What follows belongs to an exercise in optimizing a design on an open flow for small area and a short achievable clock period; a production flow would make more cautious choices.
Where RTL was checked, it was by simulation tests only, not by an equivalence proof against the original.
The series may have gaps, and a smaller design here may also do less where the tests do not look.
For runs 2, 3, 14 and 15, only the layout was checked, not whether the RTL still works.

$ cat design/flow/config.mk
export PLATFORM = sky130hd
export DESIGN_NAME = sig_altmult_add
export DESIGN_NICKNAME = sig_altmult_add
export VERILOG_FILES = /design/flow/design.v
export SDC_FILE = /design/flow/constraint.sdc
export NUM_CORES = 4
export LEC_CHECK = 0
export CAP_MARGIN = 20
export CORE_MARGIN = 2
export CORE_UTILIZATION = 40
export SLEW_MARGIN = 20
$ cat design/flow/constraint.sdc
create_clock -name core_clock -period 7.0 [get_ports {clock}]
set_input_delay 1.4000 -clock core_clock [delete_from_list [all_inputs] [get_ports {clock}]]
set_output_delay 1.4000 -clock core_clock [all_outputs]
set_load 0.01 [all_outputs]
$ cat design/flow/design.v
module sig_altmult_add
(
	input signed [15:0] dataa, datab, datac, datad,
	input 		clock, aclr,
	output reg 	[32:0] result
);
	reg signed	[15:0] dataa_reg, datab_reg, datac_reg, datad_reg;
	reg signed	[31:0] mult0_result, mult1_result;
	always @ (posedge clock or posedge aclr) begin
    	if (aclr) begin
			dataa_reg <= {16{1'b0}};
			datab_reg <= {16{1'b0}};
			datac_reg <= {16{1'b0}};
			datad_reg <= {16{1'b0}};
			mult0_result <= {32{1'b0}};
			mult1_result <= {32{1'b0}};
			result <= {33{1'b0}};
		end
		else begin
			dataa_reg <= dataa;
			datab_reg <= datab;
			datac_reg <= datac;
			datad_reg <= datad;
			mult0_result <= dataa_reg * datab_reg;
			mult1_result <= datac_reg * datad_reg;
			result <= mult0_result + mult1_result;
		end
	end
endmodule
$ cat design/flow/run.sh
#!/bin/bash
# synth_recipe.tcl (not shown) runs the flow's synth.tcl, then flattens the netlist and writes it again
# the make line also repeats each setting of config.mk as NAME=value (left out here)
make -C /OpenROAD-flow-scripts/flow DESIGN_CONFIG=/design/flow/config.mk WORK_HOME=/design/flow/orfs CLKGATE_MAP_FILE= SYNTH_SCRIPT=/design/flow/synth_recipe.tcl finish
Fig. 1: run 1, PDN straps and rails
Pins as bars on the die edge. Tap cells in gray.
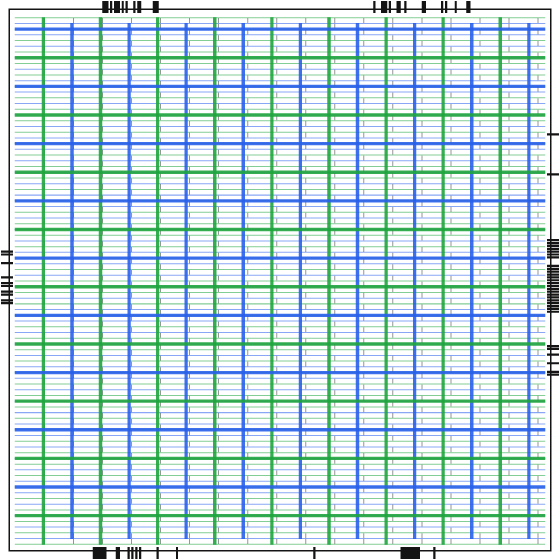
- blue: VDD
- green: VSS
- met4 straps: 18
- rows: 92

Fig. 2: run 1, cell classes on the final placement
Bar = 100 µm.
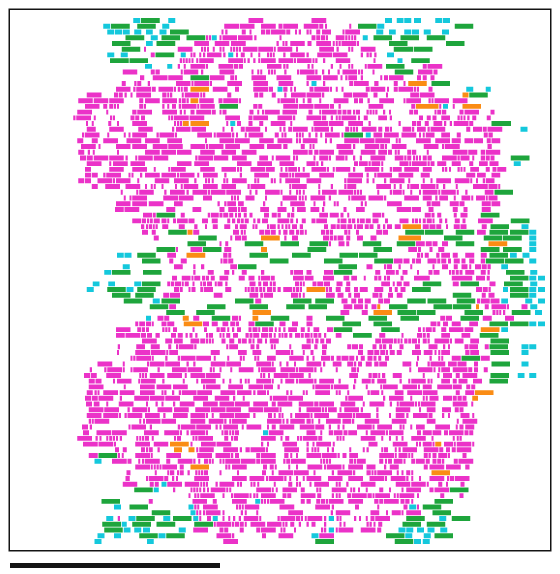
- magenta: remaining logic cells (cells 2359)
- green: sequential cells (cells 161)
- orange: clock drivers and dummy loads (cells 32)
- cyan: remaining buffers and delay cells (cells 123)

Fig. 3: run 1, routed clock nets over the placement
Bar = 100 µm.
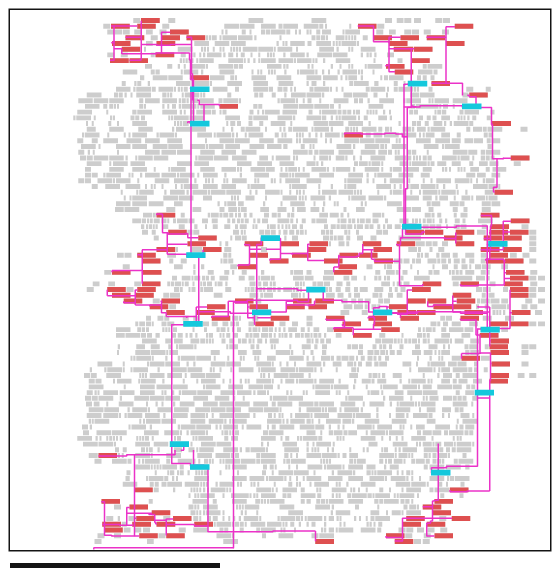
- magenta: clock wires (length 2810 µm)
- cyan: clock-net drivers (count 17)
- red: flip-flops (count 161)
- flops lie: widely spread

Fig. 4: run 1, routed metal, one color a layer
Two of the layers only.
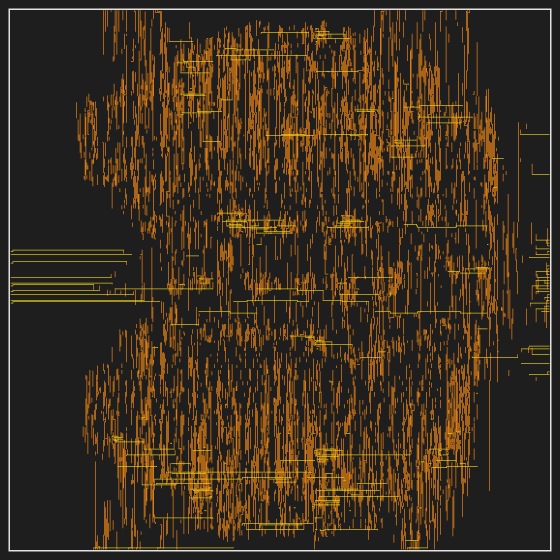
- yellow: M3 (wire length 2720 µm)
- orange: M2 (wire length 29.1 mm)

==> results.txt, run 1 <==
clk sink count 161; count leader, synth inv_1; Routed WL 56700 µm; FF/Latch Area 4030 µm²; CP Cell Sequence nand2_1 > fa_1 > inv_1 > fa_1 > inv_1 > fa_1 > inv_1 > fa_1 > fa_1 > inv_1 > fa_1 > inv_1 > ha_1 > a21o_1 > a21o_1 > a221o_1 > a21oi_1 > a21oi_1 > o21ai_1 > nor4bb_1 > a311o_1; Initial Util 0.405; hold buffers post-CTS 0; syn avg cell area 9.83 µm²; post_cts resized 0; cells on worst reg2reg path 21; largest fanout on the critical path 16; Crit path top cell by count fa_1; post-route ant nets 0; ys async rst share 1.00; worst path arrival time 7.03 ns; FF+latch count, synth 161; RSZ-0062 raised after global routing false; reg2reg start datab_reg[9]$_DFF_PP0_; met3 WL 2720 µm; GRT overflow 0; total number of vias 17400; Distinct cells, synth 71; area leader, netlist fa_1; Multi-input comb cells 1742; final clock skew 0.0222 ns; hold path start mult0_result[0]$_DFF_PP0_; Final WS setup 0.332 ns; post-synthesis cell count 2596; # DRC 0; Clock buffers and inverters, area share 0.0212; io pins 99; fmax 150 MHz; post-synth top area share 0.412; number of synthesized flops with an enable pin 0; TritonCTS buffer count 17; Reg2Reg Setup Slack 0.33 ns; maximum number of pins on one net before global-route repair 61; Worst EP required 7.36 ns; Critical path origin datab_reg[9]$_DFF_PP0_; Buffers & Inverters on Critical Path 5; dominant synthesized flop cell dfrtp_1; multi-input logic portion of the cell area 0.673; clock tree buffer depth 2; Clock Latency Late Sink 0.49 ns; synthesized cell area 25500 µm²; Die Height 257 µm; global route hottest layer met2; Setup TNS Final 0 ns; Metal-1 WL 23800 µm; outcome no timing/DRC/antenna violations; router iterations before antenna repair 5; Core Area 63100 µm²; # clk buffers 17; routed length per instance 16.1 µm; sequential-to-total area share from yosys stat 0.158; first-pass GRT wire length 98200 µm; largest registers result (33), mult0_result (32), mult1_result (32); die width 257 µm; largest family of logic cells by synthesized area adder cells; Compound-Gate Fraction of Synth Area 0.0637; FF+latch count 161; Non-Clock Buffer Count 123; delay-heaviest family, CP adder cells; vias in the first global route 19600; met1 Use GR 0.241; Tapcells 846; critical path's largest stage delay 0.80 ns; Area Overhead vs Synth 9.93%; Critical Path Sink Type flop; Synth Area in Simple Gates 0.136; routed vias/inst 4.95; Slew HR 0.481; initial antenna violation count 1; area of the die 65900 µm²; sequential cell area share 0.144; adder and majority cell fraction of the synthesized area 0.508; CP endpoint mult0_result[29]$_DFF_PP0_; final hold vios 0; fin util 0.445; Worst Max-Slew Pin Slew 0.779 ns; Reg-to-Reg End mult0_result[29]$_DFF_PP0_; port bufs 98; met2 usage 0.327; Setup-failing EPs final 0; final slew viol count 0; HP Class reg -> reg; Total GRT Usage 0.188; Tmin final 6.67 ns; post-synthesis mux area share 0.00196; row count 92
-- run 1: per-stage QoR --
step	cell area, µm²	hold slack (ns)	instances
floorplan	25500	0.443	2596
global route	28100	0.510	3521
detailed placement	27500	0.479	3489
global placement	27500	0.480	3489
finish	28100	0.492	3521
CTS	28100	0.501	3521
-- run 1: cells by family (layout without fill, tap and decap cells) --
| group | Yosys count | after routing |
|---|---|---|
| adders and majority gates | 721 | 721 |
| muxes | 5 | 5 |
| AOI/OAI and AO/OA | 232 | 232 |
| DFF | 161 | 161 |
| buffers and inverters | 693 | 772 |
| and+or+nand+nor | 695 | 695 |
| xor gates and xnor gates | 89 | 89 |
-- run 1: placed cells by master, fill, tap and decap left out, types with 25 or more instances in the layout --
cell type | netlist | layout
a21o_1 | 37 | 37
a21oi_1 | 59 | 59
and2_1 | 246 | 246
buf_4 | 2 | 25
clkdlybuf4s50_1 | 0 | 98
dfrtp_1 | 161 | 159
fa_1 | 525 | 525
ha_1 | 196 | 196
inv_1 | 617 | 616
nand2_1 | 275 | 275
nor2_1 | 75 | 75
o21ai_0 | 31 | 31
xnor2_1 | 66 | 66
--- run 2: outline of the changes from run 1 ---
design/flow/design.v: 29 -> 2104 lines; modules unchanged: 0
  sig_altmult_add: edited, 29 -> 2104 lines
--- a/design/flow/config.mk
+++ b/design/flow/config.mk
@@ -6,4 +6,5 @@
 export NUM_CORES = 4
 export LEC_CHECK = 0
+export ABC_AREA = 1
 export CAP_MARGIN = 20
 export CORE_MARGIN = 2
Fig. 5: run 2, cell classes on the final placement
Bar = 50 µm.
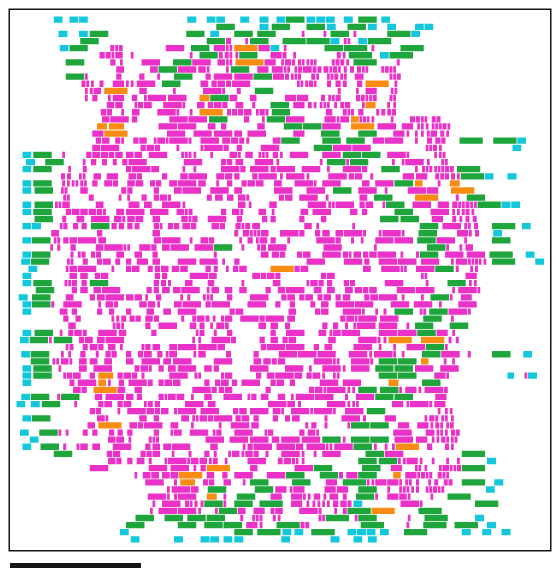
- orange: clock drivers and dummy loads (cells 32)
- green: sequential cells (cells 185)
- magenta: remaining logic cells (cells 1469)
- cyan: remaining buffers and delay cells (cells 99)

Fig. 6: run 2, finished layout with every layer on
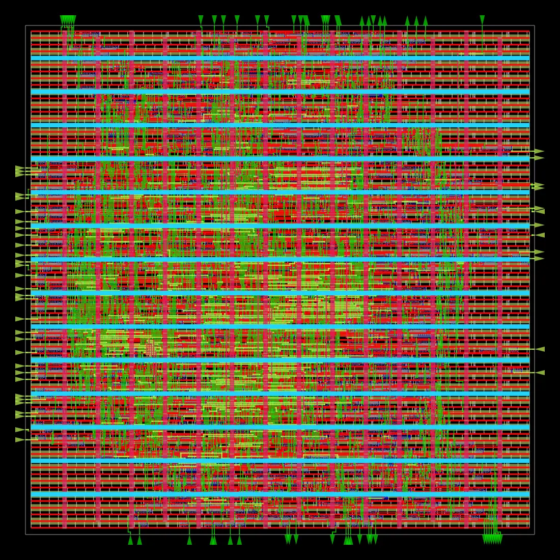
io pins: 99
final non-filler cell area: 18100 µm²

Fig. 7: run 2, routed metal, one color a layer
Two of the layers only.
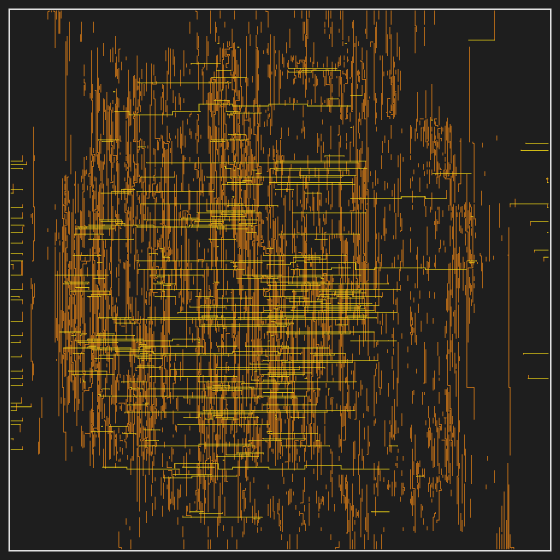
- orange: M2 (wire length 20.1 mm)
- yellow: M3 (wire length 4580 µm)

==> run 2 against run 1 <==
Compared with the run above: critical path depth is 12 lower; wire length fell by 17%; sequential cell count up 24; design area decreased by 35%; non-clock buffer count is 24 lower; setup slack improved by 1.8 ns; core utilization up 0.091 points; final cell count down 34%; register-to-register slack improved by 1.8 ns; fmax is 36% higher; critical path type unchanged.
==> results.txt, run 2 <==
outcome no timing/DRC/antenna violations; Routed WL 47000 µm; Slew HR 0.392; count leader, synth inv_1; number of synthesized flops with an enable pin 0; post-synth top area share 0.280; met1 Use GR 0.337; final slew viol count 0; routed vias/inst 5.32; DP Area 17500 µm²; first-pass GRT wire length 72800 µm; Tmin final 4.89 ns; Buffers & Inverters on Critical Path 2; Total GRT Usage 0.228; Setup-failing EPs final 0; global route hottest layer met1; Metal-1 WL 21500 µm; ys async rst share 0.189; routed length per instance 20.3 µm; Crit path top cell by count fa_1; met2 usage 0.332; total number of vias 12300; Critical Path Sink Type flop; HP Class reg -> reg; synthesized cell area 16400 µm²; Distinct cells, synth 35; clock tree buffer depth 2; die width 206 µm; commonest non-fill, non-tap cell in the layout inv_1; Worst Hold Slack 0.350 ns; clk sink count 185; router iterations before antenna repair 5; Area Overhead vs Synth 10.6%; Cells after DPL 2285; port bufs 98; maximum number of pins on one net before global-route repair 36; delay-heaviest family, CP adder cells; post-synthesis cell count 1755; row count 74; post-route ant nets 0; Core Area 40600 µm²; worst path arrival time 5.25 ns; final hold vios 0; Worst EP required 7.36 ns; critical path's largest stage delay 0.84 ns; Setup TNS Final 0 ns; area leader, netlist fa_1; most frequent cells in the layout 307 x inv_1, 255 x xor2_1, 238 x o22ai_1, 229 x fa_1, 150 x dfxtp_1; Non-Filler Instances 2317; RSZ-0062 raised after global routing false; fin util 0.446; Die Height 206 µm; met3 WL 4580 µm; largest fanout on the critical path 15; hold buffers post-CTS 0; fmax 204 MHz
-- run 2: layout make-up --
cell class              instances  area (µm²)
well taps                     532         666
clock buffers                  17         425
multi-input cells            1147       10800
clock inverters                15         190
inverters                     322        1210
repair buffers                 99         988
fillers                      3889       22500
flip-flops and latches        185        3880
-- run 2: logic make-up after synthesis --
group,count (synthesis),synth area share
AOI/OAI and AO/OA,330,0.124
xor gates and xnor gates,256,0.137
adders and majority gates,288,0.325
buffers and inverters,423,0.106
DFF,185,0.237
other,1,0.000229
and+or+nand+nor,272,0.0707
-- run 2: path summary, 6_finish.rpt --
kind	cells after the start	slack [ns]	endpoint	from
setup / recovery	9	2.11	t_r[13]$_DFF_P_	d_r[5]$_DFF_P_
setup reg to reg	9	2.11	t_r[13]$_DFF_P_	d_r[5]$_DFF_P_
hold reg to reg	0	0.35	v2$_DFF_PP0_	v1$_DFF_PP0_
min in group asynchronous	3	1.34	result[14]$_DFF_PP0_	aclr
max in group asynchronous	3	5.32	result[22]$_DFF_PP0_	aclr
hold / removal	0	0.35	v2$_DFF_PP0_	v1$_DFF_PP0_
==> inputs of run 3 (changes only) <==
--- a/design/flow/config.mk
+++ b/design/flow/config.mk
@@ -10,3 +10,3 @@
 export CORE_MARGIN = 2
-export CORE_UTILIZATION = 40
+export CORE_UTILIZATION = 65
 export SLEW_MARGIN = 20
Fig. 8: run 3, finished layout with every layer on
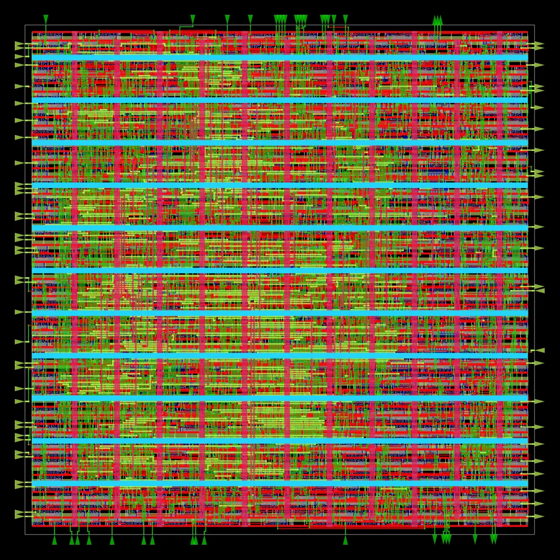
area of the die: 26500 µm²
fin util: 0.715
Routed WL: 46400 µm
row count: 58

Fig. 9: run 3, PDN straps and rails
Pins as bars on the die edge. Tap cells in gray.
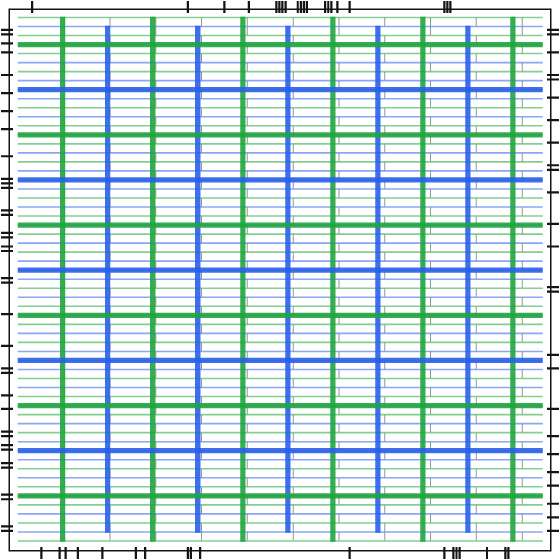
Die Height: 163 µm
die width: 163 µm
Core Area: 25000 µm²

Fig. 10: run 3, routed clock nets over the placement
Bar = 50 µm.
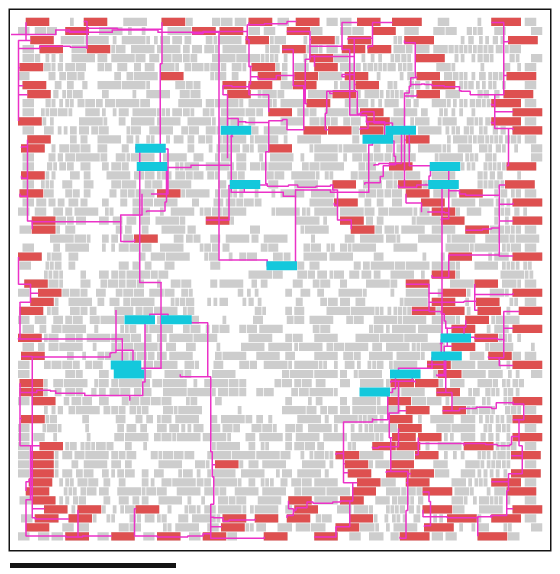
- magenta: clock wires (length 2680 µm)
- red: flip-flops (count 185)
- cyan: clock-net drivers (count 17)
- flops lie: widely spread
- routed clock nets: 18

==> run 3 against run 2 <==
Compared with the run above: still clean; synthesized cell count did not move; core utilization grew 27 points; largest cell class unchanged; area after synthesis is the same; via count is 2.5% higher; final cell count shrank 8.7%; sequential cell count is the same.
==> results.txt, run 3 <==
worst hold endpoint v2$_DFF_PP0_; final hold vios 0; fmax 212 MHz; Syn Nets 2109; routed length per instance 21.9 µm; Total GRT Usage 0.362; critical path's largest stage delay 0.76 ns; Initial Util 0.656; Final WS setup 2.29 ns; Setup TNS Final 0 ns; Worst EP required 7.33 ns; Critical Path Sink Type flop; Critical path origin b_r[13]$_DFF_P_; worst path arrival time 5.04 ns; most frequent cells in the layout 308 x inv_1, 255 x xor2_1, 238 x o22ai_1, 229 x fa_1, 150 x dfxtp_1; CP Depth 10; initial antenna violation count 0; port bufs 98; vias in the first global route 12600; delay-heaviest family, CP adder cells; largest fanout on the critical path 15; first-pass GRT wire length 72100 µm; Cells after DPL 2083; CP Cell Sequence inv_1 > o21ai_2 > o22ai_1 > xor2_1 > fa_1 > inv_1 > fa_1 > fa_1 > inv_1 > fa_1; clk sink count 185; reg2reg start b_r[13]$_DFF_P_; HPWL Detailed 34900 µm; post-synthesis cell count 1755; final slew viol count 0; HP Class reg -> reg; hold buffers post-CTS 0; maximum number of pins on one net before global-route repair 22; ys async rst share 0.189; max reg flops 86; Final Wtd Congestion 1.08; Area Overhead vs Synth 8.92%; FF+latch count, synth 185; final non-filler cell area 17800 µm²; pre-CTS setup slack 2.34 ns; area leader, netlist fa_1; Reg-to-Reg End t_r[46]$_DFF_P_; routed vias/inst 5.97; hold path start v1$_DFF_PP0_; largest registers t_r (86), result (33); final clock skew 0.0246 ns; GRT overflow 0; cells on worst reg2reg path 10; syn avg cell area 9.33 µm²; TritonCTS buffer count 17; largest cells by area after synthesis fa_1 28%, dfxtp_1 18%, xor2_1 14%, o22ai_1 9.1%, inv_1 7.1%; Non-Filler Instances 2115; Clock Latency Late Sink 0.46 ns; Buffers & Inverters on Critical Path 3; post_cts resized 0; CP endpoint t_r[46]$_DFF_P_; dominant synthesized flop cell dfxtp_1; Setup-failing EPs final 0; Distinct cells, synth 35; synthesized cell area 16400 µm²; router iterations before antenna repair 5; outcome no timing/DRC/antenna violations; Crit path top cell by count fa_1; RSZ-0062 raised after global routing false; Worst Max-Slew Pin Slew 0.863 ns; Cells on Worst Hold Path 0; Reg2Reg Setup Slack 2.29 ns; Worst Hold Slack 0.367 ns; sequential-to-total area share from yosys stat 0.237; commonest non-fill, non-tap cell in the layout inv_1; clock tree buffer depth 2; number of synthesized flops with an enable pin 0; io pins 99; DP Area 17200 µm²
run 3: cell counts after synthesis:
No cell type changed its count.
run 3: logic make-up (layout without fill, tap and decap cells):
group                    after synthesis  count (layout)  synth area share
buffers and inverters                423             453             0.106
adder cells (fa/ha/maj)              288             288             0.325
flip-flops                           185             185             0.237
AO/OA/AOI/OAI                        330             330             0.124
AND/OR/NAND/NOR                      272             272            0.0707
XOR/XNOR                             256             256             0.137
other                                  1               1          0.000229
run 3: routing by layer:
metal	share of wire	vias up	GRT usage
met5	0	-	0
met4	0.028	0	0.108
li1	-	5609	-
met2	0.43	801	0.546
met3	0.12	108	0.0965
met1	0.41	6118	0.515
run 3: area by class of cell:
class | count | area (µm²)
Multi-Input combinational cell | 1147 | 10800
Fill cell | 1940 | 7130
Sequential cell | 185 | 3880
Inverter | 322 | 1210
Timing Repair Buffer | 99 | 988
Clock buffer | 18 | 429
Tap cell | 330 | 413
Clock inverter | 14 | 159
--- run 4: outline of the changes from run 3 ---
design/flow/design.v: 2104 -> 2101 lines; modules unchanged: 0
  sig_altmult_add: edited, 2104 -> 2101 lines
--- a/design/flow/config.mk
+++ b/design/flow/config.mk
@@ -9,4 +9,5 @@
 export CAP_MARGIN = 20
 export CORE_MARGIN = 2
-export CORE_UTILIZATION = 65
+export CORE_UTILIZATION = 40
+export SETUP_SLACK_MARGIN = 4.0
 export SLEW_MARGIN = 20
Fig. 11: run 4, finished layout with every layer on
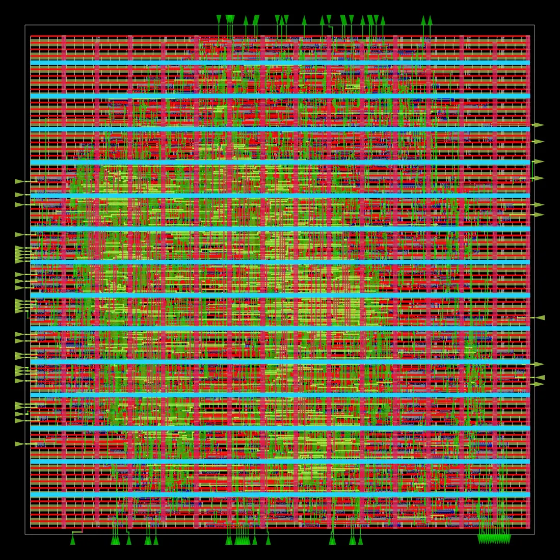
fin util: 0.566
Non-Filler Instances: 2638

Fig. 12: run 4, routed clock nets over the placement
Bar = 50 µm.
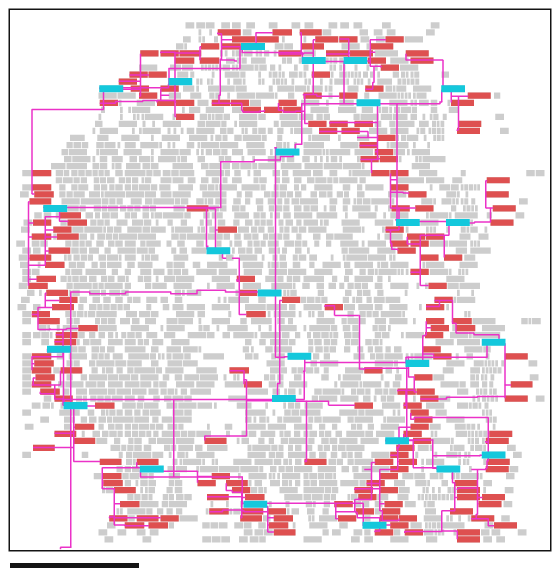
- red: flip-flops (count 207)
- magenta: clock wires (length 3100 µm)
- cyan: clock-net drivers (count 25)
- flops lie: widely spread

Fig. 13: run 4, cell classes on the final placement
Bar = 50 µm.
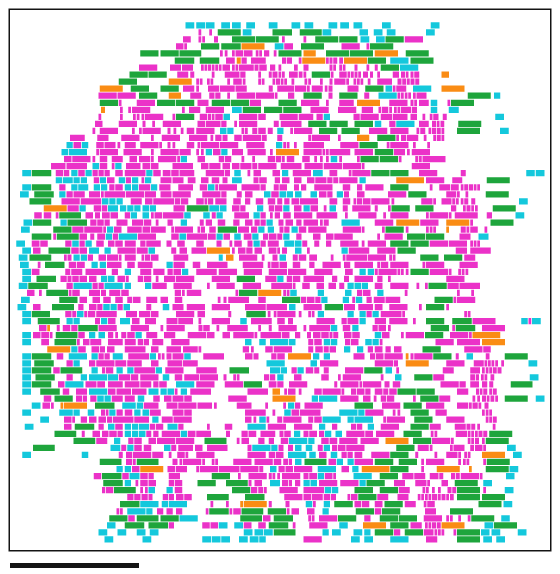
- orange: clock drivers and dummy loads (cells 44)
- cyan: remaining buffers and delay cells (cells 384)
- magenta: remaining logic cells (cells 1471)
- green: sequential cells (cells 207)

==> run 4 against run 3 <==
Compared with the run above: core utilization is 15 points lower; clock-buffer cell count up 18; worst hold slack got worse by 0.021 ns; synthesized cell count grew 0.17%; sequential cell count rose by 22; critical endpoint is now t_r[42]$_DFF_P_.
==> results.txt, run 4 <==
outcome no timing/DRC/antenna violations; Worst Hold Slack 0.347 ns; Clock Latency Late Sink 0.55 ns; Critical Path Sink Type flop; post-route ant nets 0; Distinct cells, synth 34; # H-tree levels 1; Synth Area in Simple Gates 0.0518; worst path arrival time 3.54 ns; largest registers t_r (92), result (33); TritonCTS buffer count 25; post-synthesis mux area share 0; Synth top cells by count 341 x inv_1, 287 x xor2_1, 240 x o22ai_1; worst hold endpoint v2$_DFF_PP0_; final non-filler cell area 23300 µm²; maximum number of pins on one net before global-route repair 36; router iterations before antenna repair 6; Tmin final 3.05 ns; fin nets 2443; syn avg cell area 9.52 µm²; share of layout cells above drive strength 1 0.340; post_cts resized 184; CP endpoint t_r[42]$_DFF_P_; largest family of logic cells by synthesized area adder cells; met3 WL 6270 µm; area leader, netlist fa_1; count leader, synth inv_1; Max Used Layer met4; Compound-Gate Fraction of Synth Area 0.113; Post-CTS Setup Bufs 212; Setup-failing EPs final 0; adder and majority cell fraction of the synthesized area 0.318; first-pass GRT wire length 85500 µm; GRT overflow 0; Critical path origin m0_one_r[2]$_DFF_P_; hold path start v1$_DFF_PP0_; cells on worst reg2reg path 9; most frequent cells in the layout 253 x inv_1, 249 x xor2_1, 230 x buf_4, 183 x fa_1, 165 x o22ai_1; io pins 99; Slew HR 0.511; row count 74; Reg2Reg Setup Slack 3.95 ns; max reg flops 92; Fillers 3548; FF/Latch Area 4470 µm²; met3 Usage GRT 0.0682; Multi-input gate area 12000 µm²; clk sink count 207; die width 209 µm; largest cells by area after synthesis fa_1 27%, dfxtp_1 21%, xor2_1 15%, o22ai_1 9.0%, inv_1 7.6%; Cells on Worst Hold Path 0; TritonCTS clock tree yes; largest reg by FF count t_r; Setup TNS Final 0 ns; diodes inserted 0; post-synth top area share 0.274; FF+latch count, synth 207; Worst Max-Slew Pin Slew 0.725 ns; Die Height 209 µm; post-synthesis cell count 1758; Worst EP required 7.49 ns; HPWL Detailed 39300 µm; synthesized cell area 16700 µm²; vias in the first global route 14300; HP Class reg -> reg; final slew viol count 0; ys async rst share 0.169; largest fanout on the critical path 7; CTS clk-pin slew, worst paths 0.07 ns; Area Overhead vs Synth 39.0%; Final Wtd Congestion 0.949; dominant synthesized flop cell dfxtp_1; met1 Use GR 0.341; Core Area 41100 µm²; routed length per instance 22.0 µm; Metal-1 WL 23400 µm; CTS root buf clkbuf_16; RSZ-0062 raised after global routing true; hold buffers post-CTS 0; startpoint types flop; DRT iter0 DRCs 1392; Reg-to-Reg End t_r[42]$_DFF_P_; global route hottest layer met2; Final WS setup 3.95 ns; Synth Area in XOR/XNOR 0.158; area of the die 43500 µm²; sequential-to-total area share from yosys stat 0.258; Max Cap Viol 0; Final Cycle Share 0.436; met2 routed WL 25500 µm; kind of critical path reg -> reg; Yosys warnings 1; initial antenna violation count 0; fmax 328 MHz; Routed WL 58000 µm; Syn Nets 2112; number of synthesized flops with an enable pin 0; DP Area 18100 µm²; total number of vias 14200; reg2reg start m0_one_r[2]$_DFF_P_; # DRC 0; Cells after DPL 2304; routed vias/inst 5.39; port bufs 98; Total GRT Usage 0.258; Initial Util 0.407; met2 usage 0.405; final hold vios 0; pre-CTS setup slack 3.36 ns; final clock skew 0.0181 ns; clock tree buffer depth 3; commonest non-fill, non-tap cell in the layout inv_1
run 4: changes by cell type in the layout (fill, tap and decap cells not counted), sizes merged, moves of 7 or more:
| cell | previous run | this run |
|---|---|---|
| clkinvlp | 0 | 76 |
| nand2 | 162 | 115 |
| dfxtp | 150 | 172 |
| xor2 | 255 | 287 |
| inv | 327 | 286 |
| nand3 | 26 | 18 |
| xnor2 | 1 | 14 |
| clkbuf | 18 | 37 |
| o21ai | 29 | 22 |
| buf | 1 | 285 |
run 4: final cells by class:
class | instances | share of cell area
multi-input cells | 1109 | 0.515
flip-flops and latches | 207 | 0.192
repair buffers | 384 | 0.156
inverters | 355 | 0.0690
clock buffers | 36 | 0.0318
well taps | 532 | 0.0286
clock inverters | 8 | 0.00543
repair inverters | 7 | 0.00194
run 4: worst max-delay path, cell delays in order (launching register included):
cell and delay [ns]:
dfxtp_4 0.36, clkinvlp_4 0.17, buf_6 0.20, o22ai_4 0.17
xor2_2 0.11, fa_1 0.51, inv_1 0.05, fa_1 0.49
fa_2 0.41, fa_2 0.53
==> inputs of run 5 (changes only) <==
--- a/design/flow/config.mk
+++ b/design/flow/config.mk
@@ -11,3 +11,3 @@
 export CORE_UTILIZATION = 40
-export SETUP_SLACK_MARGIN = 4.0
+export SETUP_SLACK_MARGIN = 3.0
 export SLEW_MARGIN = 20
Fig. 14: run 5, PDN straps and rails
Pins as bars on the die edge. Tap cells in gray.
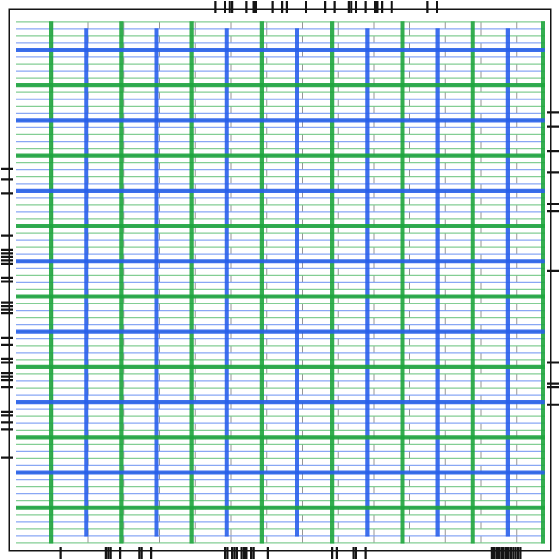
die width: 209 µm
Die Height: 209 µm
Core Area: 41100 µm²

Fig. 15: run 5, finished layout with every layer on
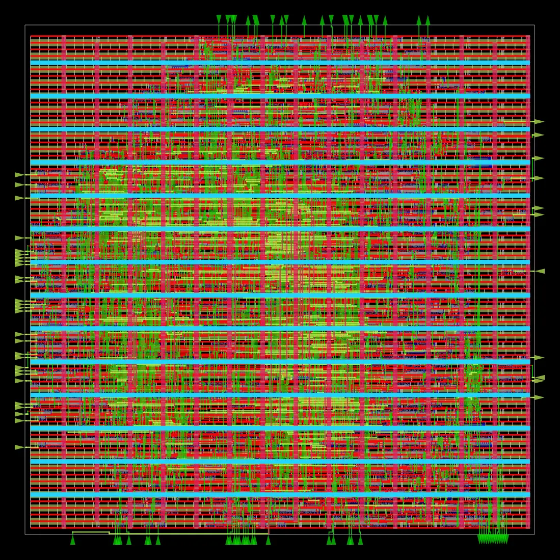
row count: 74
Non-Filler Instances: 2347

Fig. 16: run 5, cell classes on the final placement
Bar = 50 µm.
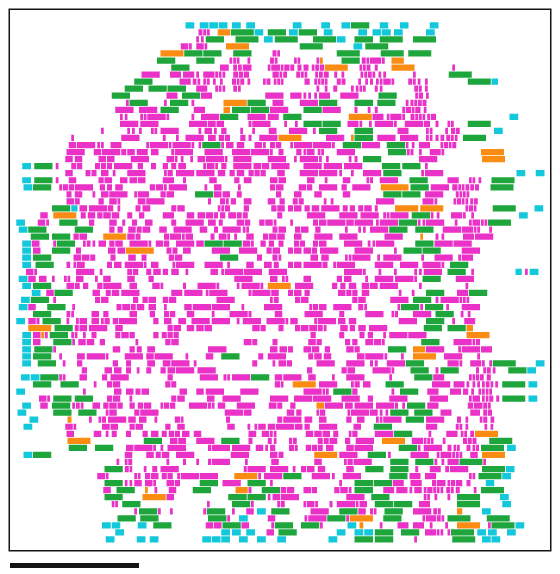
- magenta: remaining logic cells (cells 1463)
- cyan: remaining buffers and delay cells (cells 101)
- orange: clock drivers and dummy loads (cells 44)
- green: sequential cells (cells 207)

==> run 5 against run 4 <==
Compared with the run above: setup slack got worse by 0.63 ns; still clean; area after synthesis did not move; first-iteration DRC count fell by 20%; highest routed layer unchanged; largest cell class unchanged; global-route usage fell by 2.5 points; fmax fell by 17%; clock-buffer cell count did not move; worst hold slack improved by 0.0029 ns; sequential share of layout area rose by 3.6 points; final cell count fell by 11%.
==> results.txt, run 5 <==
Initial Util 0.407; FF+latch count 207; Slew HR 0.472; Reg2Reg Setup Slack 3.31 ns; multi-input logic portion of the cell area 0.567; Clock Latency Late Sink 0.55 ns; outcome no timing/DRC/antenna violations; area leader, netlist fa_1; total number of vias 12300; Multi-input comb cells 1108; largest cells by area after synthesis fa_1 27%, dfxtp_1 21%, xor2_1 15%, o22ai_1 9.0%, inv_1 7.6%; cells on worst reg2reg path 7; Max Used Layer met4; kind of critical path reg -> reg; Setup TNS Final 0 ns; # clk buffers 36; global route hottest layer met2; TritonCTS clock tree yes; post-route ant nets 0; Yosys warnings 1; Synth Area in XOR/XNOR 0.158; FF+latch count, synth 207; CTS clk-pin slew, worst paths 0.07 ns; routed length per instance 21.3 µm; TritonCTS buffer count 25; post-synthesis cell count 1758; Compound-Gate Fraction of Synth Area 0.113; Non-CTS inverters 355; routed vias/inst 5.25; non-clk buf share 0.0531; Cells on Worst Hold Path 0; Routed WL 49900 µm; fmax 271 MHz; maximum number of pins on one net before global-route repair 36; Setup-failing EPs final 0; number of synthesized flops with an enable pin 0; largest reg by FF count t_r; largest registers t_r (92), result (33); Syn Nets 2112; HP Class reg -> reg; Tapcells 532; sequential-to-total area share from yosys stat 0.258; largest family of logic cells by synthesized area adder cells; clock tree buffer depth 3; initial antenna violation count 1; Final Cycle Share 0.526; count leader, synth inv_1; post-synthesis mux area share 0; final non-filler cell area 18900 µm²; Synth Area in Simple Gates 0.0518; Cells after DPL 2303; reg2reg start m1_neg_r[0]$_DFF_P_; io pins 99; Worst EP required 7.43 ns; adder and majority cell fraction of the synthesized area 0.318; FF/Latch Area 4320 µm²; Worst Max-Slew Pin Slew 0.790 ns; Distinct cells, synth 34; hold path start v1$_DFF_PP0_; worst path arrival time 4.12 ns; Post-CTS Setup Bufs 0; met2 usage 0.354; port bufs 98; largest fanout on the critical path 11; met3 WL 5630 µm; met1 Use GR 0.321; syn avg cell area 9.52 µm²; met2 routed WL 21300 µm; DRT iter0 DRCs 1107; met3 Usage GRT 0.0734; Fillers 3969; clk sink count 207; Reg-to-Reg End t_r[29]$_DFF_P_; startpoint types flop; worst hold endpoint v2$_DFF_PP0_; Final Wtd Congestion 0.945; area of the die 43500 µm²; final hold vios 0; post-synth top area share 0.274; diodes inserted 0; Multi-input gate area 10700 µm²; dominant synthesized flop cell dfxtp_1
[run 5: through the flow]
step                      worst slack, ns  hold slack (ns)
final                                3.31            0.349
after floorplan                      3.88            0.331
after global placement               3.40            0.332
after CTS                            3.32            0.350
after global routing                 3.26            0.354
after detailed placement             3.32            0.336
[run 5: how the worst max path moves through the flow]
stage                         from              end  slack, ns
2_1_floorplan  m0_neg_r[3]$_DFF_P_  t_r[42]$_DFF_P_       3.88
3_3_place_gp   m1_neg_r[0]$_DFF_P_  t_r[29]$_DFF_P_       3.40
6_report       m1_neg_r[0]$_DFF_P_  t_r[29]$_DFF_P_       3.31
5_1_grt        m1_neg_r[0]$_DFF_P_  t_r[29]$_DFF_P_       3.26
3_5_place_dp   m1_neg_r[0]$_DFF_P_  t_r[29]$_DFF_P_       3.32
4_1_cts        m1_neg_r[0]$_DFF_P_  t_r[29]$_DFF_P_       3.32
[run 5: critical path, stage by stage, from the launching register on]
cell and delay [ns]:
dfxtp_1 0.76, inv_1 0.54, xor2_1 0.31, fa_1 0.49
fa_1 0.45, fa_1 0.52, inv_1 0.05, fa_1 0.43
==> inputs of run 6 (changes only) <==
--- a/design/flow/config.mk
+++ b/design/flow/config.mk
@@ -11,3 +11,3 @@
 export CORE_UTILIZATION = 40
-export SETUP_SLACK_MARGIN = 3.0
+export SETUP_SLACK_MARGIN = 3.5
 export SLEW_MARGIN = 20
Fig. 17: run 6, routed metal, one color a layer
Two of the layers only.
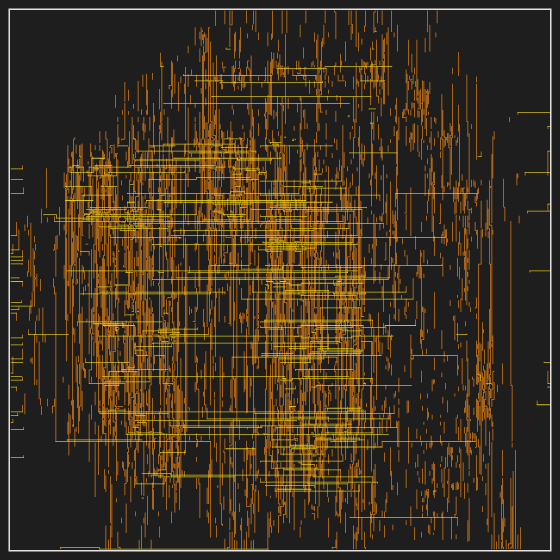
total number of vias: 12300
Total GRT Usage: 0.234

Fig. 18: run 6, cell classes on the final placement
Bar = 50 µm.
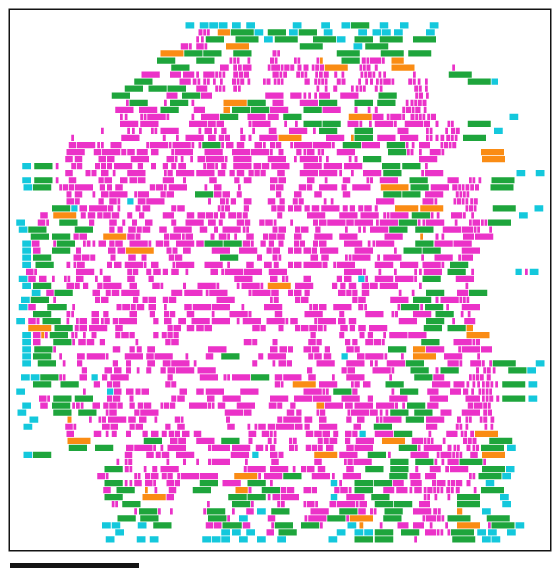
- cyan: remaining buffers and delay cells (cells 110)
- magenta: remaining logic cells (cells 1463)
- orange: clock drivers and dummy loads (cells 44)
- green: sequential cells (cells 207)

Fig. 19: run 6, finished layout with every layer on
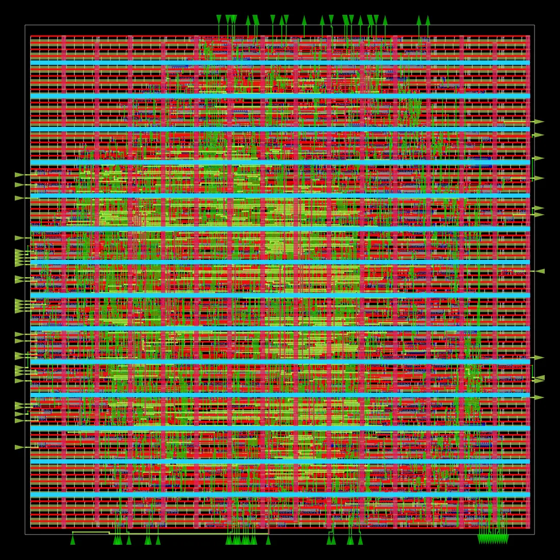
area of the die: 43500 µm²
final non-filler cell area: 19000 µm²
Non-Filler Instances: 2356
fin util: 0.462

==> run 6 against run 5 <==
Compared with the run above: critical path depth stayed put; non-clock buffer count is 9 higher; still clean on timing, DRC and antenna; sequential cell count stayed put; via count is 0.14% lower; largest cell class unchanged; clock-buffer cell count stayed put; die area stayed put; synthesized cell count stayed put; area after synthesis stayed put; core utilization is 0.24 points higher.
==> results.txt, run 6 <==
largest cells by area after synthesis fa_1 27%, dfxtp_1 21%, xor2_1 15%, o22ai_1 9.0%, inv_1 7.6%; Distinct cells, synth 34; Setup TNS Final 0 ns; initial antenna violation count 1; Worst Hold Slack 0.350 ns; number of synthesized flops with an enable pin 0; Worst EP required 7.42 ns; TritonCTS buffer count 25; final slew viol count 0; # DRC 0; io pins 99; area leader, netlist fa_1; Reg2Reg Setup Slack 3.53 ns; DRT iter0 DRCs 1006; Cells after DPL 2303; clk sink count 207; Syn Nets 2112; Area Overhead vs Synth 13.4%; Critical path origin m0_neg_r[1]$_DFF_P_; routed vias/inst 5.22; Critical Path Sink Type flop; CP endpoint t_r[42]$_DFF_P_; Core Area 41100 µm²; RSZ-0062 raised after global routing true; TritonCTS clock tree yes; diodes inserted 0; # H-tree levels 1; share of layout cells above drive strength 1 0.0488; CTS root buf clkbuf_16; kind of critical path reg -> reg; adder and majority cell fraction of the synthesized area 0.318; dominant synthesized flop cell dfxtp_1; row count 74; largest registers t_r (92), result (33); routed length per instance 21.3 µm; pre-CTS setup slack 3.32 ns; final hold vios 0; post-synth top area share 0.274; cells on worst reg2reg path 7; count leader, synth inv_1; Slew HR 0.496; Initial Util 0.407; max reg flops 92; reg2reg start m0_neg_r[1]$_DFF_P_; syn avg cell area 9.52 µm²; Fillers 3964; HPWL Detailed 39100 µm; Final WS setup 3.53 ns; Clock Latency Late Sink 0.55 ns; Final Wtd Congestion 0.945; router iterations before antenna repair 5; post-route ant nets 0; Die Height 209 µm; FF+latch count, synth 207; startpoint types flop; Tmin final 3.47 ns; vias in the first global route 12700; Synth top cells by count 341 x inv_1, 287 x xor2_1, 240 x o22ai_1; post-synthesis mux area share 0; clock tree buffer depth 3; outcome no timing/DRC/antenna violations; CTS clk-pin slew, worst paths 0.06 ns; first-pass GRT wire length 77000 µm; port bufs 98; largest reg by FF count t_r; Routed WL 50100 µm; Reg-to-Reg End t_r[42]$_DFF_P_; die width 209 µm; largest fanout on the critical path 12; DP Area 18000 µm²; commonest non-fill, non-tap cell in the layout inv_1; Yosys warnings 1; Compound-Gate Fraction of Synth Area 0.113; Worst Max-Slew Pin Slew 0.755 ns; GRT overflow 0; Cells on Worst Hold Path 0; hold path start v1$_DFF_PP0_; HP Class reg -> reg; ys async rst share 0.169; Max Cap Viol 0; worst path arrival time 3.89 ns; worst hold endpoint v2$_DFF_PP0_; maximum number of pins on one net before global-route repair 36; sequential-to-total area share from yosys stat 0.258; post-synthesis cell count 1758; most frequent cells in the layout 338 x inv_1, 287 x xor2_1, 240 x o22ai_1, 229 x fa_1, 170 x dfxtp_1; Synth Area in XOR/XNOR 0.158; final clock skew 0.0257 ns; Synth Area in Simple Gates 0.0518; fin nets 2161
==> run 6: cell count changes in the layout (fill, tap and decap cells not counted), sizes merged <==
| cell | before | now |
|---|---|---|
| buf | 3 | 12 |
| clkinvlp | 2 | 5 |
| inv | 355 | 352 |
==> run 6: repair_timing <==
action,in CTS,in global routing
pin swaps,0,0
endpoints found under the setup margin,9,8
gates resized for setup,2,6
hold buffers,0,0
cloned,0,0
buffers inserted,2,7
hold endpoints to repair,0,0
==> run 6: critical path: stages (launching register included) <==
cell	delay (ns)
dfxtp_1	0.57
inv_1	0.44
xor2_1	0.30
fa_1	0.45
fa_1	0.55
inv_1	0.06
fa_1	0.52
fa_1	0.45
==> run 6: per-layer routing <==
layer / vias up / share of wire / global-route usage
met5: - / 0 / 0
met4: 0 / 0.029 / 0.0665
met3: 98 / 0.11 / 0.0731
met2: 578 / 0.43 / 0.355
met1: 5998 / 0.43 / 0.320
li1: 5629 / - / -
==> run 6: layout make-up <==
type	count	area, µm²	area share
inverter	355	1350	0.0709
timing repair buffer	110	1070	0.0564
sequential	207	4320	0.228
tap	532	666	0.0351
clock buffer	36	749	0.0395
clock inverter	8	100	0.00527
multi-input combinational	1108	10700	0.565
==> inputs of run 7 (changes only) <==
--- a/design/flow/config.mk
+++ b/design/flow/config.mk
@@ -10,3 +10,4 @@
 export CORE_MARGIN = 2
-export CORE_UTILIZATION = 40
+export CORE_UTILIZATION = 60
+export CTS_BUF_LIST = sky130_fd_sc_hd__clkbuf_4 sky130_fd_sc_hd__clkbuf_8
 export SETUP_SLACK_MARGIN = 3.5
Fig. 20: run 7, routed clock nets over the placement
Bar = 50 µm.
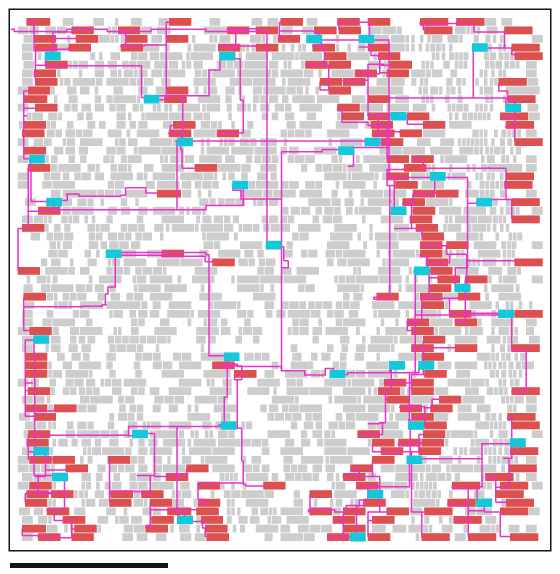
Clock Latency Late Sink: 0.58 ns

Fig. 21: run 7, PDN straps and rails
Pins as bars on the die edge. Tap cells in gray.
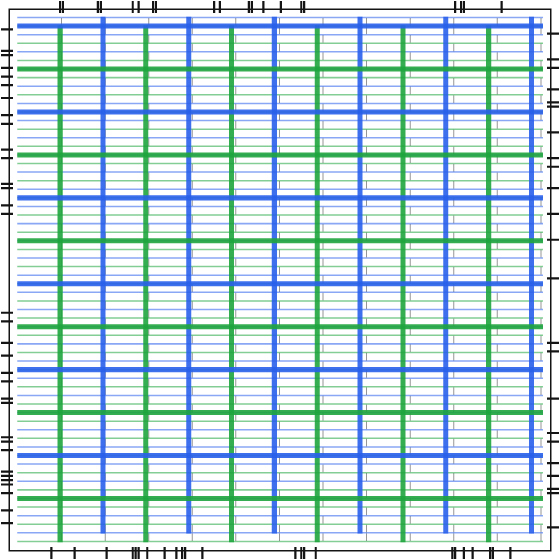
Die Height: 171 µm
Core Area: 27600 µm²
die width: 171 µm

Fig. 22: run 7, cell classes on the final placement
Bar = 50 µm.
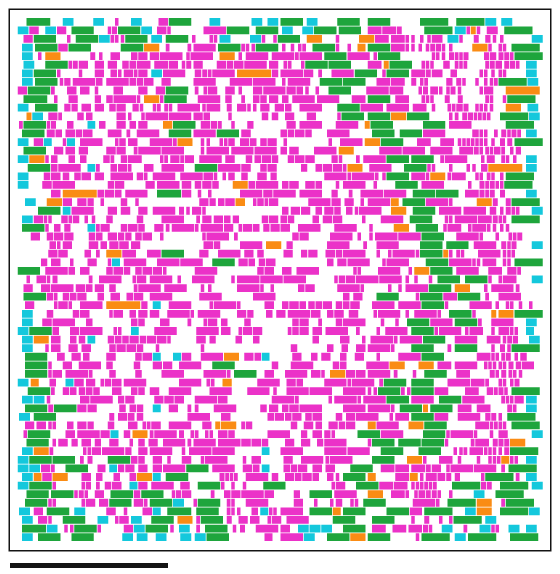
- magenta: remaining logic cells (cells 1463)
- orange: clock drivers and dummy loads (cells 68)
- green: sequential cells (cells 207)
- cyan: remaining buffers and delay cells (cells 122)

==> run 7 against run 6 <==
Compared with the run above: register-to-register slack improved by 0.04 ns; critical endpoint is now t_r[70]$_DFF_P_; worst hold slack improved by 0.0099 ns; largest cell class unchanged; setup slack improved by 0.036 ns; still clean on timing, DRC and antenna.
==> results.txt, run 7 <==
Cells after DPL 2147; area of the die 29200 µm²; routed vias/inst 5.59; router iterations before antenna repair 6; Metal-1 WL 20000 µm; Final WS setup 3.57 ns; Reg2Reg Setup Slack 3.57 ns; met3 WL 5870 µm; critical path's largest stage delay 0.62 ns; fmax 291 MHz; GRT overflow 0; final slew viol count 0; Setup TNS Final 0 ns; delay-heaviest family, CP adder cells; hold path start v1$_DFF_PP0_; syn avg cell area 9.52 µm²; initial antenna violation count 0; # H-tree levels 2; Synth top cells by count 341 x inv_1, 287 x xor2_1, 240 x o22ai_1; final hold vios 0; Distinct cells, synth 34; CTS root buf clkbuf_8; Critical Path Sink Type flop; DP Area 17800 µm²; DRT iter0 DRCs 1173; TritonCTS clock tree yes; FF+latch count, synth 207; met2 routed WL 19800 µm; count leader, synth inv_1; Slew HR 0.403; met3 Usage GRT 0.112; largest cells by area after synthesis fa_1 27%, dfxtp_1 21%, xor2_1 15%, o22ai_1 9.0%, inv_1 7.6%; Worst path slowest cell dfxtp_1; cells on worst reg2reg path 7; kind of critical path reg -> reg; reg2reg start m1_neg_r[2]$_DFF_P_; TritonCTS buffer count 38; area leader, netlist fa_1; CTS clk-pin slew, worst paths 0.07 ns; most frequent cells in the layout 337 x inv_1, 287 x xor2_1, 240 x o22ai_1, 229 x fa_1, 167 x dfxtp_1; HP Class reg -> reg; Non-Filler Instances 2238; number of synthesized flops with an enable pin 0; startpoint types flop; max reg flops 92; Buffers & Inverters on Critical Path 2; met1 Use GR 0.472; Reg-to-Reg End t_r[70]$_DFF_P_; synthesized cell area 16700 µm²; Crit path top cell by count fa_1; Worst Hold Slack 0.360 ns; commonest non-fill, non-tap cell in the layout inv_1; Routed WL 47000 µm; outcome no timing/DRC/antenna violations; total number of vias 12500; Critical path origin m1_neg_r[2]$_DFF_P_; Worst EP required 7.41 ns; largest registers t_r (92), result (33); worst hold endpoint v2$_DFF_PP0_; Final Wtd Congestion 1.00; post-synthesis cell count 1758; hold buffers post-CTS 0; clock tree buffer depth 3; Final Cycle Share 0.491; Max Cap Viol 0; Syn Nets 2112
run 7: layout make-up:
class	count	area [µm²]
Fill cell	2274	8730
Multi-Input combinational cell	1108	10700
Clock inverter	18	231
Tap cell	378	473
Timing Repair Buffer	122	1160
Clock buffer	50	644
Sequential cell	207	4330
Inverter	355	1350
run 7: kinds of logic (layout without fill, tap and decap cells):
logic type               after synthesis  count (layout)  share of synthesized area
buffers and inverters                443             545                      0.102
adder cells (fa/ha/maj)              288             288                      0.318
flip-flops                           207             207                      0.258
AND/OR/NAND/NOR                      205             205                     0.0518
other                                  1               1                   0.000224
XOR/XNOR                             301             301                      0.158
AO/OA/AOI/OAI                        313             313                      0.113
run 7: repair_timing:
action                     CTS  global route
buffers inserted             0            23
gates cloned                 0             0
gates resized for setup      1             9
setup endpoints to repair    2            10
hold endpoints to repair     0             0
==> inputs of run 8 (changes only) <==
==> design/flow/flow/run.sh (new file) <==
#!/bin/bash
# The standard layout (standard.sh), with two changes: Yosys's generic
# pre-mapping abc pass is skipped (SYNTH_ARGS=-noabc) so the full adders it
# extracts keep their natural polarity, and the ports are buffered with
# buf_1 cells. The make output goes to run_make.log, each tool's log to
# orfs/logs/.
set -uo pipefail
bash standard.sh "SYNTH_ARGS=-noabc" "BUFFER_PORTS_ARGS=-buffer_cell sky130_fd_sc_hd__buf_1" finish > run_make.log 2>&1
status=$?
tail -20 run_make.log
exit $status
==> design/flow/standard.sh (new file) <==
#!/bin/bash
# synth_recipe.tcl (not shown) runs the flow's synth.tcl, then flattens the netlist and writes it again
# the make line also repeats each setting of config.mk as NAME=value (left out here)
make -C /OpenROAD-flow-scripts/flow DESIGN_CONFIG=/design/flow/config.mk WORK_HOME=/design/flow/orfs CLKGATE_MAP_FILE= SYNTH_SCRIPT=/design/flow/synth_recipe.tcl "${@:-finish}"
--- a/design/flow/config.mk
+++ b/design/flow/config.mk
@@ -7,7 +7,5 @@
 export LEC_CHECK = 0
-export ABC_AREA = 1
 export CAP_MARGIN = 20
 export CORE_MARGIN = 2
-export CORE_UTILIZATION = 60
-export CTS_BUF_LIST = sky130_fd_sc_hd__clkbuf_4 sky130_fd_sc_hd__clkbuf_8
+export CORE_UTILIZATION = 40
 export SETUP_SLACK_MARGIN = 3.5
removed: design/flow/run.sh
Fig. 23: run 8, finished layout with every layer on
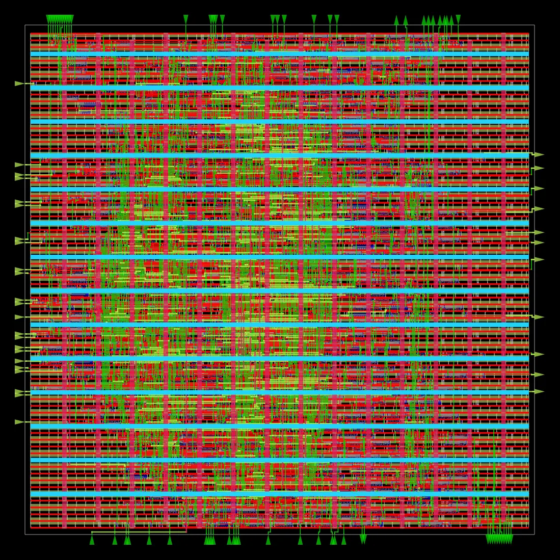
Routed WL: 44600 µm
final non-filler cell area: 17500 µm²
area of the die: 41900 µm²
fin util: 0.441

Fig. 24: run 8, PDN straps and rails
Pins as bars on the die edge. Tap cells in gray.
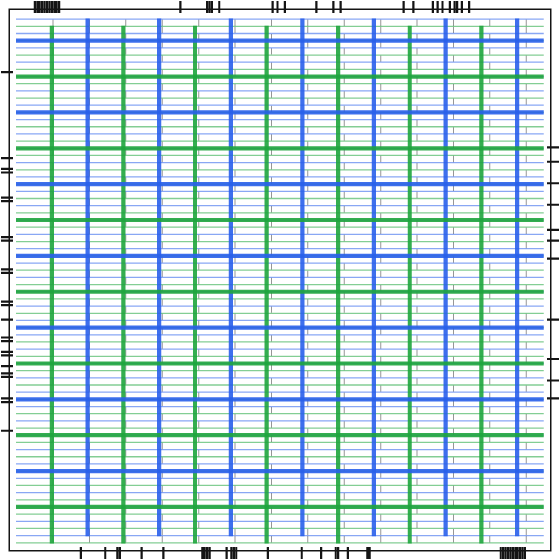
- green: VSS
- blue: VDD
- rows: 73
- met5 straps: 14
- tap cells: 525

Fig. 25: run 8, routed metal, one color a layer
Two of the layers only.
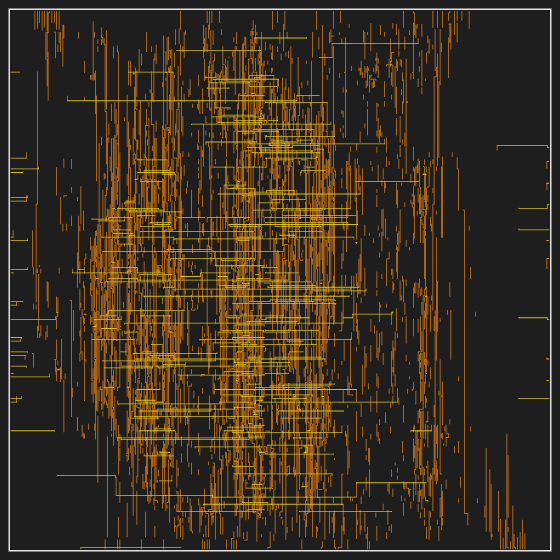
total number of vias: 10900
Total GRT Usage: 0.215

==> run 8 against run 7 <==
Compared with the run above: fmax grew 0.93%; die area up 43%; worst hold slack worse by 0.015 ns; highest routed layer unchanged; critical endpoint is now t_r[42]$_DFF_P_.
==> results.txt, run 8 <==
synthesized cell area 16100 µm²; initial antenna violation count 0; Yosys warnings 1; largest fanout on the critical path 16; delay-heaviest family, CP adder cells; Critical path origin m1_two_r[4]$_DFF_P_; sequential-to-total area share from yosys stat 0.268; TritonCTS buffer count 24; max reg flops 92; Buffers & Inverters on Critical Path 0; hold path start v1$_DFF_PP0_; largest reg by FF count t_r; first-pass GRT wire length 68800 µm; HP Class reg -> reg; Distinct cells, synth 47; fmax 294 MHz; Slew HR 0.354; met1 Use GR 0.316; largest cells by area after synthesis fa_1 29%, dfxtp_1 21%, xnor2_1 14%, a22oi_1 11%, dfrtp_1 5.4%; hold buffers post-CTS 0; Cells on Worst Hold Path 0; final hold vios 0; clock tree buffer depth 3; Reg-to-Reg End t_r[42]$_DFF_P_; Area Overhead vs Synth 8.77%; # H-tree levels 1; DRT iter0 DRCs 1382; outcome no timing/DRC/antenna violations; HPWL Detailed 32400 µm; worst hold endpoint v2$_DFF_PP0_; syn avg cell area 11.2 µm²; fin nets 1793; Syn Nets 1804; routed vias/inst 5.53; router iterations before antenna repair 6; Final Cycle Share 0.486; Crit path top cell by count fa_1; final clock skew 0.0146 ns; RSZ-0062 raised after global routing false; Worst Max-Slew Pin Slew 0.968 ns; FF+latch count, synth 207; Setup-failing EPs final 0; CTS root buf clkbuf_16; CP endpoint t_r[42]$_DFF_P_; startpoint types flop; worst path arrival time 3.80 ns; largest registers t_r (92), result (33); vias in the first global route 11200; port bufs 98; Synth top cells by count 256 x xnor2_1, 240 x a22oi_1, 230 x fa_1; maximum number of pins on one net before global-route repair 36; cells on worst reg2reg path 6; met2 routed WL 19300 µm; diodes inserted 0; met2 usage 0.318; dominant synthesized flop cell dfxtp_1; critical path's largest stage delay 0.95 ns; final slew viol count 0; routed length per instance 22.6 µm; # DRC 0; kind of critical path reg -> reg; Final Wtd Congestion 0.939; post-route ant nets 0; Critical Path Sink Type flop; Die Height 205 µm; Initial Util 0.406; met3 WL 4430 µm; clk sink count 207; reg2reg start m1_two_r[4]$_DFF_P_; io pins 99; global route hottest layer met2; TritonCTS clock tree yes; commonest non-fill, non-tap cell in the layout xnor2_1; Core Area 39700 µm²; ys async rst share 0.169; Tmin final 3.40 ns; die width 205 µm; GRT overflow 0; area leader, netlist fa_1; post-synthesis cell count 1439; pre-CTS setup slack 3.54 ns; most frequent cells in the layout 256 x xnor2_1, 240 x a22oi_1, 230 x fa_1, 164 x dfxtp_1, 98 x buf_1; CP Cell Sequence a22oi_1 > xnor2_1 > fa_1 > fa_1 > fa_1 > fa_1; Max Used Layer met4; Multi-input gate area 11100 µm²; Final WS setup 3.60 ns; Reg2Reg Setup Slack 3.60 ns; Worst EP required 7.40 ns; Clock Latency Late Sink 0.54 ns; count leader, synth xnor2_1
run 8: kinds of logic (layout without fill, tap and decap cells):
logic type / after synthesis / after routing / synth area share
compound gates: 323 / 323 / 0.148
xor+xnor: 306 / 306 / 0.166
fa+ha+maj: 299 / 299 / 0.339
buf+inv: 195 / 202 / 0.0454
flops: 207 / 207 / 0.268
other cells: 1 / 1 / 0.000233
simple gates: 108 / 108 / 0.0331
run 8: layout make-up:
type	instances	area share
timing repair buffer	108	0.0253
clock buffer	34	0.0410
sequential	207	0.247
clock inverter	10	0.00671
inverter	50	0.0107
multi-input combinational	1037	0.632
tap	525	0.0375
run 8: per-stage QoR:
| step | instances | instance area (µm²) | utilization | hold WS [ns] |
|---|---|---|---|---|
| finish | 1971 | 17500 | 0.441 | 0.345 |
| global route | 1971 | 17500 | 0.441 | 0.361 |
| CTS | 1971 | 17500 | 0.441 | 0.348 |
| detailed placement | 1927 | 16700 | 0.420 | 0.335 |
| global placement | 1927 | 16700 | 0.420 | 0.332 |
| floorplan | 1439 | 16100 | - | 0.331 |
==> inputs of run 9 (changes only) <==
--- a/design/flow/config.mk
+++ b/design/flow/config.mk
@@ -10,2 +10,3 @@
 export CORE_UTILIZATION = 40
+export CTS_BUF_LIST = sky130_fd_sc_hd__clkbuf_8
 export SETUP_SLACK_MARGIN = 3.5
Fig. 26: run 9, cell classes on the final placement
Bar = 50 µm.
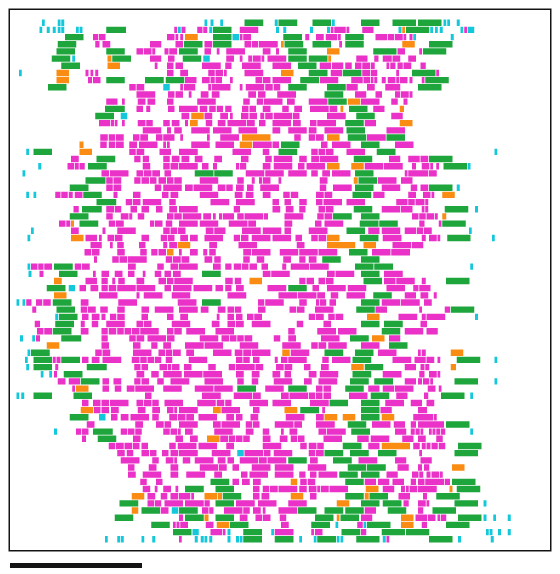
Core Area: 39700 µm²
fin util: 0.440
final non-filler cell area: 17500 µm²
row count: 73
sequential cell area share: 0.247

Fig. 27: run 9, routed clock nets over the placement
Bar = 50 µm.
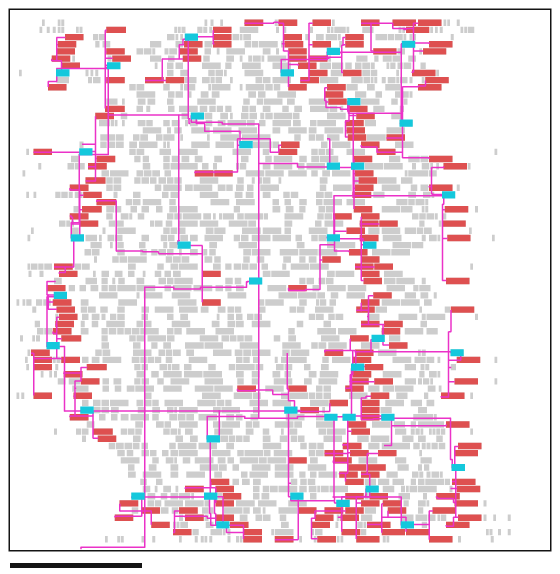
- red: flip-flops (count 207)
- cyan: clock-net drivers (count 38)
- magenta: clock wires (length 3010 µm)
- flops lie: widely spread
- routed clock nets: 39

Fig. 28: run 9, routed metal, one color a layer
Two of the layers only.
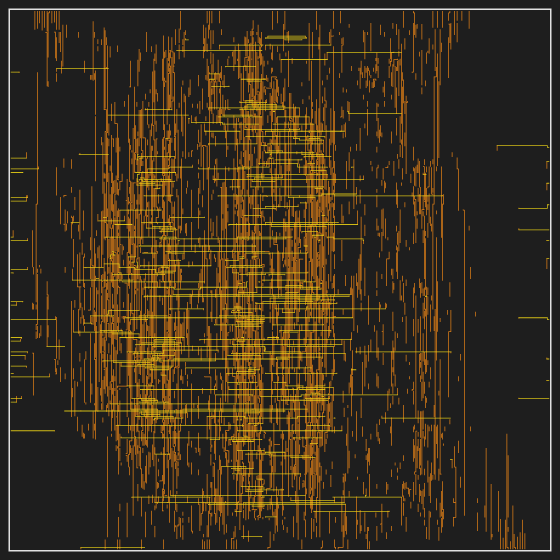
- yellow: M3 (wire length 4570 µm)
- orange: M2 (wire length 19200 µm)

==> run 9 against run 8 <==
Compared with the run above: setup slack lost 0.0045 ns; critical path depth grew 1; non-clock buffer count did not move; die area stayed put; clock skew grew 0.0083 ns.
==> results.txt, run 9 <==
fin nets 1807; clk sink count 207; routed vias/inst 5.54; count leader, synth xnor2_1; FF+latch count, synth 207; ys async rst share 0.169; Top class by area multi-input combinational cells; Cells on Worst Hold Path 0; io pins 99; met2 routed WL 19200 µm; Worst Max-Slew Pin Slew 1.02 ns; worst path arrival time 3.84 ns; post-route ant nets 0; FF/Latch Area 4330 µm²; Worst Hold Slack 0.346 ns; post-synth top area share 0.286; vias in the first global route 11300; Setup TNS Final 0 ns; final clock skew 0.0228 ns; final slew viol count 0; Clock buffers and inverters, area share 0.0464; # clk buffers 43; largest registers t_r (92), result (33); HP Class reg -> reg; Post-CTS Setup Bufs 0; fmax 293 MHz; Max Cap Viol 0; Non-CTS inverters 50; sequential-to-total area share from yosys stat 0.268; first-pass GRT wire length 68800 µm; post_cts resized 0; Multi-input comb cells 1037; Reg2Reg Setup Slack 3.59 ns; Metal-1 WL 19800 µm; clock tree buffer depth 3; TritonCTS buffer count 38; diodes inserted 0; FF+latch count 207; largest reg by FF count t_r; Multi-input gate area 11100 µm²; critical path's largest stage delay 0.87 ns; Clock Latency Late Sink 0.57 ns; TritonCTS clock tree yes; GRT overflow 0; Setup-failing EPs final 0; startpoint types flop; DRT iter0 DRCs 1190; Crit path top cell by count fa_1; Slew HR 0.322; Non-Filler Instances 1996; syn avg cell area 11.2 µm²; dominant synthesized flop cell dfxtp_1; cells on worst reg2reg path 7; Tapcells 525; # DRC 0; reg2reg start a_r[5]$_DFF_P_; delay-heaviest family, CP adder cells; Fillers 3792; Synth top cells by count 256 x xnor2_1, 240 x a22oi_1, 230 x fa_1; share of layout cells above drive strength 1 0.0632; number of synthesized flops with an enable pin 0; Buffers & Inverters on Critical Path 1; Tmin final 3.41 ns; hold buffers post-CTS 0; port bufs 98; synthesized cell area 16100 µm²; Yosys warnings 1; Initial Util 0.406; area leader, netlist fa_1; CP Cell Sequence a22oi_1 > xor2_1 > fa_1 > inv_1 > fa_1 > fa_1 > fa_1; Cells after DPL 1927; Final Wtd Congestion 0.939; CTS clk-pin slew, worst paths 0.06 ns; final hold vios 0; worst hold endpoint v2$_DFF_PP0_; outcome no timing/DRC/antenna violations; met3 WL 4570 µm; Worst EP required 7.44 ns; post-synthesis cell count 1439; Non-Clock Buffer Count 108; largest fanout on the critical path 16; initial antenna violation count 0; die width 205 µm; multi-input logic portion of the cell area 0.633; largest cells by area after synthesis fa_1 29%, dfxtp_1 21%, xnor2_1 14%, a22oi_1 11%, dfrtp_1 5.4%; Distinct cells, synth 47; RSZ-0062 raised after global routing false; non-clk buf share 0.0253; routed length per instance 22.4 µm; DP Area 16700 µm²; Final Cycle Share 0.487; max reg flops 92; router iterations before antenna repair 6; hold path start v1$_DFF_PP0_; maximum number of pins on one net before global-route repair 36; most frequent cells in the layout 256 x xnor2_1, 240 x a22oi_1, 230 x fa_1, 164 x dfxtp_1, 98 x buf_1; Critical Path Sink Type flop; kind of critical path reg -> reg; HPWL Detailed 32400 µm; Worst path slowest cell dfxtp_1; Die Height 205 µm; Max Used Layer met4; area of the die 41900 µm²; commonest non-fill, non-tap cell in the layout xnor2_1; pre-CTS setup slack 3.54 ns; total number of vias 11100; Area Overhead vs Synth 8.55%; Reg-to-Reg End t_r[70]$_DFF_P_; Total GRT Usage 0.217; Syn Nets 1804; Final WS setup 3.59 ns; CTS root buf clkbuf_8; Routed WL 44700 µm; # H-tree levels 2
==> run 9: how the worst max path moves through the flow <==
stage | startpoint | to | slack (ns) | cells after the start
6_report | a_r[5]$_DFF_P_ | t_r[70]$_DFF_P_ | 3.59 | 7
5_1_grt | t_r[52]$_DFF_P_ | result[27]$_DFF_PP0_ | 3.50 | 12
4_1_cts | m0_neg_r[7]$_DFF_P_ | t_r[70]$_DFF_P_ | 3.56 | 6
3_5_place_dp | m0_neg_r[7]$_DFF_P_ | t_r[55]$_DFF_P_ | 3.54 | 5
3_3_place_gp | m0_neg_r[7]$_DFF_P_ | t_r[70]$_DFF_P_ | 3.56 | 6
2_1_floorplan | m0_neg_r[4]$_DFF_P_ | t_r[46]$_DFF_P_ | 3.70 | 7
==> run 9: cells by family after synthesis <==
logic type,count (synthesis),synth area share
AOI/OAI and AO/OA,323,0.148
xor gates and xnor gates,306,0.166
adders and majority gates,299,0.339
buffers and inverters,195,0.0454
DFF,207,0.268
other,1,0.000233
and+or+nand+nor,108,0.0331
==> run 9: per-layer routing <==
layer  vias up  GRT usage
li1       4840          -
met1      5530      0.313
met2       610      0.318
met3        80     0.0542
met4         0     0.0660
met5         -          0
==> inputs of run 10 (changes only) <==
--- a/design/flow/config.mk
+++ b/design/flow/config.mk
@@ -10,3 +10,5 @@
 export CORE_UTILIZATION = 40
-export CTS_BUF_LIST = sky130_fd_sc_hd__clkbuf_8
+export CTS_BUF_LIST = sky130_fd_sc_hd__clkbuf_4
+export CTS_CLUSTER_DIAMETER = 50
+export CTS_CLUSTER_SIZE = 10
 export SETUP_SLACK_MARGIN = 3.5
Fig. 29: run 10, routed metal, one color a layer
Two of the layers only.
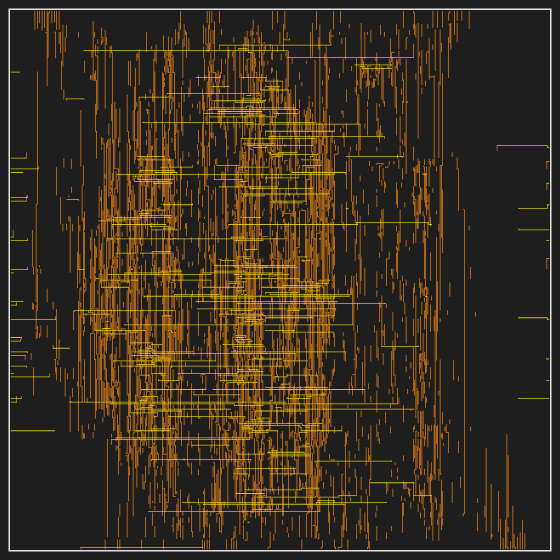
routed length per instance: 22.5 µm
Total GRT Usage: 0.215
total number of vias: 11000

Fig. 30: run 10, finished layout with every layer on
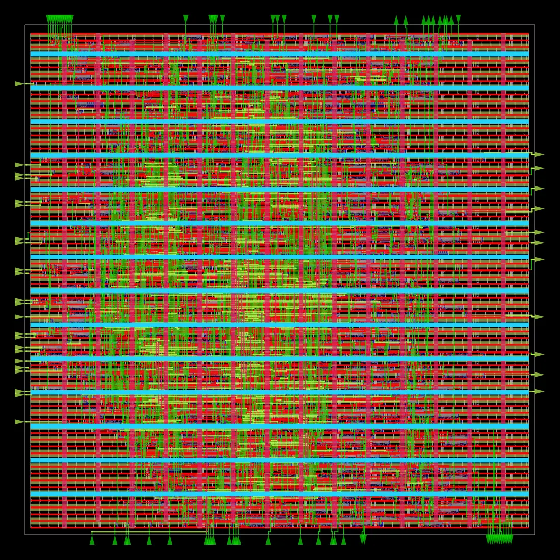
Routed WL: 44600 µm
Non-Filler Instances: 1980

Fig. 31: run 10, cell classes on the final placement
Bar = 50 µm.
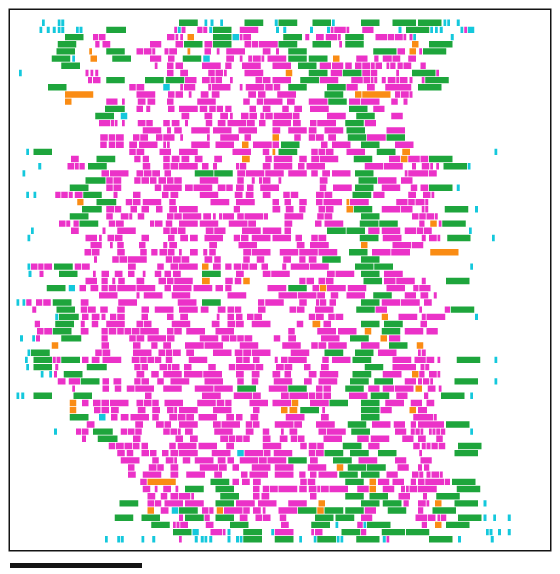
- cyan: remaining buffers and delay cells (cells 108)
- green: sequential cells (cells 207)
- orange: clock drivers and dummy loads (cells 52)
- magenta: remaining logic cells (cells 1087)

==> run 10 against run 9 <==
Compared with the run above: setup slack got worse by 0.049 ns; synthesized cell count stayed put; design area down 1.8%; still clean on timing, DRC and antenna; critical path type unchanged; worst hold slack improved by 0.013 ns; clock-buffer cell count is 7 lower; first-iteration DRC count increased by 1.3%.
==> results.txt, run 10 <==
adder and majority cell fraction of the synthesized area 0.339; ys async rst share 0.169; Die Height 205 µm; post_cts resized 0; DRT iter0 DRCs 1205; HPWL Detailed 32400 µm; met2 routed WL 19100 µm; fmax 289 MHz; global route hottest layer met1; Buffers & Inverters on Critical Path 0; area of the die 41900 µm²; Max Used Layer met4; syn avg cell area 11.2 µm²; dominant synthesized flop cell dfxtp_1; die width 205 µm; Max Cap Viol 0; post-synthesis cell count 1439; Yosys warnings 1; Setup TNS Final 0 ns; sequential-to-total area share from yosys stat 0.268; met2 usage 0.313; Cells after DPL 1927; Syn Nets 1804; GRT overflow 0; DP Area 16700 µm²; port bufs 98; io pins 99; Tmin final 3.46 ns; most frequent cells in the layout 256 x xnor2_1, 240 x a22oi_1, 230 x fa_1, 162 x dfxtp_1, 98 x buf_1; post-route ant nets 0; Setup-failing EPs final 0; synthesized cell area 16100 µm²; share of layout cells above drive strength 1 0.0571; Fillers 3811; startpoint types flop; largest reg by FF count t_r; initial antenna violation count 1; hold path start v1$_DFF_PP0_; Final Wtd Congestion 0.939; maximum number of pins on one net before global-route repair 36; CP Cell Sequence a22oi_1 > xnor2_1 > fa_1 > fa_1 > fa_1 > fa_1; vias in the first global route 11200; Worst EP required 7.59 ns; Worst path slowest cell dfxtp_1; first-pass GRT wire length 68600 µm; Final Cycle Share 0.494; Synth Area in Simple Gates 0.0331; largest cells by area after synthesis fa_1 29%, dfxtp_1 21%, xnor2_1 14%, a22oi_1 11%, dfrtp_1 5.4%; post-synth top area share 0.286; worst path arrival time 4.05 ns; HP Class reg -> reg; reg2reg start m1_one_r[4]$_DFF_P_; CTS root buf clkbuf_4; FF+latch count, synth 207; Core Area 39700 µm²; critical path's largest stage delay 0.98 ns; hold buffers post-CTS 0; TritonCTS clock tree yes; cells on worst reg2reg path 6; Area Overhead vs Synth 6.61%; Slew HR 0.342; router iterations before antenna repair 6; outcome no timing/DRC/antenna violations; max reg flops 92; Clock Latency Late Sink 0.81 ns; Distinct cells, synth 47; met3 Usage GRT 0.0511; clk sink count 207; number of synthesized flops with an enable pin 0; Worst Hold Slack 0.360 ns; final clock skew 0.0972 ns; Crit path top cell by count fa_1; # H-tree levels 1; final non-filler cell area 17200 µm²; clock tree buffer depth 3; kind of critical path reg -> reg; largest registers t_r (92), result (33); worst hold endpoint v2$_DFF_PP0_; row count 73; Synth Area in XOR/XNOR 0.166; Initial Util 0.406; Worst Max-Slew Pin Slew 0.986 ns; TritonCTS buffer count 31; Synth top cells by count 256 x xnor2_1, 240 x a22oi_1, 230 x fa_1; Compound-Gate Fraction of Synth Area 0.148; post-synthesis mux area share 0; final hold vios 0; final slew viol count 0; largest fanout on the critical path 17; Reg-to-Reg End t_r[54]$_DFF_P_; Final WS setup 3.54 ns; Reg2Reg Setup Slack 3.54 ns; routed vias/inst 5.54; fin nets 1800; RSZ-0062 raised after global routing true; # DRC 0; Critical Path Sink Type flop; fin util 0.433; Cells on Worst Hold Path 0; count leader, synth xnor2_1; met1 Use GR 0.315; Post-CTS Setup Bufs 0; delay-heaviest family, CP adder cells; pre-CTS setup slack 3.54 ns; largest family of logic cells by synthesized area adder cells; commonest non-fill, non-tap cell in the layout xnor2_1; Metal-1 WL 20000 µm
==> run 10: worst max-delay path by stage <==
| stage | from | end | cells after the start |
|---|---|---|---|
| after global routing | t_r[35]$_DFF_P_ | result[23]$_DFF_PP0_ | 12 |
| after detailed placement | m0_neg_r[7]$_DFF_P_ | t_r[55]$_DFF_P_ | 5 |
| final | m1_one_r[4]$_DFF_P_ | t_r[54]$_DFF_P_ | 6 |
| after global placement | m0_neg_r[7]$_DFF_P_ | t_r[70]$_DFF_P_ | 6 |
| after floorplan | m0_neg_r[4]$_DFF_P_ | t_r[46]$_DFF_P_ | 7 |
| after CTS | m0_neg_r[7]$_DFF_P_ | t_r[70]$_DFF_P_ | 6 |
==> run 10: cell type report <==
| class | instances | area (µm²) | share of cell area |
|---|---|---|---|
| Timing Repair Buffer | 108 | 443 | 0.0258 |
| Tap cell | 525 | 657 | 0.0382 |
| Antenna cell | 1 | 2.50 | 0.000146 |
| Clock buffer | 36 | 270 | 0.0157 |
| Inverter | 50 | 188 | 0.0109 |
| Clock inverter | 16 | 201 | 0.0117 |
| Sequential cell | 207 | 4330 | 0.252 |
| Multi-Input combinational cell | 1037 | 11100 | 0.645 |
==> inputs of run 11 (changes only) <==
==> design/flow/flow/run.sh (replaced) <==
#!/bin/bash
set -uo pipefail
here=$(pwd)
bash standard.sh "SYNTH_ARGS=-noabc" \
  "BUFFER_PORTS_ARGS=-buffer_cell sky130_fd_sc_hd__buf_1" \
  "POST_FLOORPLAN_TCL=$here/flow/upsize.tcl" finish > run_make.log 2>&1
status=$?
tail -20 run_make.log
exit $status
==> design/flow/flow/upsize.tcl (new file) <==
foreach inst [get_cells -quiet {a_r* c_r* m0_* m1_*}] {
  if {[get_property [get_lib_cells -of_objects $inst] name] == "sky130_fd_sc_hd__dfxtp_1"} {
    replace_cell $inst sky130_fd_sc_hd__dfxtp_4
  }
}
--- a/design/flow/config.mk
+++ b/design/flow/config.mk
@@ -10,5 +10,2 @@
 export CORE_UTILIZATION = 40
-export CTS_BUF_LIST = sky130_fd_sc_hd__clkbuf_4
-export CTS_CLUSTER_DIAMETER = 50
-export CTS_CLUSTER_SIZE = 10
 export SETUP_SLACK_MARGIN = 3.5
Fig. 32: run 11, PDN straps and rails
Pins as bars on the die edge. Tap cells in gray.
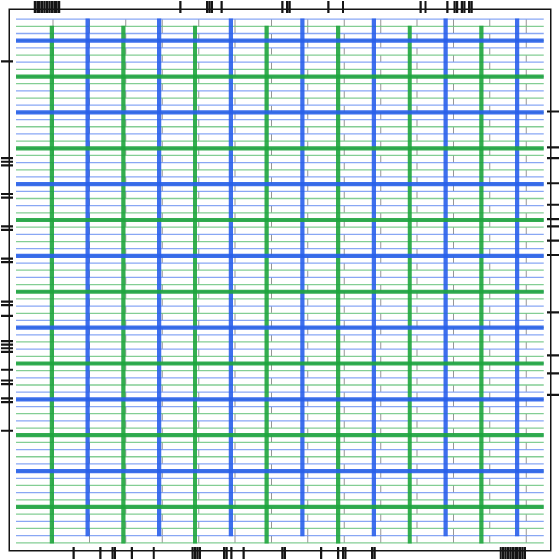
Die Height: 205 µm
die width: 205 µm

Fig. 33: run 11, routed clock nets over the placement
Bar = 50 µm.
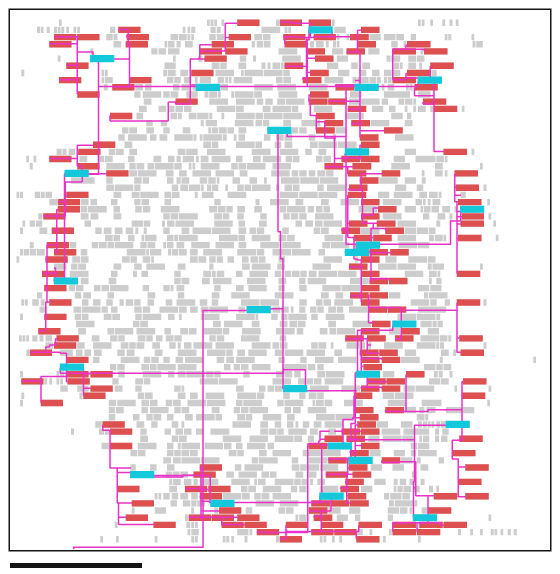
- red: flip-flops (count 207)
- magenta: clock wires (length 2800 µm)
- cyan: clock-net drivers (count 24)
- routed clock nets: 25
- flops lie: widely spread

Fig. 34: run 11, cell classes on the final placement
Bar = 50 µm.
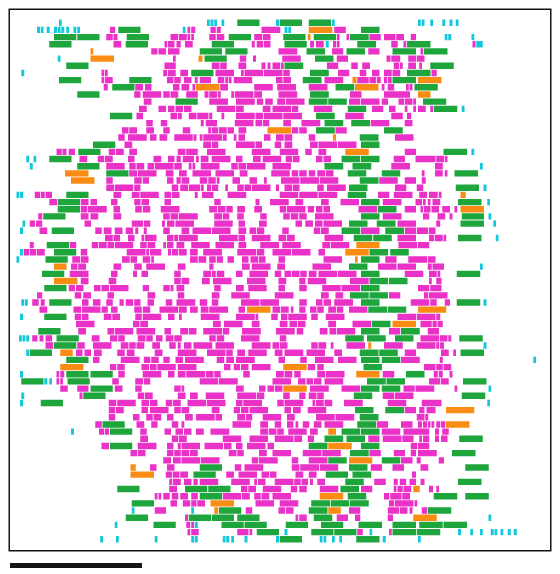
- cyan: remaining buffers and delay cells (cells 99)
- orange: clock drivers and dummy loads (cells 44)
- magenta: remaining logic cells (cells 1087)
- green: sequential cells (cells 207)

==> run 11 against run 10 <==
Compared with the run above: still clean; clock skew fell by 0.087 ns; final cell count is 0.91% lower; via count decreased by 1.7%; wire length decreased by 4.0%; synthesized cell count did not move; sequential cell count is the same.
==> results.txt, run 11 <==
port bufs 98; Synth Area in XOR/XNOR 0.166; HPWL Detailed 31900 µm; FF/Latch Area 4620 µm²; Setup TNS Final 0 ns; post-synthesis cell count 1439; post-route ant nets 0; Syn Nets 1804; TritonCTS buffer count 24; maximum number of pins on one net before global-route repair 36; CP Cell Sequence ha_1 > fa_1 > fa_1 > ha_1 > a21o_1 > o21bai_1 > o2111ai_1 > a21oi_1 > a41o_4 > a41oi_4 > xor2_1 > nor2_1; hold buffers post-CTS 0; Synth top cells by count 256 x xnor2_1, 240 x a22oi_1, 230 x fa_1; Worst path slowest cell fa_1; fmax 302 MHz; row count 73; Synth Area in Simple Gates 0.0331; Worst EP required 7.40 ns; synthesized cell area 16100 µm²; CTS clk-pin slew, worst paths 0.06 ns; Routed WL 42900 µm; final non-filler cell area 17700 µm²; largest fanout on the critical path 7; cells on worst reg2reg path 12; final hold vios 0; clk sink count 207; GRT overflow 0; routed length per instance 21.8 µm; diodes inserted 0; ys async rst share 0.169; reg2reg start t_r[52]$_DFF_P_; Final Cycle Share 0.474; Non-Filler Instances 1962; dominant synthesized flop cell dfxtp_1; commonest non-fill, non-tap cell in the layout xnor2_1; largest reg by FF count t_r; sequential-to-total area share from yosys stat 0.268; Post-CTS Setup Bufs 0; worst hold endpoint v2$_DFF_PP0_; adder and majority cell fraction of the synthesized area 0.339; Compound-Gate Fraction of Synth Area 0.148; Cells after DPL 1918; RSZ-0062 raised after global routing false; Cells on Worst Hold Path 0; final slew viol count 0; CP endpoint result[27]$_DFF_PP0_; Total GRT Usage 0.208; Worst Hold Slack 0.346 ns; startpoint types flop; Reg-to-Reg End result[27]$_DFF_PP0_; Core Area 39700 µm²; Yosys warnings 1; Critical path origin t_r[52]$_DFF_P_; Distinct cells, synth 47; DRT iter0 DRCs 1167; share of layout cells above drive strength 1 0.0926; max reg flops 92; Reg2Reg Setup Slack 3.69 ns; outcome no timing/DRC/antenna violations; Multi-input gate area 11100 µm²; worst path arrival time 3.71 ns; Final Wtd Congestion 0.948; Area Overhead vs Synth 10.1%; final clock skew 0.00975 ns; most frequent cells in the layout 256 x xnor2_1, 240 x a22oi_1, 230 x fa_1, 98 x buf_1, 92 x dfxtp_1; post-synthesis mux area share 0; TritonCTS clock tree yes; post-synth top area share 0.286; Critical Path Sink Type flop; total number of vias 10800; clock tree buffer depth 3
run 11: cell count changes in the layout (fill, tap and decap cells not counted), sizes merged:
cell      change
inv           -1
clkinv        -2
bufinv        -2
clkinvlp      -2
buf           -9
diode         -1
clkbuf        -1
run 11: layout make-up:
class / count / share of cell area
inverters: 50 / 0.0106
multi-input cells: 1037 / 0.624
repair buffers: 99 / 0.0211
clock inverters: 9 / 0.00585
well taps: 525 / 0.0370
clock buffers: 35 / 0.0408
flip-flops and latches: 207 / 0.260
run 11: critical path: cells and delay by family (launching register included):
kind            cells  cell delay (ns)
fa+ha+maj           4             1.52
compound gates      6             1.12
flops               1             0.31
xor+xnor            1             0.17
simple gates        1             0.06
run 11: metal layers:
layer,part of all wire,GRT usage,vias up
li1,-,-,4786
met2,0.44,0.311,508
met5,0,0,-
met4,0.015,0.0497,0
met1,0.45,0.307,5453
met3,0.095,0.0457,43
==> inputs of run 12 (changes only) <==
--- a/design/flow/config.mk
+++ b/design/flow/config.mk
@@ -10,3 +10,3 @@
 export CORE_UTILIZATION = 40
-export SETUP_SLACK_MARGIN = 3.5
+export SETUP_SLACK_MARGIN = 3.65
 export SLEW_MARGIN = 20
Fig. 35: run 12, cell classes on the final placement
Bar = 50 µm.
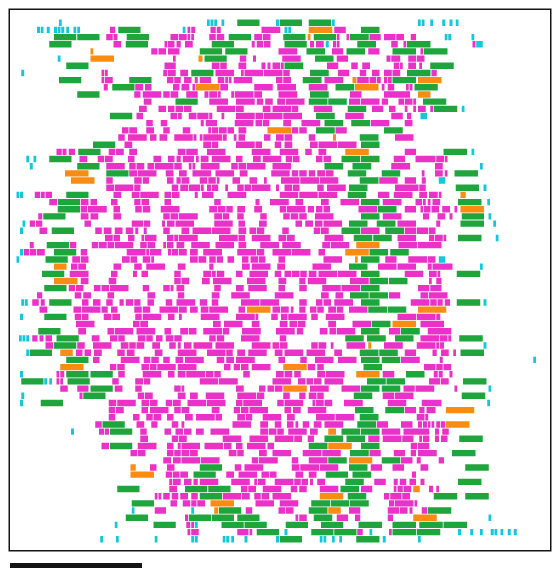
- magenta: remaining logic cells (cells 1087)
- cyan: remaining buffers and delay cells (cells 102)
- orange: clock drivers and dummy loads (cells 44)
- green: sequential cells (cells 207)

Fig. 36: run 12, routed metal, one color a layer
Two of the layers only.
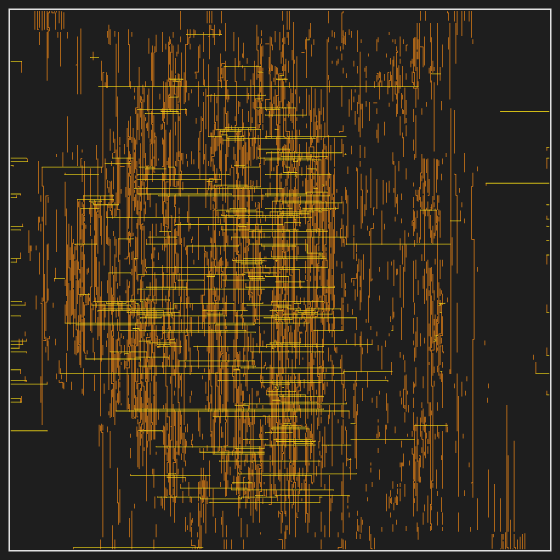
Routed WL: 43100 µm
routed length per instance: 21.9 µm
total number of vias: 10800

Fig. 37: run 12, finished layout with every layer on
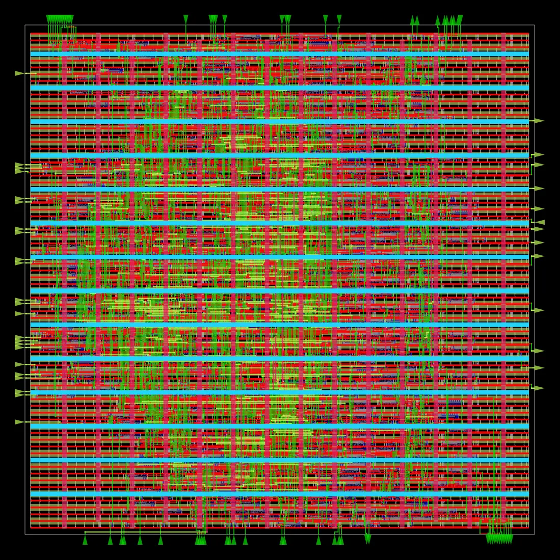
Non-Filler Instances: 1965
final non-filler cell area: 17800 µm²
fin util: 0.449

==> run 12 against run 11 <==
Compared with the run above: sequential cell count unchanged; non-clock buffer count is 3 higher; core utilization increased by 0.21 points; sequential share of layout area down 0.12 points; final cell count rose by 0.15%; register-to-register slack better by 0.11 ns; via count is 0.19% higher; setup slack gained 0.11 ns; synthesized cell count did not move; die area did not move; fmax is 3.4% higher.
==> results.txt, run 12 <==
outcome no timing/DRC/antenna violations; Max Used Layer met4; CTS root buf clkbuf_16; post-route ant nets 0; adder and majority cell fraction of the synthesized area 0.339; largest fanout on the critical path 7; Synth Area in XOR/XNOR 0.166; Top class by area multi-input combinational cells; Cells on Worst Hold Path 0; vias in the first global route 11100; Max Cap Viol 0; largest cells by area after synthesis fa_1 29%, dfxtp_1 21%, xnor2_1 14%, a22oi_1 11%, dfrtp_1 5.4%; clock tree buffer depth 3; Initial Util 0.406; count leader, synth xnor2_1; # H-tree levels 1; final slew viol count 0; HPWL Detailed 31900 µm; FF+latch count, synth 207; Final WS setup 3.79 ns; Cells after DPL 1918; Clock Latency Late Sink 0.53 ns; synthesized cell area 16100 µm²; delay-heaviest family, CP adder cells; commonest non-fill, non-tap cell in the layout xnor2_1; FF/Latch Area 4620 µm²; Metal-1 WL 19400 µm; GRT overflow 0; Multi-input comb cells 1037; met1 Use GR 0.307; Core Area 39700 µm²; TritonCTS clock tree yes; cells on worst reg2reg path 12; Synth top cells by count 256 x xnor2_1, 240 x a22oi_1, 230 x fa_1; routed vias/inst 5.50; port bufs 98; TritonCTS buffer count 24; largest reg by FF count t_r; worst path arrival time 3.60 ns; CP Cell Sequence ha_1 > fa_1 > fa_1 > ha_4 > a21o_1 > o21bai_1 > o2111ai_1 > a21oi_1 > a41o_4 > a41oi_1 > xor2_1 > nor2_1; Fillers 3696; dominant synthesized flop cell dfxtp_1; area leader, netlist fa_1; Clock buffers and inverters, area share 0.0464; Yosys warnings 1; largest family of logic cells by synthesized area adder cells; kind of critical path reg -> reg; RSZ-0062 raised after global routing false; clk sink count 207; met3 Usage GRT 0.0457; first-pass GRT wire length 67500 µm; Critical Path Sink Type flop; Final Wtd Congestion 0.948; pre-CTS setup slack 3.66 ns; # clk buffers 35; HP Class reg -> reg; CTS clk-pin slew, worst paths 0.06 ns; largest registers t_r (92), result (33); sequential cell area share 0.259; global route hottest layer met2; met2 routed WL 18800 µm; area of the die 41900 µm²; diodes inserted 0; Slew HR 0.494; Multi-input gate area 11100 µm²; io pins 99; initial antenna violation count 0; met2 usage 0.311; Buffers & Inverters on Critical Path 0; Worst EP required 7.40 ns; Tapcells 525; syn avg cell area 11.2 µm²; final hold vios 0
run 12: cell types whose count changed in the layout (fill, tap and decap cells not counted), sizes merged:
cell | before | now
buf | 99 | 102
run 12: path summary, 6_finish.rpt:
check	slack [ns]	start	end
max reg2reg	3.79	t_r[52]$_DFF_P_	result[30]$_DFF_PP0_
min	0.35	v1$_DFF_PP0_	v2$_DFF_PP0_
max	3.79	t_r[52]$_DFF_P_	result[30]$_DFF_PP0_
min reg2reg	0.35	v1$_DFF_PP0_	v2$_DFF_PP0_
min in group asynchronous	0.92	aclr	result[31]$_DFF_PP0_
max in group asynchronous	5.76	aclr	result[2]$_DFF_PP0_
run 12: what timing repair did:
action / 4_1_cts / 5_1_grt
endpoints found under the setup margin: 1 / 8
hold endpoints to repair: 0 / 0
setup buffers: 0 / 3
gates resized for setup: 1 / 7
cloned: 0 / 0
pin swaps: 0 / 7
==> inputs of run 13 (changes only) <==
--- a/design/flow/config.mk
+++ b/design/flow/config.mk
@@ -10,3 +10,3 @@
 export CORE_UTILIZATION = 40
-export SETUP_SLACK_MARGIN = 3.65
+export SETUP_SLACK_MARGIN = 3.8
 export SLEW_MARGIN = 20
Fig. 38: run 13, routed clock nets over the placement
Bar = 50 µm.
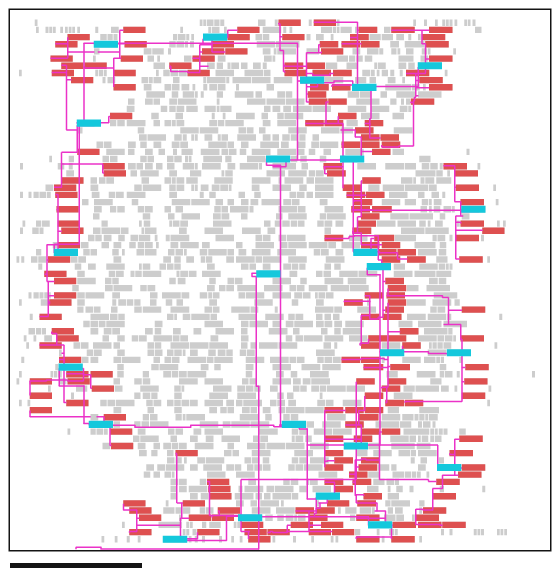
- magenta: clock wires (length 2850 µm)
- cyan: clock-net drivers (count 24)
- red: flip-flops (count 207)
- routed clock nets: 25
- flops lie: widely spread

Fig. 39: run 13, PDN straps and rails
Pins as bars on the die edge. Tap cells in gray.
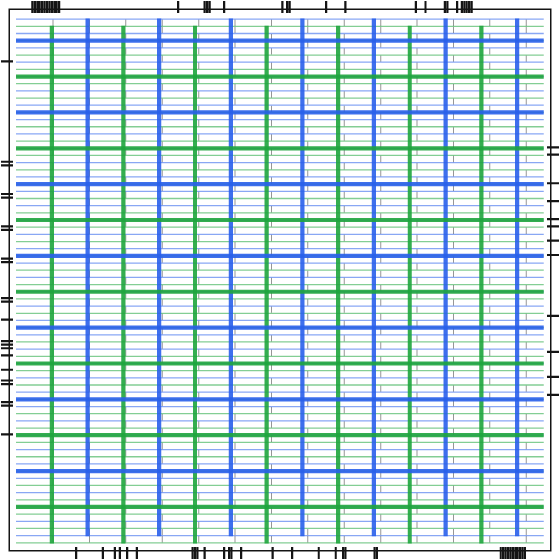

Fig. 40: run 13, routed metal, one color a layer
Two of the layers only.
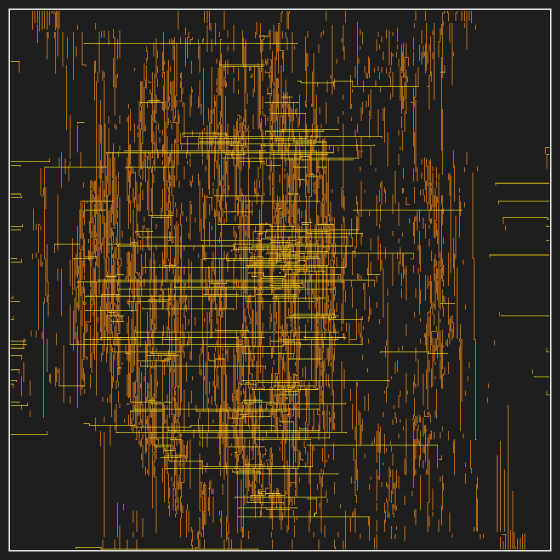
- yellow: M3 (wire length 4360 µm)
- orange: M2 (wire length 18700 µm)

==> run 13 against run 12 <==
Compared with the run above: worst hold slack improved by 0.014 ns; highest routed layer unchanged; area after synthesis did not move; still clean on timing, DRC and antenna; via count fell by 0.50%; non-clock buffer count rose by 4; setup slack improved by 0.042 ns.
==> results.txt, run 13 <==
Non-CTS inverters 50; Clock Latency Late Sink 0.54 ns; met2 routed WL 18700 µm; worst hold endpoint v2$_DFF_PP0_; final slew viol count 0; Worst EP required 7.40 ns; TritonCTS clock tree yes; routed vias/inst 5.46; Multi-input comb cells 1037; Tmin final 3.16 ns; Non-Filler Instances 1969; outcome no timing/DRC/antenna violations; Max Used Layer met4; worst path arrival time 3.56 ns; FF/Latch Area 4630 µm²; CTS root buf clkbuf_16; sequential-to-total area share from yosys stat 0.268; fin nets 1791; largest fanout on the critical path 7; commonest non-fill, non-tap cell in the layout xnor2_1; critical path's largest stage delay 0.52 ns; RSZ-0062 raised after global routing true; FF+latch count 207; area leader, netlist fa_1; synthesized cell area 16100 µm²; Reg2Reg Setup Slack 3.84 ns; number of synthesized flops with an enable pin 0; vias in the first global route 11100; first-pass GRT wire length 67500 µm; maximum number of pins on one net before global-route repair 36; io pins 99; clock tree buffer depth 3; clk sink count 207; Synth top cells by count 256 x xnor2_1, 240 x a22oi_1, 230 x fa_1; # H-tree levels 1; Cells after DPL 1918; non-clk buf share 0.0237; GRT overflow 0; Final Wtd Congestion 0.932; post-route ant nets 0; Slew HR 0.468; final clock skew 0.0168 ns; Cells on Worst Hold Path 0; largest cells by area after synthesis fa_1 29%, dfxtp_1 21%, xnor2_1 14%, a22oi_1 11%, dfrtp_1 5.4%; cells on worst reg2reg path 11; Top class by area multi-input combinational cells; Critical path origin t_r[31]$_DFF_P_; pre-CTS setup slack 3.71 ns; post-synthesis cell count 1439; Critical Path Sink Type flop; startpoint types flop; Distinct cells, synth 47; hold path start v1$_DFF_PP0_; Setup-failing EPs final 0; Final Cycle Share 0.452; Syn Nets 1804; Clock buffers and inverters, area share 0.0449; DP Area 16900 µm²; row count 73; largest reg by FF count t_r; count leader, synth xnor2_1; Initial Util 0.406; fin util 0.454; sequential cell area share 0.257; final non-filler cell area 18000 µm²; Post-CTS Setup Bufs 3; Total GRT Usage 0.210; Routed WL 43400 µm; kind of critical path reg -> reg; fmax 316 MHz; total number of vias 10800; Max Cap Viol 0; port bufs 98; multi-input logic portion of the cell area 0.628; Buffers & Inverters on Critical Path 0; HP Class reg -> reg; DRT iter0 DRCs 877; CP Cell Sequence ha_4 > fa_1 > fa_1 > ha_4 > nand4_1 > or2_4 > o21ai_4 > a41o_4 > a41oi_2 > xor2_1 > nor2_1; met3 WL 4360 µm; # DRC 0
-- run 13: cells by family (layout without fill, tap and decap cells) --
| family | count (synthesis) | count (layout) | synth area share |
|---|---|---|---|
| buffers and inverters | 195 | 200 | 0.0454 |
| other | 1 | 1 | 0.000233 |
| adders and majority gates | 299 | 299 | 0.339 |
| AOI/OAI and AO/OA | 323 | 323 | 0.148 |
| DFF | 207 | 207 | 0.268 |
| and+or+nand+nor | 108 | 108 | 0.0331 |
| xor gates and xnor gates | 306 | 306 | 0.166 |
-- run 13: worst max path at each step --
stage                      endpoint  slack [ns]  cells after the start
5_1_grt        result[30]$_DFF_PP0_        3.73                     12
2_1_floorplan       t_r[46]$_DFF_P_        3.82                      7
3_3_place_gp   result[27]$_DFF_PP0_        3.73                     12
6_report       result[30]$_DFF_PP0_        3.84                     11
3_5_place_dp   result[27]$_DFF_PP0_        3.71                     12
4_1_cts        result[27]$_DFF_PP0_        3.77                     12
-- run 13: metal layers --
metal,vias up,GRT usage
met5,-,0
met4,0,0.0590
met3,50,0.0589
met2,474,0.311
met1,5430,0.298
li1,4803,-
==> run 14: too many edits to list; what changed since run 13 <==
design/flow/design.v: 2101 -> 2095 lines; modules unchanged: 0
  sig_altmult_add: edited, 2101 -> 2095 lines
--- a/design/flow/config.mk
+++ b/design/flow/config.mk
@@ -9,4 +9,4 @@
 export CORE_MARGIN = 2
 export CORE_UTILIZATION = 40
-export SETUP_SLACK_MARGIN = 3.8
+export SETUP_SLACK_MARGIN = 3.5
 export SLEW_MARGIN = 20
Fig. 41: run 14, routed metal, one color a layer
Two of the layers only.
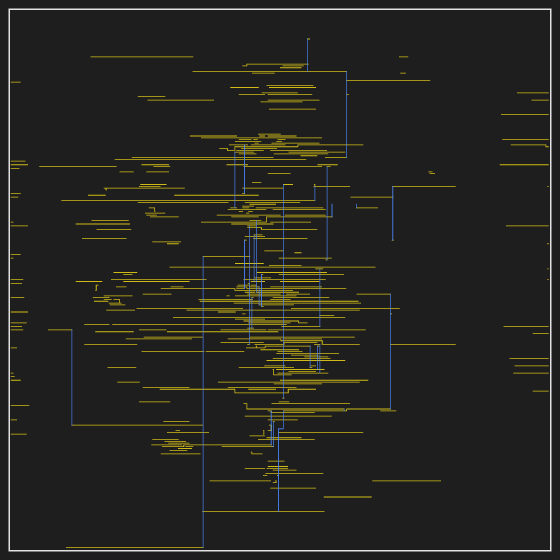
Total GRT Usage: 0.215
total number of vias: 11000
routed length per instance: 22.3 µm

Fig. 42: run 14, finished layout with every layer on
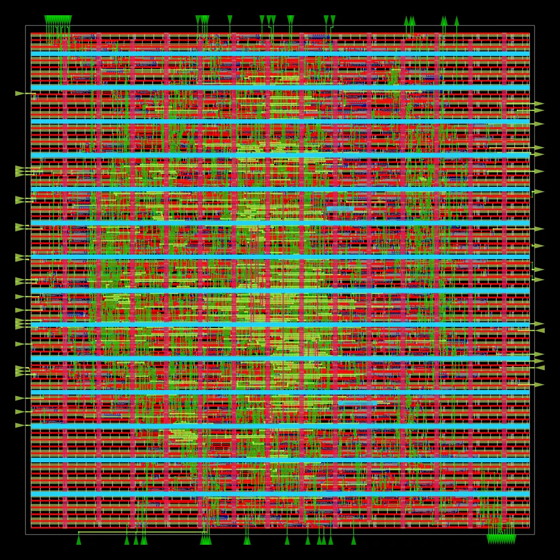
die width: 204 µm
fin util: 0.445
area of the die: 41800 µm²
Routed WL: 44100 µm

Fig. 43: run 14, routed clock nets over the placement
Bar = 50 µm.
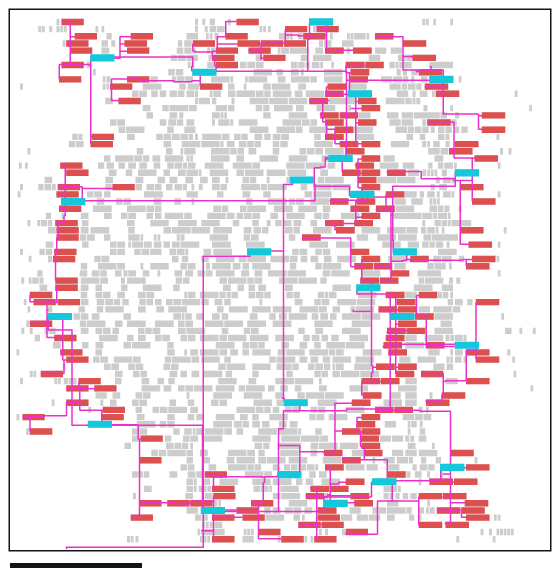
Clock Latency Late Sink: 0.53 ns

==> run 14 against run 13 <==
Compared with the run above: die area shrank 0.30%; wire length grew 1.6%; first-iteration DRC count is 32% higher; non-clock buffer count shrank 4; clock skew decreased by 0.0060 ns; critical path depth is the same; sequential share of layout area decreased by 0.24 points; final cell count increased by 0.20%; critical endpoint is now result[31]$_DFF_PP0_.
==> results.txt, run 14 <==
CP Cell Sequence ha_1 > fa_1 > fa_1 > ha_1 > a21o_1 > a221o_2 > a211oi_2 > nor2_1 > o41ai_4 > buf_4 > o211ai_1; largest fanout on the critical path 4; Reg2Reg Setup Slack 3.67 ns; sequential-to-total area share from yosys stat 0.261; CTS root buf clkbuf_16; TritonCTS buffer count 23; ys async rst share 0.174; Critical Path Sink Type flop; CP endpoint result[31]$_DFF_PP0_; Critical path origin t_r[36]$_DFF_P_; Worst EP required 7.41 ns; Worst path slowest cell fa_1; maximum number of pins on one net before global-route repair 36; delay-heaviest family, CP adder cells; port bufs 98; Syn Nets 1815; largest cells by area after synthesis fa_1 29%, dfxtp_1 21%, xnor2_1 14%, a22oi_1 11%, dfrtp_1 5.5%; vias in the first global route 11500; post_cts resized 0; io pins 99; most frequent cells in the layout 251 x xnor2_1, 240 x a22oi_1, 230 x fa_1, 98 x buf_1, 86 x dfxtp_1; RSZ-0062 raised after global routing true; final clock skew 0.0108 ns; final non-filler cell area 17700 µm²; clk sink count 201; Initial Util 0.404; syn avg cell area 11.1 µm²; worst hold endpoint v2$_DFF_PP0_; Setup TNS Final 0 ns; Post-CTS Setup Bufs 0; cells on worst reg2reg path 11; DP Area 16900 µm²; largest reg by FF count t_r; HP Class reg -> reg; Fillers 3665; reg2reg start t_r[36]$_DFF_P_; hold buffers post-CTS 0; routed vias/inst 5.57; synthesized cell area 16100 µm²; final slew viol count 0; post-route ant nets 0; startpoint types flop; Setup-failing EPs final 0; Core Area 39700 µm²; Cells on Worst Hold Path 0; worst path arrival time 3.74 ns; FF/Latch Area 4500 µm²; FF+latch count, synth 201; Slew HR 0.623; fmax 301 MHz; Final Wtd Congestion 0.910; router iterations before antenna repair 5; fin nets 1797; row count 73; commonest non-fill, non-tap cell in the layout xnor2_1; Final WS setup 3.67 ns; area leader, netlist fa_1; GRT overflow 0; post-synth top area share 0.287; DRT iter0 DRCs 1159; count leader, synth xnor2_1; outcome no timing/DRC/antenna violations; diodes inserted 0; Tmin final 3.33 ns; Multi-input gate area 11200 µm²; # H-tree levels 1; number of synthesized flops with an enable pin 0; dominant synthesized flop cell dfxtp_1; hold path start v1$_DFF_PP0_; Worst Hold Slack 0.348 ns; share of layout cells above drive strength 1 0.0905; Area Overhead vs Synth 10.1%; CTS clk-pin slew, worst paths 0.06 ns; initial antenna violation count 2; Worst Max-Slew Pin Slew 0.566 ns; Distinct cells, synth 52; critical path's largest stage delay 0.50 ns; Synth top cells by count 251 x xnor2_1, 240 x a22oi_1, 230 x fa_1; Yosys warnings 1; # DRC 0; Non-Filler Instances 1973; HPWL Detailed 32300 µm; Final Cycle Share 0.475; pre-CTS setup slack 3.53 ns; post-synthesis cell count 1450; Buffers & Inverters on Critical Path 1; largest registers t_r (86), result (33); kind of critical path reg -> reg; max reg flops 86; TritonCTS clock tree yes; first-pass GRT wire length 69500 µm; CP Depth 11; Max Cap Viol 0; Cells after DPL 1930; final hold vios 0; clock tree buffer depth 3; Reg-to-Reg End result[31]$_DFF_PP0_
==> run 14: changes by cell type after synthesis, moves of 3 or more <==
cell | previous run | this run
and3_1 | 1 | 4
or3_1 | 0 | 3
nand2_1 | 30 | 35
a21o_1 | 8 | 3
xnor2_1 | 256 | 251
dfxtp_1 | 172 | 166
nor3_1 | 4 | 8
inv_1 | 49 | 53
o21ai_0 | 33 | 36
nor2_1 | 31 | 26
==> run 14: cells by family after synthesis <==
logic type,count (synthesis),share of synthesized area
AOI/OAI and AO/OA,320,0.146
xor gates and xnor gates,300,0.164
adders and majority gates,299,0.340
buffers and inverters,198,0.0462
DFF,201,0.261
muxes,2,0.00125
other,1,0.000233
and+or+nand+nor,129,0.0410
==> run 14: layout make-up <==
cell class	count	area share
clock inverters	6	0.00452
well taps	525	0.0371
multi-input cells	1051	0.631
clock buffers	35	0.0392
inverters	53	0.0112
flip-flops and latches	201	0.254
repair buffers	102	0.0225
==> run 14: layer usage <==
layer  GRT usage  up-vias  wire length, µm  share of wire
li1            -     4841                -              -
met1       0.313     5520            19600           0.45
met5           0        -               23        0.00052
met3      0.0494       64             4630           0.10
met2       0.323      566            19100           0.43
met4      0.0505        4              673          0.015
--- run 15: outline of the changes from run 14 ---
design/flow/design.v: 2095 -> 1741 lines; modules unchanged: 0
  sig_altmult_add: edited, 2095 -> 1741 lines
--- a/design/flow/config.mk
+++ b/design/flow/config.mk
@@ -9,4 +9,7 @@
 export CORE_MARGIN = 2
 export CORE_UTILIZATION = 40
-export SETUP_SLACK_MARGIN = 3.5
+export CTS_BUF_LIST = sky130_fd_sc_hd__clkbuf_16
+export CTS_CLUSTER_DIAMETER = 100
+export CTS_CLUSTER_SIZE = 28
+export SETUP_SLACK_MARGIN = 3.95
 export SLEW_MARGIN = 20
Fig. 44: run 15, routed clock nets over the placement
Bar = 50 µm.
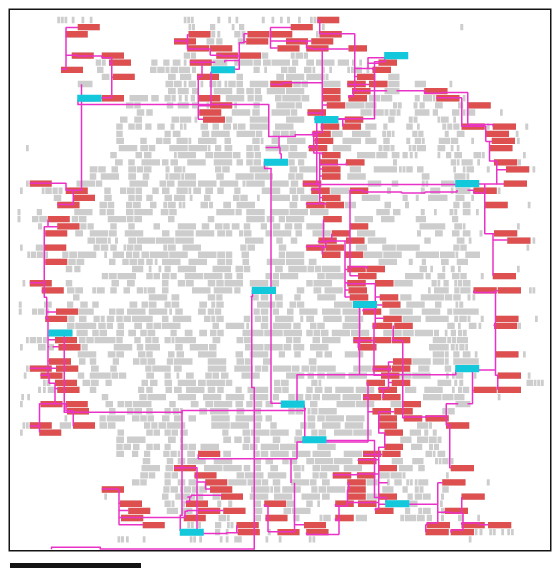

Fig. 45: run 15, finished layout with every layer on
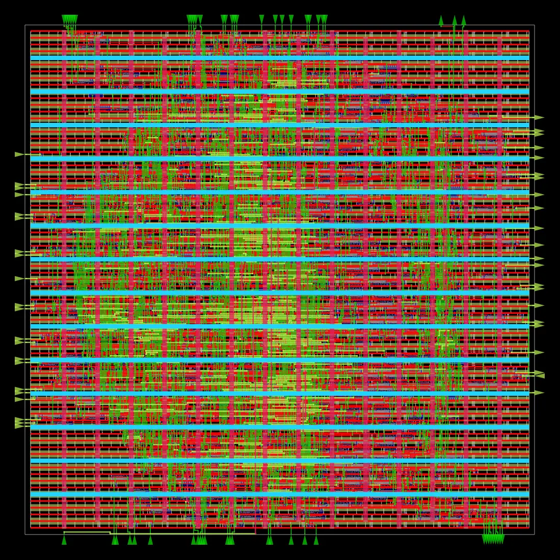
area of the die: 42600 µm²
Non-Filler Instances: 2077
fin util: 0.453
Routed WL: 45900 µm

Fig. 46: run 15, PDN straps and rails
Pins as bars on the die edge. Tap cells in gray.
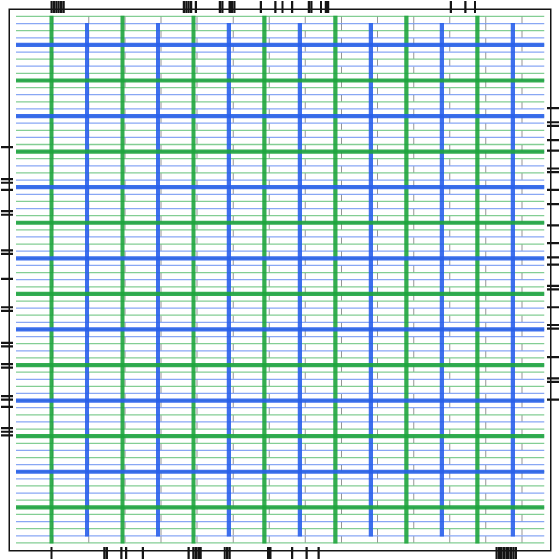
- blue: VDD
- green: VSS
- rows: 74
- tap cells: 532

==> run 15 against run 14 <==
Compared with the run above: still clean on timing, DRC and antenna; clock skew increased by 0.016 ns; wire length grew 4.2%; design area rose by 4.0%; global-route usage about the same; register-to-register slack better by 0.32 ns; via count up 4.9%; critical path type unchanged.
==> results.txt, run 15 <==
outcome no timing/DRC/antenna violations; TritonCTS clock tree yes; kind of critical path reg -> reg; final hold vios 0; Max Used Layer met4; reg2reg start m0_one_r[2]$_DFF_P_; final slew viol count 0; fin nets 1898; Clock buffers and inverters, area share 0.0273; Worst Max-Slew Pin Slew 0.586 ns; FF+latch count 201; DRT iter0 DRCs 1258; Final Cycle Share 0.429; dominant synthesized flop cell dfxtp_1; total number of vias 11500; Non-Clock Buffer Count 149; syn avg cell area 10.8 µm²; Critical Path Sink Type flop; area leader, netlist fa_1; routed vias/inst 5.55; Die Height 206 µm; largest reg by FF count t_r; TritonCTS buffer count 14; final non-filler cell area 18400 µm²; ys async rst share 0.174; post-synthesis cell count 1523; Synth Area in Simple Gates 0.0457; count leader, synth xnor2_1; post-route ant nets 0; GRT overflow 0; multi-input logic portion of the cell area 0.638; Top class by area multi-input combinational cells; FF/Latch Area 4500 µm²; Crit path top cell by count fa_1; global route hottest layer met2; Final WS setup 4.00 ns; post-synthesis mux area share 0.00183; row count 74; post-synth top area share 0.277; Initial Util 0.403; number of synthesized flops with an enable pin 0; largest cells by area after synthesis fa_1 28%, dfxtp_1 20%, xnor2_1 14%, a22oi_1 11%, dfrtp_1 5.3%; CTS clk-pin slew, worst paths 0.10 ns; DP Area 17200 µm²; Post-CTS Setup Bufs 0; Synth Area in XOR/XNOR 0.165; critical path's largest stage delay 0.53 ns; Fillers 3793; clk sink count 201; share of layout cells above drive strength 1 0.138; initial antenna violation count 1; Non-CTS inverters 50; CP Cell Sequence buf_4 > a22oi_1 > xnor2_1 > fa_1 > fa_1 > fa_1 > fa_1; met1 Use GR 0.311; Critical path origin m0_one_r[2]$_DFF_P_; Yosys warnings 1; router iterations before antenna repair 6; Compound-Gate Fraction of Synth Area 0.157; max reg flops 86; Max Cap Viol 0; CP Depth 7; Worst EP required 7.40 ns; Slew HR 0.609; Syn Nets 1884
-- run 15: cell types whose count changed in the layout (fill, tap and decap cells not counted), sizes merged, moves of 6 or more --
| cell | delta |
|---|---|
| nand2 | +14 |
| nor3 | -6 |
| nor2 | +20 |
| o21ai | +14 |
| a21oi | +20 |
| clkbuf | -20 |
| buf | +47 |
-- run 15: worst min-delay path by stage --
stage	startpoint	end	slack, ns
global route	v1$_DFF_PP0_	v2$_DFF_PP0_	0.37
finish	v1$_DFF_PP0_	v2$_DFF_PP0_	0.36
detailed placement	v1$_DFF_PP0_	v2$_DFF_PP0_	0.34
floorplan	v1$_DFF_PP0_	v2$_DFF_PP0_	0.33
global placement	v1$_DFF_PP0_	v2$_DFF_PP0_	0.33
CTS	v1$_DFF_PP0_	v2$_DFF_PP0_	0.36

## Gallery

Finished layout with every layer on.
panel A
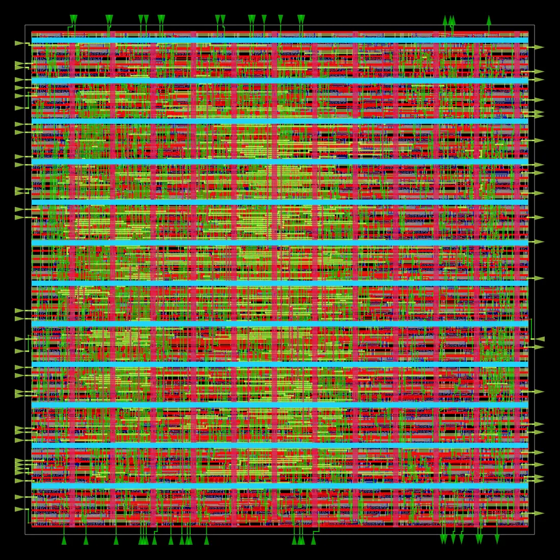
panel B
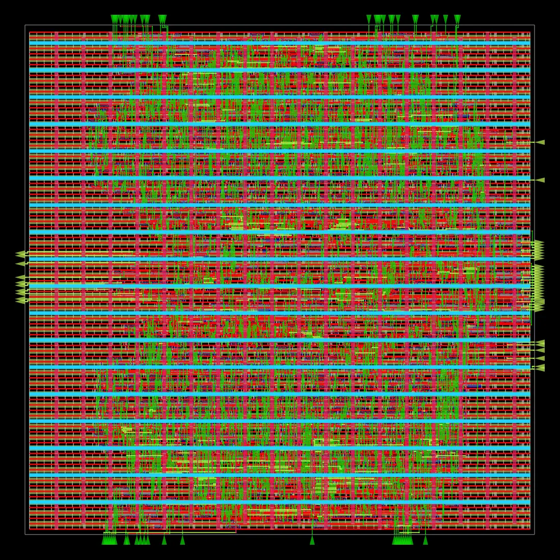
panel C
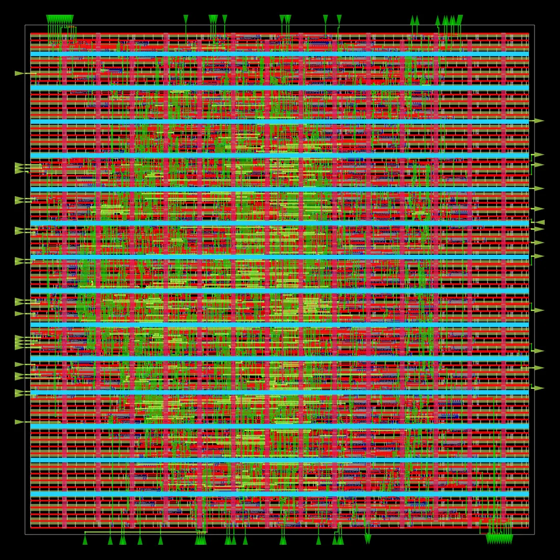
| from | picture |
|---|---|
| run 1 | panel B |
| run 11 | panel C |
| run 7 | panel A |


## Gallery

PDN straps and rails.
Pins as bars on the die edge. Tap cells in gray.
(a)
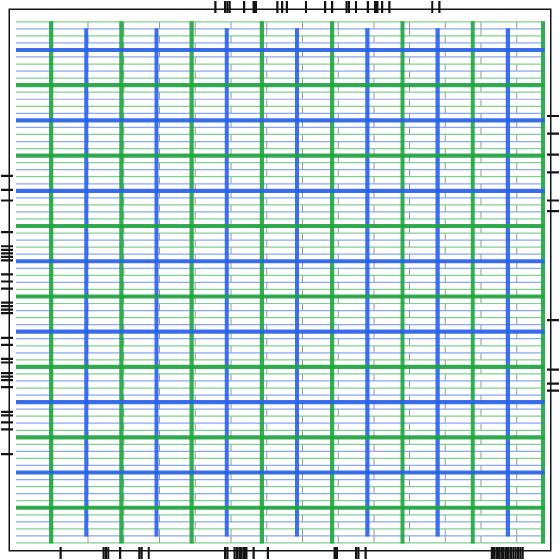
(b)
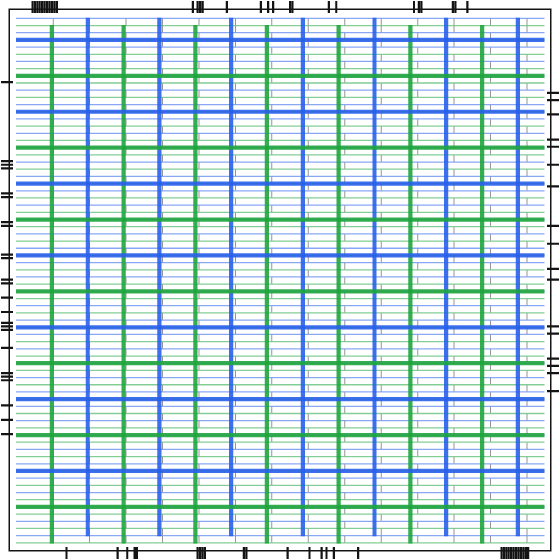
(c)
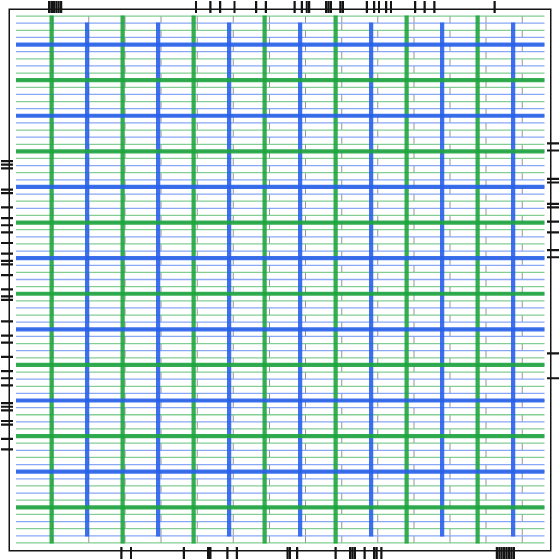
- (b) = run 14
- (c) = run 2
- (a) = run 4

Key to (c):
- green: VSS
- blue: VDD
- tap cells: 532
- met4 straps: 14

## separate check: timing with driven ports
How much do the figures lean on ideal ports? The routed layouts below were timed once more, with nothing changed but the port constraints.
Step 1 (the two cells are an assumption about what drives the block):
set clk [get_ports {clock}]
set_driving_cell -lib_cell sky130_fd_sc_hd__clkbuf_16 $clk
set_driving_cell -lib_cell sky130_fd_sc_hd__buf_2 [delete_from_list [all_inputs] $clk]
Step 2, shift: input delay + t, output delay - t, t = (earliest + latest rising clock arrival at the registers) / 2. This alone moves slack from input paths to output paths.
a / b / c = ideal ports / drivers / drivers and shift; a / b = the first two.
run	shift t [ns]	setup WS [ns]	worst hold slack (ns)	worst setup path after step 2	worst data-port slew with drivers (ns)
run 1	0.539	0.332 / 0.332 / 0.332	0.492 / 0.492 / 0.492	register to register	0.05
run 2	0.527	2.108 / 2.108 / 2.108	0.350 / 0.350 / 0.350	register to register	0.04
run 3	0.499	2.286 / 2.286 / 2.286	0.367 / 0.367 / 0.367	register to register	0.04
run 4	0.591	3.949 / 3.949 / 3.949	0.347 / 0.347 / 0.347	register to register	0.04
run 5	0.589	3.315 / 3.315 / 3.315	0.349 / 0.349 / 0.349	register to register	0.04
run 6	0.590	3.529 / 3.529 / 3.529	0.350 / 0.350 / 0.350	register to register	0.04
run 7	0.599	3.565 / 3.565 / 3.565	0.360 / 0.360 / 0.360	register to register	0.04
run 8	0.580	3.597 / 3.597 / 3.597	0.345 / 0.345 / 0.345	register to register	0.04
run 9	0.605	3.592 / 3.592 / 3.592	0.346 / 0.346 / 0.346	register to register	0.04
run 10	0.806	3.543 / 3.543 / 3.543	0.360 / 0.360 / 0.360	register to register	0.04
run 11	0.577	3.685 / 3.685 / 3.685	0.346 / 0.346 / 0.346	register to register	0.04
run 12	0.575	3.794 / 3.794 / 3.794	0.346 / 0.346 / 0.346	register to register	0.04
run 13	0.582	3.836 / 3.836 / 3.836	0.360 / 0.360 / 0.360	register to register	0.05
run 14	0.575	3.672 / 3.672 / 3.672	0.348 / 0.348 / 0.348	register to register	0.05
run 15	0.557	3.997 / 3.997 / 3.997	0.359 / 0.359 / 0.359	register to register	0.04
After both steps every run listed still meets setup and hold.
